What follows belongs to an exercise in optimizing a design on an open flow for small area, a short achievable clock period and few clock cycles; a production flow would make more cautious choices. In this exercise RTL edits were held to simulation tests only and were not proved equivalent to the original. The series may have gaps, and a smaller design here may also do less where the tests do not look.

===== design.v =====
`timescale 1ns / 1ps
module multi_control(
	clk,
	rst,
	OP,
	PCWriteCond,
	PCWrite,
	IorD,
	MemRead,
	MemWrite,
	MemtoReg,
	IRWrite,
	PCSource,
	ALUOp,
	ALUSrcA,
	ALUSrcB,
	RegWrite,
	RegDst,
	LED
);
	input wire clk, rst;
	input wire [5:0] OP;
	output wire PCWriteCond;
	output wire PCWrite;
	output wire IorD;
	output wire MemRead;
	output wire MemWrite;
	output wire MemtoReg;
	output wire IRWrite;
	output wire [1:0] PCSource;
	output wire [1:0] ALUOp;
	output wire ALUSrcA;
	output wire [1:0] ALUSrcB;
	output wire RegWrite;
	output wire RegDst;
	output wire [4:0] LED;
	reg [3:0] state;
	wire R, LW, SW, BEQ, J;		
	assign PCWriteCond 	= (state == 4'd8);
	assign PCWrite 		= (state == 4'd0) || (state == 4'd9);
	assign IorD				= (state == 4'd3) || (state == 4'd5);
	assign MemRead 		= (state == 4'd0) || (state == 4'd3);
	assign MemWrite		= (state == 4'd5);
	assign MemtoReg		= (state == 4'd4);
	assign IRWrite			= (state == 4'd0);
	assign PCSource		= {state == 4'd9, state == 4'd8};
	assign ALUOp			= {state == 4'd6, state == 4'd8};
	assign ALUSrcA			= (state == 4'd2) || (state == 4'd6) || (state == 4'd8);
	assign ALUSrcB			= {(state == 4'd1) || (state == 4'd2), (state == 4'd0) || (state == 4'd1)};
	assign RegWrite		= (state == 4'd4) || (state == 4'd7);
	assign RegDst			= (state == 4'd7);
	assign R   = ~OP[0] & ~OP[1] & ~OP[2] & ~OP[3] & ~OP[4] & ~OP[5];
	assign LW  =  OP[0] &  OP[1] & ~OP[2] & ~OP[3] & ~OP[4] &  OP[5];
	assign SW  =  OP[0] &  OP[1] & ~OP[2] &  OP[3] & ~OP[4] &  OP[5];
	assign BEQ = ~OP[0] & ~OP[1] &  OP[2] & ~OP[3] & ~OP[4] & ~OP[5];
	assign J   = ~OP[0] &  OP[1] & ~OP[2] & ~OP[3] & ~OP[4] & ~OP[5];
	assign LED[0] = (state == 4'd0);
	assign LED[1] = (state == 4'd1);
	assign LED[2] = (state == 4'd2) || (state == 4'd6) || (state == 4'd8) || (state == 4'd9);
	assign LED[3] = (state == 4'd3) || (state == 4'd5) || (state == 4'd7);
	assign LED[4] = (state == 4'd4);
	always @(posedge clk or posedge rst)
	begin
		if (rst)
			state <= 4'd0;
		else if (state == 4'd0)
			state <= 4'd1;
		else if (state == 4'd1)
		begin
			if (J)
				state <= 4'd9;
			else if (BEQ)
				state <= 4'd8;
			else if (R)
				state <= 4'd6;
			else if (LW || SW)
				state <= 4'd2;
			else
				state <= 4'd0;
		end else if (state == 4'd6)
			state <= 4'd7;
		else if (state == 4'd2)
		begin
			if (SW)
				state <= 4'd5;
			else
				state <= 4'd3;
		end else if (state == 4'd3)
			state <= 4'd4;
		else if (state == 4'd4 || state == 4'd5 || state == 4'd7 || state == 4'd9)
			state <= 4'd0;
		else
			state <= 4'd0;
	end
endmodule
`timescale 1ns / 1ps
module multi_ALU(A, B, SUB, OP, LD, D, res, eq);
	input  wire [31:0] A, B, D;
	input  wire SUB, LD;
	input  wire [1:0] OP;
	output wire [31:0] res;
	output wire eq;
	wire [31:0] b = B ^ {32{SUB}};
	wire [31:0] p = A ^ b;
	wire [31:0] g = A & b;
	wire [31:0] gn;     
	multi_ALU_carry carry(.G(g), .P(p), .CI(SUB), .GN(gn));
	wire [31:0] sum = p ^ ~{gn[30:0], ~SUB};
	wire [31:0] lor = p | g;
	assign res = LD ? D :
	             (OP == 2'd0) ? sum :
	             (OP == 2'd1) ? lor :
	             (OP == 2'd2) ? ~lor : g;
	assign eq = (A == B);
endmodule
module multi_ALU_carry(G, P, CI, GN);
	input  wire [31:0] G, P;
	input  wire CI;
	output wire [31:0] GN;
	wire [31:0] g0, p0;
	wire [31:0] g1, p1;
	wire [31:0] g2, p2;
	wire [31:0] g3, p3;
	wire [31:0] g4, p4;
	wire [31:0] g5, p5;
	assign g0 = {G[31:1], G[0] | (P[0] & CI)};
	assign p0 = P;
	multi_inv ig0_0(.a(g0[0]), .y(g1[0]));
	assign p1[0] = 1'b0;
	assign p1[1] = 1'b0;
	multi_ks_n n0_1(.gi(g0[1]), .pi(p0[1]), .gj(g0[0]), .go(g1[1]));
	multi_ks_np n0_2(.gi(g0[2]), .pi(p0[2]), .gj(g0[1]), .pj(p0[1]), .po(p1[2]), .go(g1[2]));
	multi_ks_np n0_3(.gi(g0[3]), .pi(p0[3]), .gj(g0[2]), .pj(p0[2]), .po(p1[3]), .go(g1[3]));
	multi_ks_np n0_4(.gi(g0[4]), .pi(p0[4]), .gj(g0[3]), .pj(p0[3]), .po(p1[4]), .go(g1[4]));
	multi_ks_np n0_5(.gi(g0[5]), .pi(p0[5]), .gj(g0[4]), .pj(p0[4]), .po(p1[5]), .go(g1[5]));
	multi_ks_np n0_6(.gi(g0[6]), .pi(p0[6]), .gj(g0[5]), .pj(p0[5]), .po(p1[6]), .go(g1[6]));
	multi_ks_np n0_7(.gi(g0[7]), .pi(p0[7]), .gj(g0[6]), .pj(p0[6]), .po(p1[7]), .go(g1[7]));
	multi_ks_np n0_8(.gi(g0[8]), .pi(p0[8]), .gj(g0[7]), .pj(p0[7]), .po(p1[8]), .go(g1[8]));
	multi_ks_np n0_9(.gi(g0[9]), .pi(p0[9]), .gj(g0[8]), .pj(p0[8]), .po(p1[9]), .go(g1[9]));
	multi_ks_np n0_10(.gi(g0[10]), .pi(p0[10]), .gj(g0[9]), .pj(p0[9]), .po(p1[10]), .go(g1[10]));
	multi_ks_np n0_11(.gi(g0[11]), .pi(p0[11]), .gj(g0[10]), .pj(p0[10]), .po(p1[11]), .go(g1[11]));
	multi_ks_np n0_12(.gi(g0[12]), .pi(p0[12]), .gj(g0[11]), .pj(p0[11]), .po(p1[12]), .go(g1[12]));
	multi_ks_np n0_13(.gi(g0[13]), .pi(p0[13]), .gj(g0[12]), .pj(p0[12]), .po(p1[13]), .go(g1[13]));
	multi_ks_np n0_14(.gi(g0[14]), .pi(p0[14]), .gj(g0[13]), .pj(p0[13]), .po(p1[14]), .go(g1[14]));
	multi_ks_np n0_15(.gi(g0[15]), .pi(p0[15]), .gj(g0[14]), .pj(p0[14]), .po(p1[15]), .go(g1[15]));
	multi_ks_np n0_16(.gi(g0[16]), .pi(p0[16]), .gj(g0[15]), .pj(p0[15]), .po(p1[16]), .go(g1[16]));
	multi_ks_np n0_17(.gi(g0[17]), .pi(p0[17]), .gj(g0[16]), .pj(p0[16]), .po(p1[17]), .go(g1[17]));
	multi_ks_np n0_18(.gi(g0[18]), .pi(p0[18]), .gj(g0[17]), .pj(p0[17]), .po(p1[18]), .go(g1[18]));
	multi_ks_np n0_19(.gi(g0[19]), .pi(p0[19]), .gj(g0[18]), .pj(p0[18]), .po(p1[19]), .go(g1[19]));
	multi_ks_np n0_20(.gi(g0[20]), .pi(p0[20]), .gj(g0[19]), .pj(p0[19]), .po(p1[20]), .go(g1[20]));
	multi_ks_np n0_21(.gi(g0[21]), .pi(p0[21]), .gj(g0[20]), .pj(p0[20]), .po(p1[21]), .go(g1[21]));
	multi_ks_np n0_22(.gi(g0[22]), .pi(p0[22]), .gj(g0[21]), .pj(p0[21]), .po(p1[22]), .go(g1[22]));
	multi_ks_np n0_23(.gi(g0[23]), .pi(p0[23]), .gj(g0[22]), .pj(p0[22]), .po(p1[23]), .go(g1[23]));
	multi_ks_np n0_24(.gi(g0[24]), .pi(p0[24]), .gj(g0[23]), .pj(p0[23]), .po(p1[24]), .go(g1[24]));
	multi_ks_np n0_25(.gi(g0[25]), .pi(p0[25]), .gj(g0[24]), .pj(p0[24]), .po(p1[25]), .go(g1[25]));
	multi_ks_np n0_26(.gi(g0[26]), .pi(p0[26]), .gj(g0[25]), .pj(p0[25]), .po(p1[26]), .go(g1[26]));
	multi_ks_np n0_27(.gi(g0[27]), .pi(p0[27]), .gj(g0[26]), .pj(p0[26]), .po(p1[27]), .go(g1[27]));
	multi_ks_np n0_28(.gi(g0[28]), .pi(p0[28]), .gj(g0[27]), .pj(p0[27]), .po(p1[28]), .go(g1[28]));
	multi_ks_np n0_29(.gi(g0[29]), .pi(p0[29]), .gj(g0[28]), .pj(p0[28]), .po(p1[29]), .go(g1[29]));
	multi_ks_np n0_30(.gi(g0[30]), .pi(p0[30]), .gj(g0[29]), .pj(p0[29]), .po(p1[30]), .go(g1[30]));
	multi_ks_np n0_31(.gi(g0[31]), .pi(p0[31]), .gj(g0[30]), .pj(p0[30]), .po(p1[31]), .go(g1[31]));
	multi_inv ig1_0(.a(g1[0]), .y(g2[0]));
	assign p2[0] = 1'b0;
	multi_inv ig1_1(.a(g1[1]), .y(g2[1]));
	assign p2[1] = 1'b0;
	assign p2[2] = 1'b0;
	multi_ks_p n1_2(.gi(g1[2]), .pi(p1[2]), .gj(g1[0]), .go(g2[2]));
	assign p2[3] = 1'b0;
	multi_ks_p n1_3(.gi(g1[3]), .pi(p1[3]), .gj(g1[1]), .go(g2[3]));
	multi_ks_pp n1_4(.gi(g1[4]), .pi(p1[4]), .gj(g1[2]), .pj(p1[2]), .po(p2[4]), .go(g2[4]));
	multi_ks_pp n1_5(.gi(g1[5]), .pi(p1[5]), .gj(g1[3]), .pj(p1[3]), .po(p2[5]), .go(g2[5]));
	multi_ks_pp n1_6(.gi(g1[6]), .pi(p1[6]), .gj(g1[4]), .pj(p1[4]), .po(p2[6]), .go(g2[6]));
	multi_ks_pp n1_7(.gi(g1[7]), .pi(p1[7]), .gj(g1[5]), .pj(p1[5]), .po(p2[7]), .go(g2[7]));
	multi_ks_pp n1_8(.gi(g1[8]), .pi(p1[8]), .gj(g1[6]), .pj(p1[6]), .po(p2[8]), .go(g2[8]));
	multi_ks_pp n1_9(.gi(g1[9]), .pi(p1[9]), .gj(g1[7]), .pj(p1[7]), .po(p2[9]), .go(g2[9]));
	multi_ks_pp n1_10(.gi(g1[10]), .pi(p1[10]), .gj(g1[8]), .pj(p1[8]), .po(p2[10]), .go(g2[10]));
	multi_ks_pp n1_11(.gi(g1[11]), .pi(p1[11]), .gj(g1[9]), .pj(p1[9]), .po(p2[11]), .go(g2[11]));
	multi_ks_pp n1_12(.gi(g1[12]), .pi(p1[12]), .gj(g1[10]), .pj(p1[10]), .po(p2[12]), .go(g2[12]));
	multi_ks_pp n1_13(.gi(g1[13]), .pi(p1[13]), .gj(g1[11]), .pj(p1[11]), .po(p2[13]), .go(g2[13]));
	multi_ks_pp n1_14(.gi(g1[14]), .pi(p1[14]), .gj(g1[12]), .pj(p1[12]), .po(p2[14]), .go(g2[14]));
	multi_ks_pp n1_15(.gi(g1[15]), .pi(p1[15]), .gj(g1[13]), .pj(p1[13]), .po(p2[15]), .go(g2[15]));
	multi_ks_pp n1_16(.gi(g1[16]), .pi(p1[16]), .gj(g1[14]), .pj(p1[14]), .po(p2[16]), .go(g2[16]));
	multi_ks_pp n1_17(.gi(g1[17]), .pi(p1[17]), .gj(g1[15]), .pj(p1[15]), .po(p2[17]), .go(g2[17]));
	multi_ks_pp n1_18(.gi(g1[18]), .pi(p1[18]), .gj(g1[16]), .pj(p1[16]), .po(p2[18]), .go(g2[18]));
	multi_ks_pp n1_19(.gi(g1[19]), .pi(p1[19]), .gj(g1[17]), .pj(p1[17]), .po(p2[19]), .go(g2[19]));
	multi_ks_pp n1_20(.gi(g1[20]), .pi(p1[20]), .gj(g1[18]), .pj(p1[18]), .po(p2[20]), .go(g2[20]));
	multi_ks_pp n1_21(.gi(g1[21]), .pi(p1[21]), .gj(g1[19]), .pj(p1[19]), .po(p2[21]), .go(g2[21]));
	multi_ks_pp n1_22(.gi(g1[22]), .pi(p1[22]), .gj(g1[20]), .pj(p1[20]), .po(p2[22]), .go(g2[22]));
	multi_ks_pp n1_23(.gi(g1[23]), .pi(p1[23]), .gj(g1[21]), .pj(p1[21]), .po(p2[23]), .go(g2[23]));
	multi_ks_pp n1_24(.gi(g1[24]), .pi(p1[24]), .gj(g1[22]), .pj(p1[22]), .po(p2[24]), .go(g2[24]));
	multi_ks_pp n1_25(.gi(g1[25]), .pi(p1[25]), .gj(g1[23]), .pj(p1[23]), .po(p2[25]), .go(g2[25]));
	multi_ks_pp n1_26(.gi(g1[26]), .pi(p1[26]), .gj(g1[24]), .pj(p1[24]), .po(p2[26]), .go(g2[26]));
	multi_ks_pp n1_27(.gi(g1[27]), .pi(p1[27]), .gj(g1[25]), .pj(p1[25]), .po(p2[27]), .go(g2[27]));
	multi_ks_pp n1_28(.gi(g1[28]), .pi(p1[28]), .gj(g1[26]), .pj(p1[26]), .po(p2[28]), .go(g2[28]));
	multi_ks_pp n1_29(.gi(g1[29]), .pi(p1[29]), .gj(g1[27]), .pj(p1[27]), .po(p2[29]), .go(g2[29]));
	multi_ks_pp n1_30(.gi(g1[30]), .pi(p1[30]), .gj(g1[28]), .pj(p1[28]), .po(p2[30]), .go(g2[30]));
	multi_ks_pp n1_31(.gi(g1[31]), .pi(p1[31]), .gj(g1[29]), .pj(p1[29]), .po(p2[31]), .go(g2[31]));
	multi_inv ig2_0(.a(g2[0]), .y(g3[0]));
	assign p3[0] = 1'b0;
	multi_inv ig2_1(.a(g2[1]), .y(g3[1]));
	assign p3[1] = 1'b0;
	multi_inv ig2_2(.a(g2[2]), .y(g3[2]));
	assign p3[2] = 1'b0;
	multi_inv ig2_3(.a(g2[3]), .y(g3[3]));
	assign p3[3] = 1'b0;
	assign p3[4] = 1'b0;
	multi_ks_n n2_4(.gi(g2[4]), .pi(p2[4]), .gj(g2[0]), .go(g3[4]));
	assign p3[5] = 1'b0;
	multi_ks_n n2_5(.gi(g2[5]), .pi(p2[5]), .gj(g2[1]), .go(g3[5]));
	assign p3[6] = 1'b0;
	multi_ks_n n2_6(.gi(g2[6]), .pi(p2[6]), .gj(g2[2]), .go(g3[6]));
	assign p3[7] = 1'b0;
	multi_ks_n n2_7(.gi(g2[7]), .pi(p2[7]), .gj(g2[3]), .go(g3[7]));
	multi_ks_np n2_8(.gi(g2[8]), .pi(p2[8]), .gj(g2[4]), .pj(p2[4]), .po(p3[8]), .go(g3[8]));
	multi_ks_np n2_9(.gi(g2[9]), .pi(p2[9]), .gj(g2[5]), .pj(p2[5]), .po(p3[9]), .go(g3[9]));
	multi_ks_np n2_10(.gi(g2[10]), .pi(p2[10]), .gj(g2[6]), .pj(p2[6]), .po(p3[10]), .go(g3[10]));
	multi_ks_np n2_11(.gi(g2[11]), .pi(p2[11]), .gj(g2[7]), .pj(p2[7]), .po(p3[11]), .go(g3[11]));
	multi_ks_np n2_12(.gi(g2[12]), .pi(p2[12]), .gj(g2[8]), .pj(p2[8]), .po(p3[12]), .go(g3[12]));
	multi_ks_np n2_13(.gi(g2[13]), .pi(p2[13]), .gj(g2[9]), .pj(p2[9]), .po(p3[13]), .go(g3[13]));
	multi_ks_np n2_14(.gi(g2[14]), .pi(p2[14]), .gj(g2[10]), .pj(p2[10]), .po(p3[14]), .go(g3[14]));
	multi_ks_np n2_15(.gi(g2[15]), .pi(p2[15]), .gj(g2[11]), .pj(p2[11]), .po(p3[15]), .go(g3[15]));
	multi_ks_np n2_16(.gi(g2[16]), .pi(p2[16]), .gj(g2[12]), .pj(p2[12]), .po(p3[16]), .go(g3[16]));
	multi_ks_np n2_17(.gi(g2[17]), .pi(p2[17]), .gj(g2[13]), .pj(p2[13]), .po(p3[17]), .go(g3[17]));
	multi_ks_np n2_18(.gi(g2[18]), .pi(p2[18]), .gj(g2[14]), .pj(p2[14]), .po(p3[18]), .go(g3[18]));
	multi_ks_np n2_19(.gi(g2[19]), .pi(p2[19]), .gj(g2[15]), .pj(p2[15]), .po(p3[19]), .go(g3[19]));
	multi_ks_np n2_20(.gi(g2[20]), .pi(p2[20]), .gj(g2[16]), .pj(p2[16]), .po(p3[20]), .go(g3[20]));
	multi_ks_np n2_21(.gi(g2[21]), .pi(p2[21]), .gj(g2[17]), .pj(p2[17]), .po(p3[21]), .go(g3[21]));
	multi_ks_np n2_22(.gi(g2[22]), .pi(p2[22]), .gj(g2[18]), .pj(p2[18]), .po(p3[22]), .go(g3[22]));
	multi_ks_np n2_23(.gi(g2[23]), .pi(p2[23]), .gj(g2[19]), .pj(p2[19]), .po(p3[23]), .go(g3[23]));
	multi_ks_np n2_24(.gi(g2[24]), .pi(p2[24]), .gj(g2[20]), .pj(p2[20]), .po(p3[24]), .go(g3[24]));
	multi_ks_np n2_25(.gi(g2[25]), .pi(p2[25]), .gj(g2[21]), .pj(p2[21]), .po(p3[25]), .go(g3[25]));
	multi_ks_np n2_26(.gi(g2[26]), .pi(p2[26]), .gj(g2[22]), .pj(p2[22]), .po(p3[26]), .go(g3[26]));
	multi_ks_np n2_27(.gi(g2[27]), .pi(p2[27]), .gj(g2[23]), .pj(p2[23]), .po(p3[27]), .go(g3[27]));
	multi_ks_np n2_28(.gi(g2[28]), .pi(p2[28]), .gj(g2[24]), .pj(p2[24]), .po(p3[28]), .go(g3[28]));
	multi_ks_np n2_29(.gi(g2[29]), .pi(p2[29]), .gj(g2[25]), .pj(p2[25]), .po(p3[29]), .go(g3[29]));
	multi_ks_np n2_30(.gi(g2[30]), .pi(p2[30]), .gj(g2[26]), .pj(p2[26]), .po(p3[30]), .go(g3[30]));
	multi_ks_np n2_31(.gi(g2[31]), .pi(p2[31]), .gj(g2[27]), .pj(p2[27]), .po(p3[31]), .go(g3[31]));
	multi_inv ig3_0(.a(g3[0]), .y(g4[0]));
	assign p4[0] = 1'b0;
	multi_inv ig3_1(.a(g3[1]), .y(g4[1]));
	assign p4[1] = 1'b0;
	multi_inv ig3_2(.a(g3[2]), .y(g4[2]));
	assign p4[2] = 1'b0;
	multi_inv ig3_3(.a(g3[3]), .y(g4[3]));
	assign p4[3] = 1'b0;
	multi_inv ig3_4(.a(g3[4]), .y(g4[4]));
	assign p4[4] = 1'b0;
	multi_inv ig3_5(.a(g3[5]), .y(g4[5]));
	assign p4[5] = 1'b0;
	multi_inv ig3_6(.a(g3[6]), .y(g4[6]));
	assign p4[6] = 1'b0;
	multi_inv ig3_7(.a(g3[7]), .y(g4[7]));
	assign p4[7] = 1'b0;
	assign p4[8] = 1'b0;
	multi_ks_p n3_8(.gi(g3[8]), .pi(p3[8]), .gj(g3[0]), .go(g4[8]));
	assign p4[9] = 1'b0;
	multi_ks_p n3_9(.gi(g3[9]), .pi(p3[9]), .gj(g3[1]), .go(g4[9]));
	assign p4[10] = 1'b0;
	multi_ks_p n3_10(.gi(g3[10]), .pi(p3[10]), .gj(g3[2]), .go(g4[10]));
	assign p4[11] = 1'b0;
	multi_ks_p n3_11(.gi(g3[11]), .pi(p3[11]), .gj(g3[3]), .go(g4[11]));
	assign p4[12] = 1'b0;
	multi_ks_p n3_12(.gi(g3[12]), .pi(p3[12]), .gj(g3[4]), .go(g4[12]));
	assign p4[13] = 1'b0;
	multi_ks_p n3_13(.gi(g3[13]), .pi(p3[13]), .gj(g3[5]), .go(g4[13]));
	assign p4[14] = 1'b0;
	multi_ks_p n3_14(.gi(g3[14]), .pi(p3[14]), .gj(g3[6]), .go(g4[14]));
	assign p4[15] = 1'b0;
	multi_ks_p n3_15(.gi(g3[15]), .pi(p3[15]), .gj(g3[7]), .go(g4[15]));
	multi_ks_pp n3_16(.gi(g3[16]), .pi(p3[16]), .gj(g3[8]), .pj(p3[8]), .po(p4[16]), .go(g4[16]));
	multi_ks_pp n3_17(.gi(g3[17]), .pi(p3[17]), .gj(g3[9]), .pj(p3[9]), .po(p4[17]), .go(g4[17]));
	multi_ks_pp n3_18(.gi(g3[18]), .pi(p3[18]), .gj(g3[10]), .pj(p3[10]), .po(p4[18]), .go(g4[18]));
	multi_ks_pp n3_19(.gi(g3[19]), .pi(p3[19]), .gj(g3[11]), .pj(p3[11]), .po(p4[19]), .go(g4[19]));
	multi_ks_pp n3_20(.gi(g3[20]), .pi(p3[20]), .gj(g3[12]), .pj(p3[12]), .po(p4[20]), .go(g4[20]));
	multi_ks_pp n3_21(.gi(g3[21]), .pi(p3[21]), .gj(g3[13]), .pj(p3[13]), .po(p4[21]), .go(g4[21]));
	multi_ks_pp n3_22(.gi(g3[22]), .pi(p3[22]), .gj(g3[14]), .pj(p3[14]), .po(p4[22]), .go(g4[22]));
	multi_ks_pp n3_23(.gi(g3[23]), .pi(p3[23]), .gj(g3[15]), .pj(p3[15]), .po(p4[23]), .go(g4[23]));
	multi_ks_pp n3_24(.gi(g3[24]), .pi(p3[24]), .gj(g3[16]), .pj(p3[16]), .po(p4[24]), .go(g4[24]));
	multi_ks_pp n3_25(.gi(g3[25]), .pi(p3[25]), .gj(g3[17]), .pj(p3[17]), .po(p4[25]), .go(g4[25]));
	multi_ks_pp n3_26(.gi(g3[26]), .pi(p3[26]), .gj(g3[18]), .pj(p3[18]), .po(p4[26]), .go(g4[26]));
	multi_ks_pp n3_27(.gi(g3[27]), .pi(p3[27]), .gj(g3[19]), .pj(p3[19]), .po(p4[27]), .go(g4[27]));
	multi_ks_pp n3_28(.gi(g3[28]), .pi(p3[28]), .gj(g3[20]), .pj(p3[20]), .po(p4[28]), .go(g4[28]));
	multi_ks_pp n3_29(.gi(g3[29]), .pi(p3[29]), .gj(g3[21]), .pj(p3[21]), .po(p4[29]), .go(g4[29]));
	multi_ks_pp n3_30(.gi(g3[30]), .pi(p3[30]), .gj(g3[22]), .pj(p3[22]), .po(p4[30]), .go(g4[30]));
	multi_ks_pp n3_31(.gi(g3[31]), .pi(p3[31]), .gj(g3[23]), .pj(p3[23]), .po(p4[31]), .go(g4[31]));
	multi_inv ig4_0(.a(g4[0]), .y(g5[0]));
	assign p5[0] = 1'b0;
	multi_inv ig4_1(.a(g4[1]), .y(g5[1]));
	assign p5[1] = 1'b0;
	multi_inv ig4_2(.a(g4[2]), .y(g5[2]));
	assign p5[2] = 1'b0;
	multi_inv ig4_3(.a(g4[3]), .y(g5[3]));
	assign p5[3] = 1'b0;
	multi_inv ig4_4(.a(g4[4]), .y(g5[4]));
	assign p5[4] = 1'b0;
	multi_inv ig4_5(.a(g4[5]), .y(g5[5]));
	assign p5[5] = 1'b0;
	multi_inv ig4_6(.a(g4[6]), .y(g5[6]));
	assign p5[6] = 1'b0;
	multi_inv ig4_7(.a(g4[7]), .y(g5[7]));
	assign p5[7] = 1'b0;
	multi_inv ig4_8(.a(g4[8]), .y(g5[8]));
	assign p5[8] = 1'b0;
	multi_inv ig4_9(.a(g4[9]), .y(g5[9]));
	assign p5[9] = 1'b0;
	multi_inv ig4_10(.a(g4[10]), .y(g5[10]));
	assign p5[10] = 1'b0;
	multi_inv ig4_11(.a(g4[11]), .y(g5[11]));
	assign p5[11] = 1'b0;
	multi_inv ig4_12(.a(g4[12]), .y(g5[12]));
	assign p5[12] = 1'b0;
	multi_inv ig4_13(.a(g4[13]), .y(g5[13]));
	assign p5[13] = 1'b0;
	multi_inv ig4_14(.a(g4[14]), .y(g5[14]));
	assign p5[14] = 1'b0;
	multi_inv ig4_15(.a(g4[15]), .y(g5[15]));
	assign p5[15] = 1'b0;
	assign p5[16] = 1'b0;
	multi_ks_n n4_16(.gi(g4[16]), .pi(p4[16]), .gj(g4[0]), .go(g5[16]));
	assign p5[17] = 1'b0;
	multi_ks_n n4_17(.gi(g4[17]), .pi(p4[17]), .gj(g4[1]), .go(g5[17]));
	assign p5[18] = 1'b0;
	multi_ks_n n4_18(.gi(g4[18]), .pi(p4[18]), .gj(g4[2]), .go(g5[18]));
	assign p5[19] = 1'b0;
	multi_ks_n n4_19(.gi(g4[19]), .pi(p4[19]), .gj(g4[3]), .go(g5[19]));
	assign p5[20] = 1'b0;
	multi_ks_n n4_20(.gi(g4[20]), .pi(p4[20]), .gj(g4[4]), .go(g5[20]));
	assign p5[21] = 1'b0;
	multi_ks_n n4_21(.gi(g4[21]), .pi(p4[21]), .gj(g4[5]), .go(g5[21]));
	assign p5[22] = 1'b0;
	multi_ks_n n4_22(.gi(g4[22]), .pi(p4[22]), .gj(g4[6]), .go(g5[22]));
	assign p5[23] = 1'b0;
	multi_ks_n n4_23(.gi(g4[23]), .pi(p4[23]), .gj(g4[7]), .go(g5[23]));
	assign p5[24] = 1'b0;
	multi_ks_n n4_24(.gi(g4[24]), .pi(p4[24]), .gj(g4[8]), .go(g5[24]));
	assign p5[25] = 1'b0;
	multi_ks_n n4_25(.gi(g4[25]), .pi(p4[25]), .gj(g4[9]), .go(g5[25]));
	assign p5[26] = 1'b0;
	multi_ks_n n4_26(.gi(g4[26]), .pi(p4[26]), .gj(g4[10]), .go(g5[26]));
	assign p5[27] = 1'b0;
	multi_ks_n n4_27(.gi(g4[27]), .pi(p4[27]), .gj(g4[11]), .go(g5[27]));
	assign p5[28] = 1'b0;
	multi_ks_n n4_28(.gi(g4[28]), .pi(p4[28]), .gj(g4[12]), .go(g5[28]));
	assign p5[29] = 1'b0;
	multi_ks_n n4_29(.gi(g4[29]), .pi(p4[29]), .gj(g4[13]), .go(g5[29]));
	assign p5[30] = 1'b0;
	multi_ks_n n4_30(.gi(g4[30]), .pi(p4[30]), .gj(g4[14]), .go(g5[30]));
	assign p5[31] = 1'b0;
	multi_ks_n n4_31(.gi(g4[31]), .pi(p4[31]), .gj(g4[15]), .go(g5[31]));
	assign GN = g5;
endmodule
module multi_ks_np(gi, pi, gj, pj, go, po);
	input  wire gi, pi, gj, pj;
	output wire go, po;
	assign go = ~(gi | (pi & gj));
	assign po = ~(pi & pj);
endmodule
module multi_ks_n(gi, pi, gj, go);
	input  wire gi, pi, gj;
	output wire go;
	assign go = ~(gi | (pi & gj));
endmodule
module multi_ks_pp(gi, pi, gj, pj, go, po);
	input  wire gi, pi, gj, pj;
	output wire go, po;
	assign go = ~(gi & (pi | gj));
	assign po = ~(pi | pj);
endmodule
module multi_ks_p(gi, pi, gj, go);
	input  wire gi, pi, gj;
	output wire go;
	assign go = ~(gi & (pi | gj));
endmodule
module multi_inv(a, y);
	input  wire a;
	output wire y;
	assign y = ~a;
endmodule
`timescale 1ns / 1ps
module multi_ALU_Ctrl(
	ALUOp,	
	FUNC,		
	OP			
);
	input wire  [1:0] ALUOp;
	input wire  [5:0] FUNC;
	output wire [2:0] OP;
	wire LS, BEQ, R;
	wire OP_ADD, OP_SUB, OP_AND, OP_OR, OP_SLT;
	assign LS  = ~ALUOp[0] & ~ALUOp[1];
	assign BEQ =  ALUOp[0] & ~ALUOp[1];
	assign R   = ~ALUOp[0] &  ALUOp[1];
	assign OP_ADD = LS  | (FUNC[5] & ~FUNC[4] & ~FUNC[3] & ~FUNC[2] & ~FUNC[1] & ~FUNC[0] & R);
	assign OP_SUB = BEQ | (FUNC[5] & ~FUNC[4] & ~FUNC[3] & ~FUNC[2] &  FUNC[1] & ~FUNC[0] & R);
	assign OP_OR  = FUNC[5] & ~FUNC[4] & ~FUNC[3] &  FUNC[2] & ~FUNC[1] &  FUNC[0] & R;
	assign OP_NOR = FUNC[5] & ~FUNC[4] & ~FUNC[3] &  FUNC[2] &  FUNC[1] &  FUNC[0] & R;
	assign OP[2] =  OP_SUB | OP_NOR;
	assign OP[1] =  OP_ADD | OP_SUB;
	assign OP[0] =  OP_OR;
endmodule
`timescale 1ns / 1ps
module multi_register_files(
	clk, rst,
	NextA, NextB, AddrC,
	DataA, DataB, DataC,
	WriteAddr, WriteData, WriteEN
);
	input  wire clk, rst, WriteEN;
	input  wire [ 4:0] NextA, NextB, AddrC, WriteAddr;
	input  wire [31:0] WriteData;
	output wire [31:0] DataA, DataB, DataC;
	reg  [1023:0] mem;
	reg  [31:0] valid;
	reg  [31:0] selA, selB;
	wire [31:0] wsel  = WriteEN ? (32'd1 << WriteAddr) : 32'd0;
	wire [31:0] vnext = valid | wsel;
	genvar r, b;
	generate
		for (r = 0; r < 32; r = r + 1) begin : regs
			always @(posedge clk)
				if (wsel[r])
					mem[r*32 +: 32] <= WriteData;
			always @(posedge clk or posedge rst)
				if (rst)
					valid[r] <= 1'b0;
				else if (wsel[r])
					valid[r] <= 1'b1;
		end
	endgenerate
	always @(posedge clk) begin
		selA <= (32'd1 << NextA) & vnext;
		selB <= (32'd1 << NextB) & vnext;
	end
	wire [31:0] selC;
	wire [3:0]  cl;
	wire [7:0]  ch;
	multi_dec2 dcl(.a(AddrC[1:0]), .y(cl));
	multi_dec3 dch(.a(AddrC[4:2]), .y(ch));
	generate
		for (r = 0; r < 32; r = r + 1) begin : dec
			multi_and3 sc(.a(cl[r % 4]), .b(ch[r / 4]), .c(valid[r]), .y(selC[r]));
		end
		for (b = 0; b < 32; b = b + 1) begin : rd
			wire [31:0] col;
			for (r = 0; r < 32; r = r + 1) begin : c
				assign col[r] = mem[r*32 + b];
			end
			multi_rf_read_s ra(.sel(selA), .d(col), .y(DataA[b]));
			multi_rf_read_s rb(.sel(selB), .d(col), .y(DataB[b]));
			multi_rf_read rc(.sel(selC), .d(col), .y(DataC[b]));
		end
	endgenerate
endmodule
module multi_rf_read(sel, d, y);
	input  wire [31:0] sel, d;
	output wire y;
	wire [3:0] g;
	wire [1:0] n;
	multi_rf_and8 g0(.sel(sel[ 7: 0]), .d(d[ 7: 0]), .y(g[0]));
	multi_rf_and8 g1(.sel(sel[15: 8]), .d(d[15: 8]), .y(g[1]));
	multi_rf_and8 g2(.sel(sel[23:16]), .d(d[23:16]), .y(g[2]));
	multi_rf_and8 g3(.sel(sel[31:24]), .d(d[31:24]), .y(g[3]));
	multi_nor2 n0(.a(g[0]), .b(g[1]), .y(n[0]));
	multi_nor2 n1(.a(g[2]), .b(g[3]), .y(n[1]));
	multi_nand2 o(.a(n[0]), .b(n[1]), .y(y));
endmodule
module multi_rf_and8(sel, d, y);
	input  wire [7:0] sel, d;
	output wire y;
	assign y = |(sel & d);
endmodule
module multi_nor2(a, b, y);
	input  wire a, b;
	output wire y;
	assign y = ~(a | b);
endmodule
module multi_nand2(a, b, y);
	input  wire a, b;
	output wire y;
	assign y = ~(a & b);
endmodule
module multi_rf_read_s(sel, d, y);
	input  wire [31:0] sel, d;
	output wire y;
	wire [2:0] g;
	wire n, i2;
	multi_rf_and12 g0(.sel(sel[11: 0]), .d(d[11: 0]), .y(g[0]));
	multi_rf_and12 g1(.sel(sel[23:12]), .d(d[23:12]), .y(g[1]));
	multi_rf_and8  g2(.sel(sel[31:24]), .d(d[31:24]), .y(g[2]));
	multi_nor2 n0(.a(g[0]), .b(g[1]), .y(n));
	multi_inv  v2(.a(g[2]), .y(i2));
	multi_nand2 o(.a(n), .b(i2), .y(y));
endmodule
module multi_rf_and12(sel, d, y);
	input  wire [11:0] sel, d;
	output wire y;
	wire [3:0] t;
	genvar k;
	generate
		for (k = 0; k < 4; k = k + 1) begin : a
			multi_aoi222 c(.a0(sel[3*k]), .b0(d[3*k]), .a1(sel[3*k+1]), .b1(d[3*k+1]),
			               .a2(sel[3*k+2]), .b2(d[3*k+2]), .y(t[k]));
		end
	endgenerate
	assign y = ~&t;
endmodule
module multi_aoi222(a0, b0, a1, b1, a2, b2, y);
	input  wire a0, b0, a1, b1, a2, b2;
	output wire y;
	assign y = ~((a0 & b0) | (a1 & b1) | (a2 & b2));
endmodule
module multi_dec2(a, y);
	input  wire [1:0] a;
	output wire [3:0] y;
	assign y = 4'd1 << a;
endmodule
module multi_dec3(a, y);
	input  wire [2:0] a;
	output wire [7:0] y;
	assign y = 8'd1 << a;
endmodule
module multi_and3(a, b, c, y);
	input  wire a, b, c;
	output wire y;
	assign y = a & b & c;
endmodule
`timescale 1ns / 1ps
module multi_register_EN(
	EN,		
	clk,		
	rst,		
	data_in,	
	data_out	
);
	parameter N = 32;
	input  wire EN;
	input  wire clk, rst;
	input  wire [N - 1 : 0] data_in;
	output reg [N - 1 : 0] data_out;
	always @(posedge clk or posedge rst)
		if (rst)
			data_out <= 0;
		else if (EN == 1'b1)
			data_out <= data_in;
		else
			data_out <= data_out;
endmodule
`timescale 1ns / 1ps
module multi_mux2(
	A,		
	B,		
	Ctrl,	
	S		
);
	parameter N = 32;
	input wire [N - 1: 0] A, B;
	output wire [N - 1: 0] S;
	input wire Ctrl;
	assign S = (Ctrl == 1'b0) ? A : B;
endmodule
`timescale 1ns / 1ps
module multi_mux4(
	A,		
	B,		
	C,		
	D,		
	Ctrl,	
	S		
	);
	parameter N = 16;
	input wire [N - 1: 0] A, B, C, D;
	output wire [N - 1: 0] S;
	input wire [1:0] Ctrl;
	assign S = (Ctrl == 2'b00) ? A :
				  ((Ctrl == 2'b01) ? B :
				  ((Ctrl == 2'b10) ? C : D
				  ));
endmodule
`timescale 1ns / 1ps
module multi_signext(
	input_16,	
	output_32	
);
	input wire [15:0]input_16;
	output wire [31:0]output_32;
assign output_32 = {{16{input_16[15]}}, input_16[15:0]};
endmodule
`timescale 1ns / 1ps
module multi_cpu_core(
	clk,         
	rst,         
	mem_addr,    
	mem_we,      
	mem_wdata,   
	mem_rdata,   
	dbg_addr,    
	dbg_data     
);
	input  wire clk;
	input  wire rst;
	output wire [9:0]  mem_addr;
	output wire        mem_we;
	output wire [31:0] mem_wdata;
	input  wire [31:0] mem_rdata;
	input  wire [4:0]  dbg_addr;
	output wire [31:0] dbg_data;
	reg  [11:2] pc;           
	reg         e_r, e_lw, e_sw, e_beq;
	reg         e_sub;        
	reg  [1:0]  e_op;         
	reg  [25:0] ir;
	reg  [4:0]  mrt;          
	reg         mc, m_we;
	reg  [9:0]  maddr;
	wire [31:0] ra, rb;
	wire        rf_we;
	wire [4:0]  rf_wa;
	wire [31:0] rf_wd;
	wire [31:0] ins = mem_rdata;    
	wire        eq;
	wire [11:0] ea;           
	multi_ALU ALU(
		.A(ra), .B(rb),
		.SUB(e_sub), .OP(e_op), .LD(mc), .D(mem_rdata),
		.res(rf_wd), .eq(eq)
	);
	assign ea = ra[11:0] + ir[11:0];
	wire [11:0] st_t  = {pc, 2'b00} - ir[11:0];
	wire [11:2] st_t1 = st_t[11:2] + 10'd1;
	wire st_hit;
	multi_st_hit sth(.ra(ra[11:0]), .t(st_t), .t1(st_t1), .hit(st_hit));
	wire e_go    = ~mc;                        
	wire br_take = e_beq & eq & e_go;
	wire smc     = e_sw & e_go & st_hit;
	assign rf_we = (e_r & e_go) | (mc & ~m_we);
	assign rf_wa = mc ? mrt : ir[15:11];
	multi_register_files register_files(
		.clk(clk), .rst(rst), .WriteEN(rf_we),
		.WriteData(rf_wd), .WriteAddr(rf_wa),
		.NextA(mc ? ir[25:21] : ins[25:21]),
		.NextB((mc | e_sw) ? ir[20:16] : ins[20:16]),    
		.AddrC(dbg_addr),
		.DataA(ra), .DataB(rb), .DataC(dbg_data)
	);
	wire [5:0]  fop = ins[31:26];
	wire [5:0]  ffn = ins[5:0];
	wire f_r   = (fop == 6'd0);
	wire f_lw  = (fop == 6'd35);
	wire f_sw  = (fop == 6'd43);
	wire f_j   = (fop == 6'd2);
	wire f_beq = (fop == 6'd4);
	wire f_bsame = f_beq & (ins[25:21] == ins[20:16]);    
	wire [11:2] pc1    = pc + 10'd1;
	wire [11:2] e_btgt = pc  + ir[9:0];        
	wire [11:2] f_btgt = pc1 + ins[9:0];
	wire [11:2] f_jtgt = ins[9:0];
	wire f_kill  = br_take | smc;              
	wire f_redir = f_j | f_bsame;
	wire [11:2] pc_f = f_j ? f_jtgt : (f_bsame ? f_btgt : pc1);
	wire [11:2] pc_s, pc_n;
	multi_mux2 #(.N(10)) pc_smc(.A(pc_f), .B(pc), .Ctrl(mc | smc), .S(pc_s));
	multi_mux2 #(.N(10)) pc_br(.A(pc_s), .B(e_btgt), .Ctrl(br_take), .S(pc_n));
	always @(posedge clk or posedge rst)
		if (rst)
			pc <= 10'd0;
		else
			pc <= pc_n;
	always @(posedge clk or posedge rst)
		if (rst) begin
			e_r   <= 1'b0;
			e_lw  <= 1'b0;
			e_sw  <= 1'b0;
			e_beq <= 1'b0;
		end else begin
			e_r   <= ~f_kill & (e_go ? f_r : e_r);
			e_lw  <= ~f_kill & (e_go ? f_lw : e_lw);
			e_sw  <= ~f_kill & (e_go ? f_sw : e_sw);
			e_beq <= ~f_kill & (e_go ? f_beq & ~f_bsame : e_beq);
		end
	always @(posedge clk)
		if (e_go) begin
			ir    <= ins[25:0];
			e_sub <= (ffn == 6'h22);
			e_op  <= (ffn == 6'h20 || ffn == 6'h22) ? 2'd0 :
			         (ffn == 6'h25) ? 2'd1 :
			         (ffn == 6'h27) ? 2'd2 : 2'd3;
		end
	always @(posedge clk or posedge rst)
		if (rst) begin
			mc   <= 1'b0;
			m_we <= 1'b0;
		end else begin
			mc   <= e_go & (e_lw | e_sw);
			m_we <= e_go & e_sw;
		end
	always @(posedge clk) begin
		maddr <= ea[11:2];
		mrt   <= ir[20:16];
	end
	assign mem_addr  = mc ? maddr : pc[11:2];
	assign mem_we    = m_we;
	assign mem_wdata = rb;
endmodule
module multi_st_hit(ra, t, t1, hit);
	input  wire [11:0] ra, t;
	input  wire [11:2] t1;
	output wire hit;
	assign hit = (ra[1:0] >= t[1:0]) ? (ra[11:2] == t[11:2]) : (ra[11:2] == t1);
endmodule

===== flow/run.sh =====
#!/bin/bash
# The standard layout (standard.sh: ORFS synthesis through finish), with
# one change: the buffers buffer_ports puts on every input and output port
# are sky130_fd_sc_hd__buf_1 cells instead of the default pick (a clkdlybuf4s
# delay cell, which repair cannot resize into a fast buffer).
# All tool output goes to standard.log here; ORFS keeps its per-step logs
# under orfs/logs/.
set -euo pipefail
export BUFFER_PORTS_ARGS="-buffer_cell sky130_fd_sc_hd__buf_1"
bash standard.sh > standard.log 2>&1

===== standard.sh =====
#!/bin/bash
# synth_recipe.tcl (not shown) runs the flow's synth.tcl, then flattens the netlist and writes it again
# the make line also repeats each setting of config.mk as NAME=value (left out here)
make -C /OpenROAD-flow-scripts/flow DESIGN_CONFIG=/design/flow/config.mk WORK_HOME=/design/flow/orfs CLKGATE_MAP_FILE= SYNTH_SCRIPT=/design/flow/synth_recipe.tcl "${@:-finish}"

===== config.mk =====
export PLATFORM = sky130hd
export DESIGN_NAME = multi_cpu_core
export DESIGN_NICKNAME = multi_cpu_core
export VERILOG_FILES = /design/flow/design.v
export SDC_FILE = /design/flow/constraint.sdc
export NUM_CORES = 8
export LEC_CHECK = 0
export CAP_MARGIN = 20
export CORE_MARGIN = 2
export CORE_UTILIZATION = 62
export CTS_CLUSTER_DIAMETER = 90
export CTS_CLUSTER_SIZE = 24
export PLACE_DENSITY = 0.72
export SETUP_SLACK_MARGIN = 3.0
export SLEW_MARGIN = 20
export SYNTH_HIERARCHICAL = 1

===== constraint.sdc =====
create_clock -name core_clock -period 8.0 [get_ports {clk}]
set_input_delay 1.6000 -clock core_clock [delete_from_list [all_inputs] [get_ports {clk}]]
set_output_delay 1.6000 -clock core_clock [all_outputs]
set_load 0.01 [all_outputs]

Run 1, floorplan with the power grid:
Bar = 100 um. Pins as bars on the die edge.
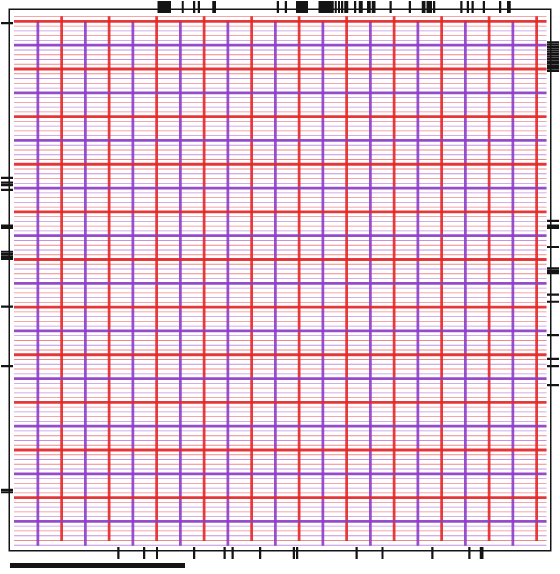
legend:
  purple:
    net: VSS
  red:
    net: VDD
met5 straps: 22
met1 rails: 112
signal pins: 114
rows: 111
met4 straps: 22

Run 1, placed cells, one colour a class:
Fill, decap, tap and diode cells in grey.
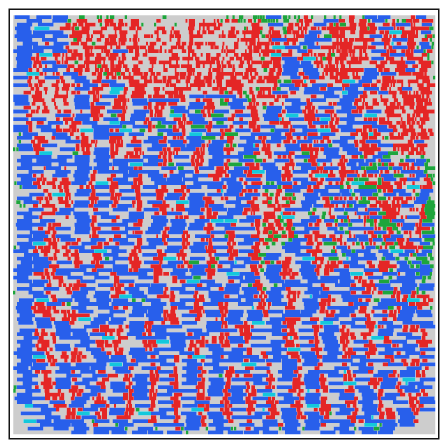
legend:
  green:
    class: remaining buffers and delay cells
    cells: 321
    share_of_their_area: 4.0%
  red:
    class: combinational and other logic
    cells: 3147
    share_of_their_area: 38%
  cyan:
    class: clock drivers and dummy loads
    cells: 86
    share_of_their_area: 2.6%
  blue:
    class: sequential cells
    cells: 1180
    share_of_their_area: 55%

Run 1, routed clock nets over the placement:
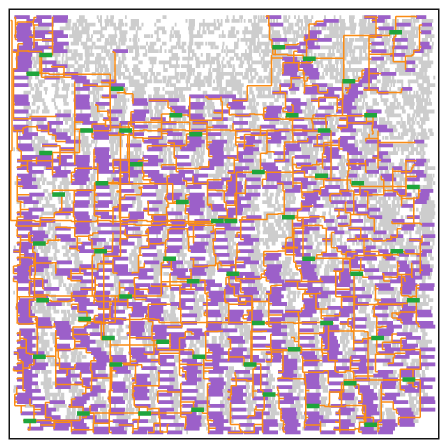
legend:
  purple:
    item: flip-flops
    count: 1180
  orange:
    item: clock wires
    length: 11800 um
  green:
    item: clock drivers
    count: 57
flops lie: all over the die
routed clock nets: 58

==> metrics.md, run 1 <==
| Metric | Value |
|---|---|
| Reg-to-Reg Start | `register_files.selB[14]` |
| Die width | `308 um` |
| Clock Skew | `76.5 ps` |
| I/O pin total | `114` |
| DRC Markers | `0` |
| Nets@finish | `4822` |
| Post-synthesis cell count | `about 4400` |
| Yosys warns | `8` |
| Critical path class | `input pin to primary output` |
| Clock Pin Slew Worst Setup and Hold Paths | `90 ps` |
| Startpoint types | `input pin` |
| Top sig layer | `met5` |
| Cell area after layout | `64300 um^2` |
| Final hold vios | `0` |
| Starting Density | `0.626` |
| Fmax | `approximately 0.19 GHz` |
| Core Footprint | `~92000 um^2` |
| Worst-path maximum fanout | `8` |
| CTS Buf Count | `57` |
| Max cap viols | `0` |
| Critical Path End | `dbg_data[20]` |
| DRT iter0 DRCs | `17100` |
| Largest net degree at the start of global routing | `55` |
| Worst slew margin | `0.208` |
| GRT Total Usage | `0.528` |
| Core Util, Final | `0.700` |
| Layout cells sized above 1 | `0.158` |
| TritonCTS clock tree | `done` |
| Worst Hold Class | `flip-flop to flip-flop` |
| Syn avg cell area | `13.1 um^2` |
| Max-slew violations | `0` |
| Vias in the first global route | `49500` |
| HPWL after DPL | `149000 um` |
| WP data required | `6400 ps` |
| Setup slack at placement | `1990 ps` |
| Setup violations, final | `0` |
| Root Driver | `clkbuf_16` |
| Register-to-register path setup slack | `2860 ps` |
| Die area | `95100 um^2` |
| Hold_buf cts | `0` |
| R2R Path End | `register_files.mem[667]` |
| Met1 Wirelength | `79800 um` |
| Sum Neg Setup Slack | `0 ps` |
| DRT Pass-1 Iters | `23` |
| DP Area | `a little over 60000 um^2` |
| Post-route antenna net violation count | `0` |
| Remaining global-route overflow | `0` |
| Clk buf depth | `3` |
| Area Overhead vs Synth | `11.9%` |
| Final critical-path setup slack | `between 2000 and 3000 ps` |
| DRT Wirelength | `roughly 260000 um` |
| R2R depth | `17` |
| Syn nets | `approximately 4500` |
| Worst-margin pin slew | `1190 ps` |
| Cell Area, Synth | `57500 um^2` |
| Gp weighted congestion | `0.992` |
| H-tree depth | `2` |
| Cell Rows | `roughly 110` |
| Worst path arrival time | `3640 ps` |
| Setup crit start | `dbg_addr[4]` |
| Final Critical Period | `5240 ps` |
| Sink Count | `roughly 1200` |
| First-pass GRT wire length | `~350000 um` |
| Met3 routed WL | `a little over 50000 um` |
| Status | `timing/DRC/antenna clean` |
| RSZ-0062 raised after global routing | `yes` |
| Clk Latency, worst-skew pair | `790 ps` |
| DR vias | `53300` |
Testbench counts for the RTL of run 1, summed over its fixed seeds: cycles 36,474.
-- run 1: stage by stage --
stage | instances | hold slack [ps]
6_report | 5982 | 379
3_3_place_gp | 5843 | 350
4_1_cts | 5954 | 373
5_1_grt | 5978 | 387
3_5_place_dp | 5844 | 351
2_1_floorplan | 4374 | 344
-- run 1: cells in the final DEF, fill, tap and decap left out, types with 21 or more instances in the layout --
master,count
buf_4,160
xor2_1,83
clkbuf_1,21
a21oi_1,66
a22oi_1,762
nor2_4,45
buf_1,98
a222oi_1,512
and3_1,24
nand2_1,159
o31ai_4,30
mux2i_1,34
edfxtp_1,1053
o21ai_2,42
and3_4,21
mux2_2,26
nand4_1,325
dfxtp_1,73
a21oi_2,73
xnor2_1,64
a22oi_2,37
ha_1,71
clkbuf_16,61
dfrtp_1,46
o21ai_0,21
nor2_2,77
inv_1,166
nor3_1,78
nor2_1,190
-- run 1: worst max-delay path: stages --
cell and delay [ps]:
buf_12 110, and3b_2 250, and3_4 270, clkbuf_16 220, a22oi_1 240, nand4_1 370
nor2_2 290, nand2_1 120, buf_2 150
-- run 1: how the worst min path moves through the flow --
stage	start	end	cells past startpoint
2_1_floorplan	ir[16]	mrt[0]	0
3_3_place_gp	ir[20]	mrt[4]	0
3_5_place_dp	ir[18]	mrt[2]	0
4_1_cts	ir[17]	mrt[1]	0
5_1_grt	ir[17]	mrt[1]	0
6_report	ir[17]	mrt[1]	0
-- run 1: layout make-up --
type,instances,area [um^2]
clock buffer,78,1510
antenna,5,12.5
timing repair buffer,321,2520
inverter,166,623
multi-input combinational,2981,23500
clock inverter,8,146
sequential,1180,34400
fill,6371,27500
tap,1243,1560
-- run 1: sequential cells by signal, indices dropped and copies added (netlist names), 2 cells and up --
name	flops
mrt	5
register_files.valid	32
register_files.selA	32
e_op	2
register_files.mem	1024
pc	10
ir	26
maddr	10
register_files.selB	32
-- run 1: metal layers --
layer,vias up,global-route usage
met5,-,0.0171
met4,10,0.373
met3,1826,0.261
met2,6686,0.702
met1,24900,0.665
li1,19900,-
-- run 1: timing repair --
action	CTS	global route
gates resized for setup	142	149
pin swaps	49	64
gates cloned	7	4
buffers inserted	17	13
setup endpoints to repair	760	887
==> run 2, diff against run 1 <==
--- a/config.mk
+++ b/config.mk
@@ -15,2 +15,3 @@
 export SLEW_MARGIN = 20
 export SYNTH_HIERARCHICAL = 1
+export TNS_END_PERCENT = 40
Run 2, routed clock nets over the placement:
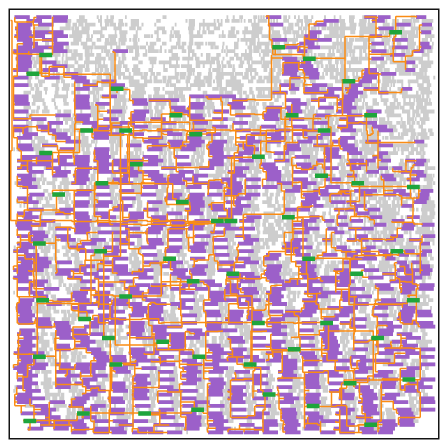
legend:
  purple:
    item: flip-flops
    count: 1180
  orange:
    item: clock wires
    length: 11800 um
  green:
    item: clock drivers
    count: 57
flops lie: all over the die

==> metrics.md, run 2 <==
| Metric | Value |
|---|---|
| Final Critical Period | `5250 ps (+8.08 ps)` |
| Setup violations, final | `0 (unchanged)` |
| Hold slack | `377 ps (-2.13 ps)` |
| Syn avg cell area | `13.1 um^2 (unchanged)` |
| Worst slew margin | `0.246 (+0.0379)` |
| Clk buf depth | `3 (unchanged)` |
| Worst-path maximum fanout | `8 (unchanged)` |
| Vias in the first global route | `49500 (unchanged)` |
| Starting Density | `0.626 (unchanged)` |
| CP max stage delay | `460 ps (+90 ps)` |
| Register-to-register path setup slack | `2920 ps (+60 ps)` |
| Remaining global-route overflow | `0 (unchanged)` |
| Non-filler cells, final | `5971 (-0.18%)` |
| Die width | `308 um (unchanged)` |
| GRT Total Usage | `0.528 (unchanged)` |
| Filler instances | `6410 (+0.61%)` |
| Buf/Inv on CP | `3 (unchanged)` |
| Area Overhead vs Synth | `11.4%` |
| DR vias | `53100 (-0.47%)` |
| Final hold vios | `0 (unchanged)` |
| Root Driver | `clkbuf_16` |
| CP max stage cell | `nand4_1` |
| Sum Neg Setup Slack | `0 ps (unchanged)` |
| RSZ-0062 raised after global routing | `yes` |
| HPWL after DPL | `149000 um (unchanged)` |
| Max cap viols | `0 (unchanged)` |
| Die area | `95100 um^2 (unchanged)` |
| Cell Rows | `111 (unchanged)` |
| Worst-margin pin slew | `1130 ps (-56.9 ps)` |
| Clock Pin Slew Worst Setup and Hold Paths | `90 ps (about the same)` |
| DRC Markers | `0 (unchanged)` |
| I/O pin total | `114 (unchanged)` |
| Placed insts | `5844 (unchanged)` |
| Worst Hold Class | `flip-flop to flip-flop` |
| Nets@finish | `4811 (-0.23%)` |
| Fmax | `0.190 GHz (-0.15%)` |
| Yosys warns | `8 (unchanged)` |
| TritonCTS clock tree | `done` |
| Status | `timing/DRC/antenna clean` |
| Commonest non-fill, non-tap cells in the layout | `edfxtp_1 (1053), a22oi_1 (768), a222oi_1 (512)` |
| Hold_buf cts | `0 (unchanged)` |
| WP data required | `6400 ps (about the same)` |
| Core Footprint | `91800 um^2 (unchanged)` |
| Most flop-heavy register | `register_files.mem` |
| H-tree depth | `2 (unchanged)` |
| CTS Buf Count | `57 (unchanged)` |
| DRT Wirelength | `256000 um (-0.45%)` |
| Critical path class | `input pin to primary output` |
| Setup slack at placement | `1990 ps (unchanged)` |
| CP Cell Sequence | `buf_6 > and3b_2 > and3_4 > buf_12 > a22oi_2 > nand4_1 > nor2_2 > nand2_1 > buf_2` |
| Sink Count | `1180 (unchanged)` |
| Max-slew violations | `0 (unchanged)` |
| First-pass GRT wire length | `355000 um (unchanged)` |
| Area of the multi-input gates | `23400 um^2 (-0.27%)` |
| Startpoint types | `input pin` |
| Worst path arrival time | `3650 ps (about the same)` |
| Core Util, Final | `0.697 (-0.00282)` |
| Gp weighted congestion | `0.992 (unchanged)` |
| DRT iter0 DRCs | `16800 (-1.8%)` |
| Post-synthesis cell count | `4374 (unchanged)` |
| Final critical-path setup slack | `2750 ps (-8.08 ps)` |
| CP top delay family | `simple AND/OR/NAND/NOR gates` |
| Layout cells sized above 1 | `0.152 (-0.00535)` |
| Post-route antenna net violation count | `0 (unchanged)` |
| Clk Latency, worst-skew pair | `790 ps (about the same)` |
| Max reg flops | `1024 (unchanged)` |
| DRT Pass-1 Iters | `22 (-4.3%)` |
| Clock Skew | `69.4 ps (-7.07 ps)` |
| Cell Area, Synth | `57500 um^2 (unchanged)` |
| Syn nets | `4489 (unchanged)` |
| Largest net degree at the start of global routing | `55 (unchanged)` |
| Register area | `34400 um^2 (unchanged)` |
Run 2, placed cells, one colour a class:
Fill, decap, tap and diode cells in grey.
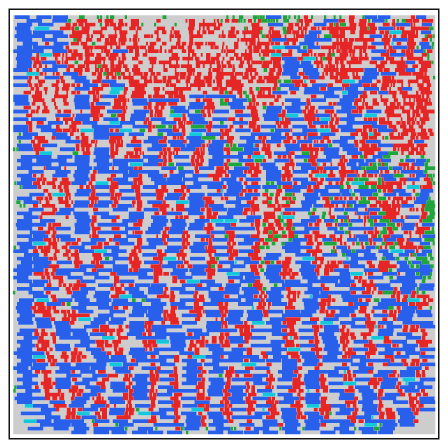
legend:
  cyan:
    class: clock drivers and dummy loads
    cells: 86
    share_of_their_area: 2.6%
  red:
    class: combinational and other logic
    cells: 3147
    share_of_their_area: 39%
  green:
    class: remaining buffers and delay cells
    cells: 310
    share_of_their_area: 3.7%
  blue:
    class: sequential cells
    cells: 1180
    share_of_their_area: 55%

[run 2: worst register-to-register path, stage by stage, from the launching register on]
cell and delay [ps]:
dfxtp_2 520, buf_4 370, a222oi_1 830, nand4_1 290, nor2_4 330, nand2_1 250, ha_2 480, nand2_1 140
nor2_1 230, nand2_1 150, nor2_1 150, a21oi_2 80, xor2_1 140, nor3_1 60, a311oi_1 310, a32oi_2 160
buf_4 270
[run 2: stage by stage]
step,area [um^2]
final,64000
after global routing,64000
after CTS,63500
after detailed placement,61100
after global placement,61100
after floorplan,57500
[run 2: final cells by class]
class,count,share of cell area
Inverter,166,0.00973
Antenna cell,5,0.000195
Sequential cell,1180,0.538
Tap cell,1243,0.0243
Timing Repair Buffer,310,0.0363
Multi-Input combinational cell,2981,0.366
Clock buffer,78,0.0235
Clock inverter,8,0.00229
[run 2: metal layers]
| layer | GRT usage | part of all wire | wire length, um |
|---|---|---|---|
| met2 | 0.702 | 0.39 | 99500 |
| met5 | 0.0171 | 0.00058 | 149 |
| met3 | 0.261 | 0.20 | 50500 |
| met4 | 0.373 | 0.10 | 25800 |
| met1 | 0.665 | 0.31 | 80200 |
[run 2: repair_timing]
action,4_1_cts,5_1_grt
buffers inserted,17,4
setup endpoints to repair,760,887
pin swaps,49,42
hold endpoints to repair,0,0
gates cloned,7,2
resized for setup,142,120
[run 2: final timing paths]
path                                          from                      end  cells past startpoint
max reg2reg                register_files.selA[14]  register_files.mem[667]                     16
min                                         ir[17]                   mrt[1]                      0
min reg2reg                                 ir[17]                   mrt[1]                      0
max in group asynchronous                      rst                       mc                      2
max                                    dbg_addr[4]              dbg_data[0]                      9
min in group asynchronous                      rst  register_files.valid[9]                      3
==> run 3, diff against run 2 <==
--- a/design.v
+++ b/design.v
@@ -103,7 +103,7 @@
 	wire [31:0] b = B ^ {32{SUB}};
 	wire [31:0] p = A ^ b;
-	wire [31:0] g = A & b;
+	wire [31:0] g;      
 	wire [31:0] gn;     
-	multi_ALU_carry carry(.G(g), .P(p), .CI(SUB), .GN(gn));
+	multi_ALU_carry carry(.A(A), .B(b), .P(p), .CI(SUB), .G(g), .GN(gn));
 	wire [31:0] sum = p ^ ~{gn[30:0], ~SUB};
 	wire [31:0] lor = p | g;
@@ -114,8 +114,9 @@
 	assign eq = (A == B);
 endmodule
-module multi_ALU_carry(G, P, CI, GN);
-	input  wire [31:0] G, P;
+module multi_ALU_carry(A, B, P, CI, G, GN);
+	input  wire [31:0] A, B, P;
 	input  wire CI;
-	output wire [31:0] GN;
+	output wire [31:0] G, GN;
+	assign G = A & B;
 	wire [31:0] g0, p0;
 	wire [31:0] g1, p1;
@@ -446,6 +447,6 @@
 				assign col[r] = mem[r*32 + b];
 			end
-			multi_rf_read_s ra(.sel(selA), .d(col), .y(DataA[b]));
-			multi_rf_read_s rb(.sel(selB), .d(col), .y(DataB[b]));
+			multi_rf_read ra(.sel(selA), .d(col), .y(DataA[b]));
+			multi_rf_read rb(.sel(selB), .d(col), .y(DataB[b]));
 			multi_rf_read rc(.sel(selC), .d(col), .y(DataC[b]));
 		end
--- a/config.mk
+++ b/config.mk
@@ -15,3 +15,3 @@
 export SLEW_MARGIN = 20
 export SYNTH_HIERARCHICAL = 1
-export TNS_END_PERCENT = 40
+export TNS_END_PERCENT = 10
Run 3, routed clock nets over the placement:
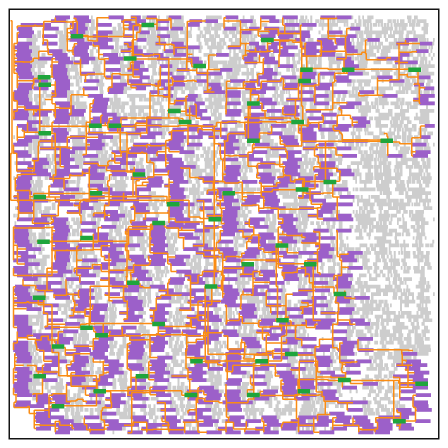
legend:
  purple:
    item: flip-flops
    count: 1180
  orange:
    item: clock wires
    length: 12000 um
  green:
    item: clock drivers
    count: 56
routed clock nets: 57
flops lie: all over the die

==> metrics.md, run 3 <==
| Metric | Value |
|---|---|
| Status | `timing/DRC/antenna clean` |
| Syn avg cell area | `12.3 um^2 (-6.2%)` |
| Core Footprint | `93500 um^2 (+1.8%)` |
| Die width | `311 um (+0.97%)` |
| Worst Hold Class | `flip-flop to flip-flop` |
| Sink Count | `1180 (unchanged)` |
| Setup violations, final | `0 (unchanged)` |
| Clock Skew | `40.8 ps (-28.6 ps)` |
| Final hold vios | `0 (unchanged)` |
| Stages on the worst setup path | `11 (+2)` |
| Grt met3 use | `0.264 (+0.00289)` |
| Hold slack | `379 ps (+2.21 ps)` |
| TritonCTS clock tree | `done` |
| Remaining global-route overflow | `0 (unchanged)` |
| Worst Hold Path Cells | `0 (unchanged)` |
| Starting Density | `0.627 (+0.000973)` |
| DRC Markers | `0 (unchanged)` |
| Buf/Inv on CP | `5 (+2)` |
| Largest net degree at the start of global routing | `68 (+24%)` |
| H-tree depth | `2 (unchanged)` |
| Die area | `97000 um^2 (+1.9%)` |
| Cell Rows | `112 (+0.90%)` |
| Worst-margin pin slew | `1390 ps (+263 ps)` |
| Syn nets | `4837 (+7.8%)` |
| Post-synthesis cell count | `4754 (+8.7%)` |
| Clock Pin Slew Worst Setup and Hold Paths | `100 ps (about the same)` |
| CP max stage delay | `290 ps (-170 ps)` |
| Max cap viols | `0 (unchanged)` |
| Commonest non-fill, non-tap cells in the layout | `a22oi_1 (1519), edfxtp_1 (1053), nand4_1 (398)` |
| Setup crit start | `dbg_addr[1]` |
| Filler instances | `6692 (+4.4%)` |
| DRT iter0 DRCs | `12000 (-29%)` |
| Max reg flops | `1024 (unchanged)` |
| Worst path arrival time | `3700 ps (+50 ps)` |
| Clk Latency, worst-skew pair | `730 ps (-60 ps)` |
| Hold_buf cts | `0 (unchanged)` |
| GRT Total Usage | `0.512 (-0.0156)` |
| CTS Buf Count | `56 (-1.8%)` |
| Cell Area, Synth | `58600 um^2 (+2.0%)` |
| Worst slew margin | `0.0703 (-0.175)` |
| Post-route antenna net violation count | `0 (unchanged)` |
| DRT Pass-1 Iters | `13 (-41%)` |
| Clk buf depth | `3 (unchanged)` |
| Register-to-register path setup slack | `2870 ps (-50 ps)` |
| RSZ-0062 raised after global routing | `yes` |
Testbench counts for the RTL of run 3, summed over its fixed seeds: cycles 36,474.
Run 3, floorplan with the power grid:
Bar = 100 um. Pins as bars on the die edge.
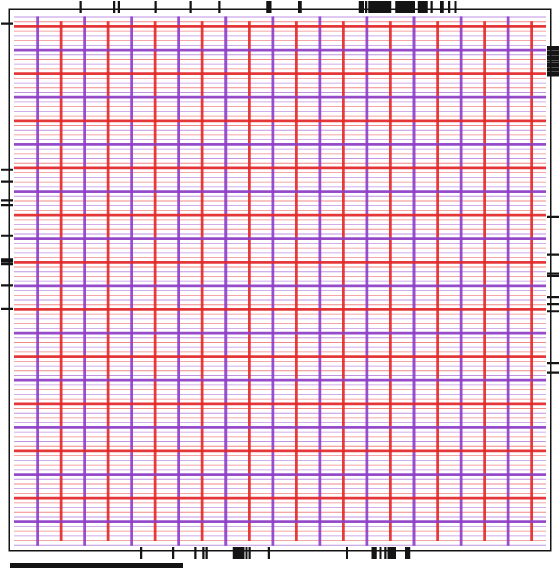
legend:
  red:
    net: VDD
  purple:
    net: VSS
met1 rails: 113
met5 straps: 22

[run 3: area by class of cell]
type / instances / area (um^2) / area share
Sequential cell: 1180 / 34400 / 0.526
Multi-Input combinational cell: 3397 / 24800 / 0.379
Timing Repair Buffer: 328 / 2600 / 0.0397
Tap cell: 1254 / 1570 / 0.0240
Clock buffer: 78 / 1540 / 0.0235
Inverter: 104 / 390 / 0.00596
Clock inverter: 7 / 93.8 / 0.00143
Antenna cell: 7 / 17.5 / 0.000268
[run 3: worst min path at each step]
stage,from,endpoint,slack [ps]
floorplan,ir[16],mrt[0],340
global placement,ir[17],mrt[1],350
detailed placement,ir[18],mrt[2],350
CTS,ir[18],mrt[2],380
global route,ir[18],mrt[2],400
finish,ir[18],mrt[2],380
[run 3: worst reg2reg max path, cell delays in order, from the launching register on]
cell and delay, ps:
dfxtp_2 490, buf_4 340, a22oi_1 290, nand4_1 160, nor2_1 430, nand2_1 430
xnor2_1 470, xnor2_2 210, nand2_1 200, nor2_1 240, nand2_1 190, nor2_1 180
a21oi_2 110, nor2b_1 160, a211oi_1 230, mux2i_1 130, o221ai_2 180, buf_4 410
[run 3: per-stage QoR]
stage          utilization  setup slack (ps)  cell area (um^2)  cells
6_report             0.701              2700             65500   6355
5_1_grt              0.700              2770             65500   6349
4_1_cts              0.693              2980             64800   6324
3_5_place_dp         0.661              2140             61700   6192
3_3_place_gp         0.661              2240             61700   6192
2_1_floorplan            -              3400             58600   4754
[run 3: repair_timing]
item / in CTS / in global routing
setup endpoints to repair: 842 / 970
pin swaps: 69 / 15
gates resized for setup: 220 / 114
setup buffers: 24 / 23
cloned: 23 / 1
[run 3: metal layers]
| metal | routed length, um | vias up |
|---|---|---|
| li1 | - | 20600 |
| met1 | 79700 | 25500 |
| met2 | 103000 | 6047 |
| met3 | 49500 | 1770 |
| met4 | 24600 | 14 |
| met5 | 180 | - |
==> run 4, diff against run 3 <==
==> flow/run.sh (replaced) <==
#!/bin/bash
# The standard layout (standard.sh: ORFS synthesis through finish), with
# one change: the buffers buffer_ports puts on every input and output port
# are sky130_fd_sc_hd__buf_4 cells instead of the default pick (a clkdlybuf4s
# delay cell, which repair cannot resize into a fast buffer).
# All tool output goes to standard.log here; ORFS keeps its per-step logs
# under orfs/logs/.
set -euo pipefail
export BUFFER_PORTS_ARGS="-buffer_cell sky130_fd_sc_hd__buf_4"
bash standard.sh > standard.log 2>&1
--- a/config.mk
+++ b/config.mk
@@ -9,6 +9,6 @@
 export CORE_MARGIN = 2
 export CORE_UTILIZATION = 62
-export CTS_CLUSTER_DIAMETER = 90
-export CTS_CLUSTER_SIZE = 24
+export CTS_CLUSTER_DIAMETER = 80
+export CTS_CLUSTER_SIZE = 20
 export PLACE_DENSITY = 0.72
 export SETUP_SLACK_MARGIN = 3.0
Run 4, finished layout with every layer on:
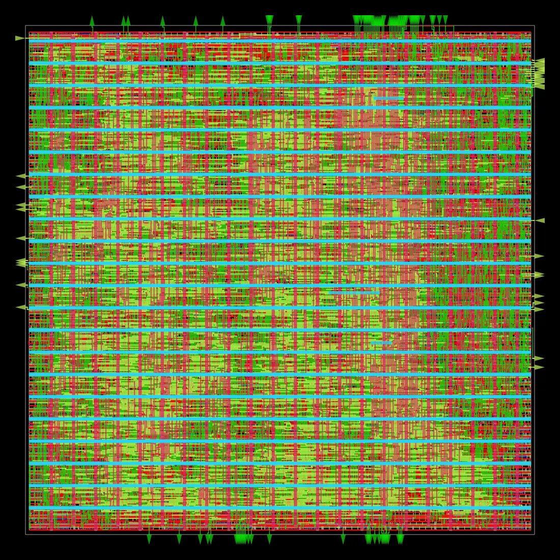
non-filler cells, final: 6358
cell area after layout: 65500 um^2
DRT Wirelength: 249000 um

==> metrics.md, run 4 <==
| Metric | Value |
|---|---|
| Die area | `97000 um^2 (unchanged)` |
| Syn avg cell area | `12.3 um^2 (unchanged)` |
| Worst Hold Class | `flip-flop to flip-flop` |
| Critical path class | `input pin to primary output` |
| Remaining global-route overflow | `0 (unchanged)` |
| Cell Rows | `112 (unchanged)` |
| RSZ-0062 raised after global routing | `yes` |
| Clock Pin Slew Worst Setup and Hold Paths | `80 ps (-20 ps)` |
| Syn nets | `4837 (unchanged)` |
| Largest net degree at the start of global routing | `69 (+1.5%)` |
| DRT Pass-1 Iters | `14 (+1)` |
| DP Area | `62200 um^2 (+0.74%)` |
| Die width | `311 um (unchanged)` |
| DR vias | `between 50000 and 60000` |
| Hold EP | `mrt[4]` |
| Reg-to-Reg Start | `register_files.selA[26]` |
| Sink Count | `1180 (unchanged)` |
| Hold_buf cts | `0 (unchanged)` |
| Worst path arrival time | `3700 ps (about the same)` |
| Starting Density | `0.627 (unchanged)` |
| GR Util met1 | `0.619` |
| H-tree depth | `3 (+1)` |
| Max reg flops | `1024 (unchanged)` |
| Gp weighted congestion | `0.984` |
| Worst Hold Path Cells | `0 (unchanged)` |
| Clk Latency, worst-skew pair | `700 ps (-30 ps)` |
| Worst-margin pin slew | `1290 ps (-100 ps)` |
| Hold Path Origin | `ir[20]` |
| DRT iter0 DRCs | `12200 (+1.8%)` |
| Via density | `8.36` |
| TritonCTS clock tree | `done` |
| Commonest non-fill, non-tap cells in the layout | `a22oi_1 (1529), edfxtp_1 (1053), nand4_1 (398)` |
| Cell Area, Synth | `58600 um^2 (unchanged)` |
| Max cap viols | `0 (unchanged)` |
| Period utilization | `0.662` |
| Wirelength per Cell | `39.1 um` |
| Clk buf depth | `3 (unchanged)` |
| HPWL after DPL | `147000 um` |
| Vias in the first global route | `48900` |
| Register-to-register path setup slack | `2960 ps (+90 ps)` |
| Worst slew margin | `0.137 (+0.0670)` |
| Grt met3 use | `0.233 (-0.0309)` |
| Post-synthesis cell count | `4754 (unchanged)` |
| Final hold vios | `0 (unchanged)` |
| CTS Buf Count | `72 (+29%)` |
| Core Footprint | `93500 um^2 (unchanged)` |
| Post-route antenna net violation count | `0 (unchanged)` |
| Clock Skew | `43.7 ps (+2.89 ps)` |
| GRT Total Usage | `0.494 (-0.0182)` |
| Setup violations, final | `0 (unchanged)` |
| Status | `timing/DRC/antenna clean` |
| GR peak layer | `met2` |
| DRC Markers | `0 (unchanged)` |
Run 4, routed clock nets over the placement:
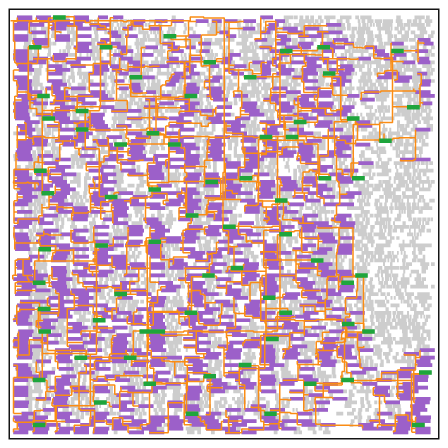
legend:
  purple:
    item: flip-flops
    count: 1180
  orange:
    item: clock wires
    length: 12700 um
  green:
    item: clock drivers
    count: 72
flops lie: all over the die
routed clock nets: 73

-- run 4: cell count changes in the layout (fill, tap and decap cells not counted), sizes merged --
cell and delta:
clkinv +5, buf -25, diode +4, bufinv -1, and3b +1, and2b -1
inv +1, and2 +1, clkbuf +18, and3 +5, clkinvlp +1, bufbuf -6
-- run 4: per-layer routing --
layer  part of all wire  wire [um]  vias up
met5            0.00023         56        -
met4              0.083      20600        6
met3               0.19      48000     1484
met2               0.41     101000     5970
met1               0.32      78800    25100
li1                   -          -    20600
-- run 4: how the worst max path moves through the flow --
stage / cells after the start / startpoint / to
after floorplan: 6 / dbg_addr[2] / dbg_data[0]
after global placement: 9 / dbg_addr[3] / dbg_data[6]
after detailed placement: 9 / dbg_addr[2] / dbg_data[6]
after CTS: 17 / register_files.selB[5] / register_files.mem[154]
after global routing: 9 / dbg_addr[1] / dbg_data[3]
final: 8 / dbg_addr[2] / dbg_data[26]
-- run 4: per-stage QoR --
step,util,hold slack [ps],cells,setup WS (ps)
2_1_floorplan,-,344,4754,3400
3_3_place_gp,0.665,352,6197,2230
3_5_place_dp,0.665,362,6197,2270
4_1_cts,0.696,381,6345,2950
5_1_grt,0.701,393,6347,2890
6_report,0.701,382,6358,2700
-- run 4: worst max-delay path: stages --
cell     delay (ps)
buf_8           150
and3b_4         310
and3_4          360
a22oi_1         280
nand4_1         280
nor2_1          370
nand2_1         130
buf_4           170
-- run 4: area by class of cell --
class,instances,area [um^2]
sequential,1180,34400
fill,6664,27900
multi-input combinational,3403,24600
timing repair buffer,297,2470
clock buffer,96,1910
tap,1254,1570
inverter,104,390
clock inverter,13,140
antenna,11,27.5
-- run 4: repair_timing --
item,in CTS,in global routing
pin swaps,32,21
endpoints found under the hold margin,0,0
endpoints found under the setup margin,338,938
gates resized for setup,121,101
gates cloned,19,2
setup buffers,20,0
==> run 5, diff against run 4 <==
--- a/design.v
+++ b/design.v
@@ -447,6 +447,6 @@
 				assign col[r] = mem[r*32 + b];
 			end
-			multi_rf_read ra(.sel(selA), .d(col), .y(DataA[b]));
-			multi_rf_read rb(.sel(selB), .d(col), .y(DataB[b]));
+			multi_rf_read_s ra(.sel(selA), .d(col), .y(DataA[b]));
+			multi_rf_read_s rb(.sel(selB), .d(col), .y(DataB[b]));
 			multi_rf_read rc(.sel(selC), .d(col), .y(DataC[b]));
 		end
==> flow/run.sh (replaced) <==
#!/bin/bash
# The standard layout (standard.sh: ORFS synthesis through finish), with
# one change: the buffers buffer_ports puts on every input and output port
# are sky130_fd_sc_hd__buf_1 cells instead of the default pick (a clkdlybuf4s
# instead of the default pick, a slow clkdlybuf4s delay cell.
# All tool output goes to standard.log here; ORFS keeps its per-step logs
# under orfs/logs/.
set -euo pipefail
export BUFFER_PORTS_ARGS="-buffer_cell sky130_fd_sc_hd__buf_1"
bash standard.sh > standard.log 2>&1
--- a/config.mk
+++ b/config.mk
@@ -9,9 +9,9 @@
 export CORE_MARGIN = 2
 export CORE_UTILIZATION = 62
-export CTS_CLUSTER_DIAMETER = 80
-export CTS_CLUSTER_SIZE = 20
+export CTS_CLUSTER_DIAMETER = 90
+export CTS_CLUSTER_SIZE = 24
 export PLACE_DENSITY = 0.72
 export SETUP_SLACK_MARGIN = 3.0
 export SLEW_MARGIN = 20
 export SYNTH_HIERARCHICAL = 1
-export TNS_END_PERCENT = 10
+export TNS_END_PERCENT = 40
Run 5, metal layers overlaid:
Only two layers are drawn.
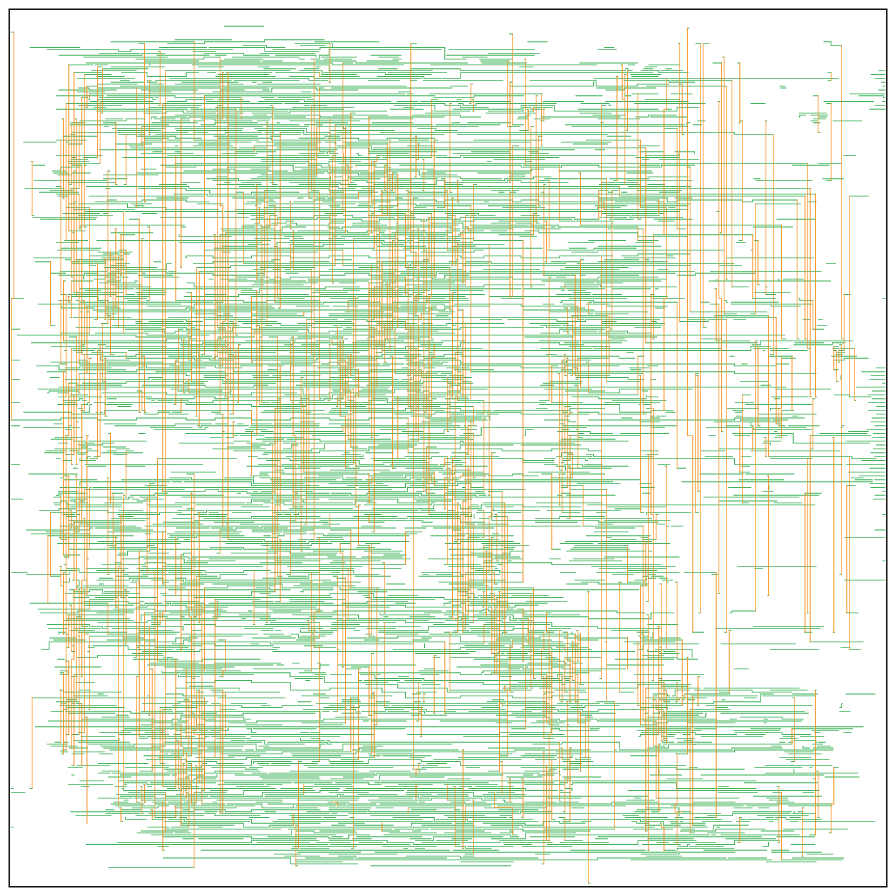
legend:
  orange:
    layer: metal 4
    wire_length: 20.2 mm
  green:
    layer: metal 3
    wire_length: 53.3 mm

==> metrics.md, run 5 <==
| Metric | Value |
|---|---|
| Status | `timing/DRC/antenna clean` |
| Syn avg cell area | `13.0 um^2 (+5.3%)` |
| Area Overhead vs Synth | `12.9%` |
| Sum Neg Setup Slack | `0 ps` |
| Cell Area, Synth | `57600 um^2 (-1.8%)` |
| CTS Buf Count | `56 (-22%)` |
| Root Driver | `clkbuf_16` |
| Met1 Wirelength | `79000 um (+0.34%)` |
| Met3 routed WL | `53300 um (+11%)` |
| Buf/Inv on CP | `3 (+1)` |
| CP top delay family | `simple AND/OR/NAND/NOR gates` |
| Post-route antenna net violation count | `0 (unchanged)` |
| DRT Wirelength | `252000 um (+1.4%)` |
| Yosys warns | `8` |
| Largest net degree at the start of global routing | `66 (-4.3%)` |
| Clk buf depth | `3 (unchanged)` |
| Worst-path maximum fanout | `32` |
| Clock Skew | `38.8 ps (-4.89 ps)` |
| RSZ-0062 raised after global routing | `yes` |
| Setup violations, final | `0 (unchanged)` |
| Max cap viols | `0 (unchanged)` |
| Clk Latency, worst-skew pair | `750 ps (+50 ps)` |
| Hold slack | `376 ps (-6.23 ps)` |
| Commonest non-fill, non-tap cells in the layout | `edfxtp_1 (1053), a22oi_1 (756), a222oi_1 (512)` |
| Worst path arrival time | `3650 ps (-50 ps)` |
| CP Capture Type | `primary output` |
| HPWL after DPL | `150000 um (+1.8%)` |
| Critical path class | `input pin to primary output` |
| Filler instances | `6339 (-4.9%)` |
| DRC Markers | `0 (unchanged)` |
| Layout cells sized above 1 | `0.168` |
| Final Critical Period | `5250 ps` |
| Remaining global-route overflow | `0 (unchanged)` |
| Max reg flops | `1024 (unchanged)` |
| CP Cell Sequence | `clkbuf_4 > and2_4 > and3_1 > buf_12 > a22oi_2 > nand4_1 > nor2_2 > nand2_2 > buf_6` |
| Gp weighted congestion | `1.02 (+4.0%)` |
| Max-slew violations | `0` |
| Worst-margin pin slew | `1270 ps (-22.1 ps)` |
| DRT Pass-1 Iters | `22 (+8)` |
| Initial antenna violation count | `6` |
| Top sig layer | `met5` |
| Via density | `8.75 (+4.7%)` |
| Vias in the first global route | `48300 (-1.2%)` |
| Hold_buf cts | `0 (unchanged)` |
| GRT Total Usage | `0.511 (+0.0172)` |
| Syn nets | `4517 (-6.6%)` |
| Cell area after layout | `65000 um^2 (-0.82%)` |
| DP Area | `60800 um^2 (-2.2%)` |
| Area of the multi-input gates | `23900 um^2 (-3.0%)` |
| Most flop-heavy register | `register_files.mem` |
| Wirelength per Cell | `41.6 um (+6.3%)` |
| Post-synthesis cell count | `4434 (-6.7%)` |
| Sink Count | `1180 (unchanged)` |
| DRT iter0 DRCs | `15700 (+29%)` |
| Final hold vios | `0 (unchanged)` |
| I/O pin total | `114` |
| DR vias | `53100 (-0.041%)` |
| Register area | `34400 um^2 (about the same)` |
| CP max stage cell | `nand4_1` |
| WP data required | `6400 ps` |
| Clock Pin Slew Worst Setup and Hold Paths | `100 ps (+20 ps)` |
| Die area | `95300 um^2 (-1.8%)` |
| Worst Hold Class | `flip-flop to flip-flop` |
| Starting Density | `0.627 (about the same)` |
| Nets@finish | `between 4000 and 5000` |
| CP max stage delay | `380 ps (about the same)` |
| TritonCTS clock tree | `done` |
| Core Footprint | `91800 um^2 (-1.8%)` |
| Worst slew margin | `0.152 (+0.0148)` |
| Met2 WL | `98700 um (-2.5%)` |
| Period utilization | `0.656 (-0.00545)` |
| First-pass GRT wire length | `346000 um` |
| H-tree depth | `2 (-1)` |
Testbench counts for the RTL of run 5, summed over its fixed seeds: cycles 36,474.
Run 5, finished layout with every layer on:
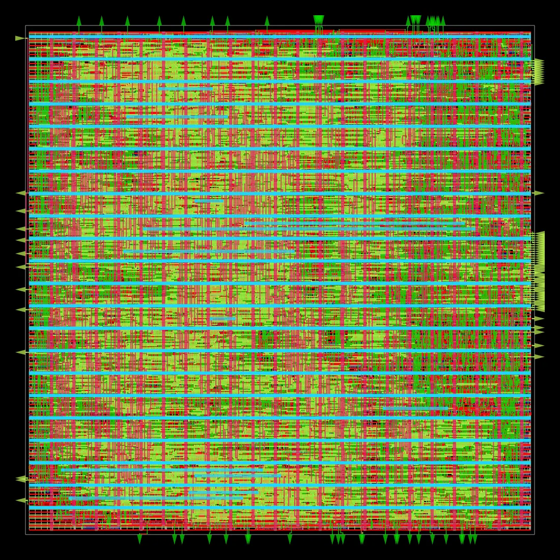
die span in y: 309 um
Cell Rows: 111
non-filler cells, final: 6069
die width: 309 um

-- run 5: metrics by stage --
| step | utilization | cells | worst slack, ps |
|---|---|---|---|
| floorplan | - | 4434 | 3400 |
| global placement | 0.663 | 5873 | 2130 |
| detailed placement | 0.663 | 5873 | 2090 |
| CTS | 0.698 | 6031 | 2890 |
| global route | 0.708 | 6063 | 2830 |
| finish | 0.708 | 6069 | 2750 |
-- run 5: worst paths after layout --
| check | from | to | slack (ps) | depth (start not counted) |
|---|---|---|---|---|
| max | dbg_addr[1] | dbg_data[3] | 2750 | 9 |
| min | ir[20] | mrt[4] | 380 | 0 |
| max reg2reg | register_files.selA[3] | register_files.mem[857] | 2820 | 18 |
| min reg2reg | ir[20] | mrt[4] | 380 | 0 |
| max in group asynchronous | rst | mc | 6410 | 2 |
| min in group asynchronous | rst | register_files.valid[1] | 1020 | 3 |
-- run 5: area by class of cell --
type | count | share of cell area
flip-flops and latches | 1180 | 0.530
multi-input cells | 3012 | 0.367
repair buffers | 364 | 0.0444
clock buffers | 89 | 0.0239
well taps | 1243 | 0.0239
inverters | 168 | 0.00970
clock inverters | 7 | 0.00100
diodes | 6 | 0.000231
-- run 5: routing by layer --
metal / vias to the layer above / track usage
met1: 25100 / 0.632
met4: 24 / 0.274
met5: - / 0.0182
li1: 20100 / -
met3: 1558 / 0.296
met2: 6348 / 0.703
-- run 5: timing repair --
item | 4_1_cts | 5_1_grt
pin swaps | 67 | 54
gates cloned | 14 | 3
endpoints found under the setup margin | 940 | 971
resized for setup | 221 | 128
buffers inserted | 48 | 29
==> run 6, diff against run 5 <==
--- a/design.v
+++ b/design.v
@@ -438,7 +438,9 @@
 	multi_dec2 dcl(.a(AddrC[1:0]), .y(cl));
 	multi_dec3 dch(.a(AddrC[4:2]), .y(ch));
+	wire [31:0] selC2;
 	generate
 		for (r = 0; r < 32; r = r + 1) begin : dec
 			multi_and3 sc(.a(cl[r % 4]), .b(ch[r / 4]), .c(valid[r]), .y(selC[r]));
+			multi_and3 sd(.a(cl[r % 4]), .b(ch[r / 4]), .c(valid[r]), .y(selC2[r]));
 		end
 		for (b = 0; b < 32; b = b + 1) begin : rd
@@ -449,5 +451,5 @@
 			multi_rf_read_s ra(.sel(selA), .d(col), .y(DataA[b]));
 			multi_rf_read_s rb(.sel(selB), .d(col), .y(DataB[b]));
-			multi_rf_read rc(.sel(selC), .d(col), .y(DataC[b]));
+			multi_rf_read rc(.sel(b < 16 ? selC : selC2), .d(col), .y(DataC[b]));
 		end
 	endgenerate
Run 6, placed cells, one colour a class:
Fill, decap, tap and diode cells in grey.
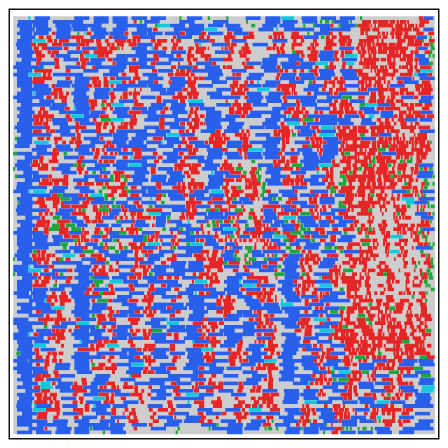
legend:
  red:
    class: combinational and other logic
    cells: 3206
    share_of_their_area: 39%
  cyan:
    class: clock drivers and dummy loads
    cells: 110
    share_of_their_area: 2.9%
  green:
    class: remaining buffers and delay cells
    cells: 313
    share_of_their_area: 3.7%
  blue:
    class: sequential cells
    cells: 1180
    share_of_their_area: 54%

==> metrics.md, run 6 <==
| Metric | Value |
|---|---|
| Leading cell type in the layout, fill and taps excluded | `edfxtp_1` |
| CP Cell Sequence | `buf_4 > a222oi_1 > nand4_1 > nor2_4 > nand2_1 > xnor2_4 > xnor2_4 > nand2_1 > nor2_1 > nand2_1 > o21ai_2 > inv_1 > nor2b_1 > a211oi_1 > mux2i_1 > o221ai_2 > buf_6` |
| DRT Wirelength | `238000 um (-5.8%)` |
| Cell Rows | `111 (unchanged)` |
| DRT Pass-1 Iters | `17 (-23%)` |
| Register-to-register path setup slack | `2800 ps (-20 ps)` |
| Die width | `309 um (+0.17%)` |
| CP Capture Type | `flip-flop` |
| Vias in the first global route | `46800 (-3.1%)` |
| Final hold vios | `0 (unchanged)` |
| Starting Density | `0.628 (+0.00123)` |
| IO buf count | `113` |
| DRC Markers | `0 (unchanged)` |
| Reg-to-Reg Start | `register_files.selB[1]` |
| Setup crit start | `register_files.selB[1]` |
| Worst slew margin | `0.188 (+0.0365)` |
| Clock Pin Slew Worst Setup and Hold Paths | `100 ps (about the same)` |
| Buf/Inv on CP | `3 (unchanged)` |
| Grt met3 use | `0.220 (-0.0759)` |
| Fmax | `0.192 GHz` |
| Max reg flops | `1024 (unchanged)` |
| Cell Area, Synth | `57800 um^2 (+0.35%)` |
| Status | `timing/DRC/antenna clean` |
| Stages on the worst setup path | `17 (+8)` |
| CTS Buf Count | `58 (+3.6%)` |
| WP data required | `8530 ps (+2130 ps)` |
| Max-slew violations | `0 (unchanged)` |
| R2R Path End | `register_files.mem[1002]` |
| DRT iter0 DRCs | `14500 (-7.9%)` |
| Clk buf depth | `3 (unchanged)` |
| I/O pin total | `114 (unchanged)` |
| Syn avg cell area | `12.9 um^2 (-0.37%)` |
| Yosys warns | `8 (unchanged)` |
| Critical path's most frequent cell | `nand2_1` |
| Worst path arrival time | `5720 ps (+2070 ps)` |
| Period utilization | `0.649 (-0.00708)` |
| Post-route antenna net violation count | `0 (unchanged)` |
| First-pass GRT wire length | `329000 um (-4.9%)` |
| Remaining global-route overflow | `0 (unchanged)` |
| Most flop-heavy register | `register_files.mem` |
| TritonCTS clock tree | `done` |
| Worst Hold Path Cells | `0 (unchanged)` |
| Final Critical Period | `5200 ps (-56.7 ps)` |
| Area Overhead vs Synth | `12.4%` |
| DP Area | `60700 um^2 (-0.16%)` |
| Largest net degree at the start of global routing | `66 (unchanged)` |
| CP top delay family | `simple AND/OR/NAND/NOR gates` |
| Worst-margin pin slew | `1220 ps (-56.4 ps)` |
| Sum Neg Setup Slack | `0 ps (unchanged)` |
| Setup violations, final | `0 (unchanged)` |
| Clock Skew | `45.0 ps (+6.24 ps)` |
| Sink Count | `1180 (unchanged)` |
| GR peak layer | `met2` |
| GR Util met1 | `0.628 (-0.00413)` |
| Max cap viols | `0 (unchanged)` |
| GR Util met2 | `0.693 (-0.00940)` |
| DR vias | `51800 (-2.4%)` |
| Clk Latency, worst-skew pair | `760 ps (about the same)` |
| Core Footprint | `91900 um^2 (+0.15%)` |
| Post-synthesis cell count | `4466 (+0.72%)` |
| Via density | `8.56 (-2.2%)` |
| Layout cells sized above 1 | `0.167 (-0.000655)` |
| CP max stage cell | `nand4_1` |
| Root Driver | `clkbuf_16` |
| HPWL after DPL | `153000 um (+1.8%)` |
| Gp weighted congestion | `1.03 (+0.63%)` |
| Commonest non-fill, non-tap cells in the layout | `edfxtp_1 (1053), a22oi_1 (763), a222oi_1 (512)` |
| Wirelength per Cell | `39.2 um (-5.6%)` |
| Worst Hold Class | `flip-flop to flip-flop` |
| GRT Total Usage | `0.477 (-0.0347)` |
| Nets@finish | `4842 (-0.47%)` |
| RSZ-0062 raised after global routing | `yes` |
| Filler instances | `6542 (+3.2%)` |
| Die span in y | `309 um (+0.17%)` |
| Critical Path End | `register_files.mem[1002]` |
| Worst-path maximum fanout | `32 (unchanged)` |
| CP max stage delay | `500 ps (+120 ps)` |
| Startpoint types | `flip-flop` |
| R2R depth | `17 (-1)` |
| H-tree depth | `2 (unchanged)` |
| Initial antenna violation count | `5 (-1)` |
| Critical path class | `flip-flop to flip-flop` |
| Syn nets | `4549 (+0.71%)` |
Testbench counts for the RTL of run 6, summed over its fixed seeds: cycles 36,474.
Run 6, finished layout with every layer on:
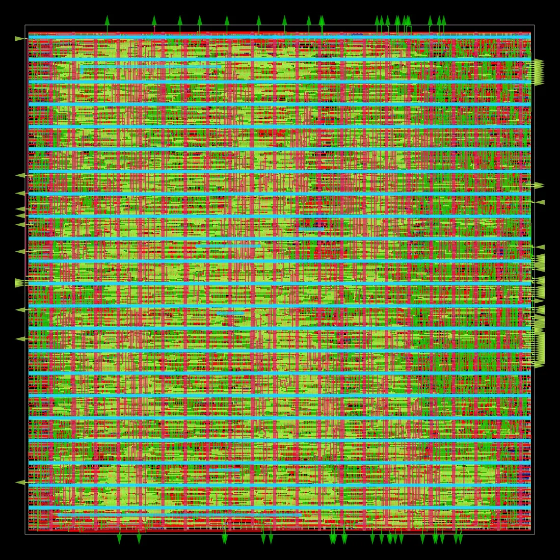
die area: 95600 um^2
cell area after layout: 64900 um^2

## run 6: metal layers
| layer | share of wire | wire (um) |
|---|---|---|
| met2 | 0.41 | 97700 |
| met5 | 0.0013 | 316 |
| met3 | 0.20 | 48200 |
| met4 | 0.060 | 14300 |
| met1 | 0.32 | 77100 |
## run 6: layout make-up
cell class | instances | area [um^2] | share of cell area
clock inverters | 9 | 160 | 0.00247
clock buffers | 101 | 1660 | 0.0255
repair buffers | 313 | 2370 | 0.0366
flip-flops and latches | 1180 | 34400 | 0.530
multi-input cells | 3038 | 24100 | 0.371
well taps | 1243 | 1560 | 0.0240
diodes | 3 | 7.51 | 0.000116
inverters | 168 | 631 | 0.00972
## run 6: worst min path at each step
stage,start,to,slack (ps)
after floorplan,ir[16],mrt[0],340
after global placement,ir[19],mrt[3],350
after detailed placement,ir[19],mrt[3],350
after CTS,ir[19],mrt[3],370
after global routing,ir[19],mrt[3],390
final,ir[19],mrt[3],380
## run 6: stage by stage
stage | std cells | hold WS, ps | utilization | worst slack (ps)
finish | 6055 | 376 | 0.706 | 2800
global route | 6052 | 393 | 0.706 | 2900
CTS | 6006 | 375 | 0.692 | 2960
detailed placement | 5875 | 353 | 0.661 | 2120
global placement | 5875 | 351 | 0.661 | 1900
floorplan | 4466 | 344 | - | 3550
## run 6: repair_timing
action | in CTS | in global routing
buffers inserted | 16 | 42
pin swaps | 18 | 94
cloned | 5 | 3
endpoints found under the setup margin | 939 | 971
gates resized for setup | 239 | 210
hold buffers | 0 | 0
## run 6: worst register-to-register path, cell delays in order (launching register included)
cell and delay, ps:
dfxtp_1 480, buf_4 360, a222oi_1 440, nand4_1 500
nor2_4 320, nand2_1 300, xnor2_4 270, xnor2_4 280
nand2_1 180, nor2_1 260, nand2_1 140, o21ai_2 270
inv_1 80, nor2b_1 160, a211oi_1 260, mux2i_1 130
o221ai_2 210, buf_6 320

[static timing again, ports no longer ideal]
The flow's constraints put no driver on any port. The routed layouts listed below were extracted and timed again, unchanged, in two steps. Step 1 sets driving cells, clkbuf_16 on the clock port and buf_2 on the other inputs (assumed; they add their load-dependent delay and slew). Step 2 times the ports against the registers' clock, not the clock port: input delays grow and output delays shrink by t, the midpoint of the rising clock arrivals with the driver on. a / b / c = ideal ports / drivers / drivers and shift; a / b = the first two.
| run | shift t [ns] | setup slack, ns | worst register clock-pin slew, ns |
|---|---|---|---|
| run 1 | 0.828 | 2.757 / 2.709 / 2.709 | 0.12 / 0.12 |
| run 2 | 0.825 | 2.749 / 2.711 / 2.711 | 0.11 / 0.11 |
| run 3 | 0.784 | 2.703 / 2.650 / 2.650 | 0.11 / 0.11 |
| run 4 | 0.760 | 2.704 / 2.643 / 2.643 | 0.09 / 0.09 |
| run 5 | 0.802 | 2.748 / 2.723 / 2.723 | 0.11 / 0.11 |
| run 6 | 0.810 | 2.805 / 2.722 / 2.722 | 0.11 / 0.11 |
After both steps every run listed still meets setup and hold. For run 6, which loses most, drivers alone change the setup slack by -0.083 ns; drivers and shift together by -0.083 ns.
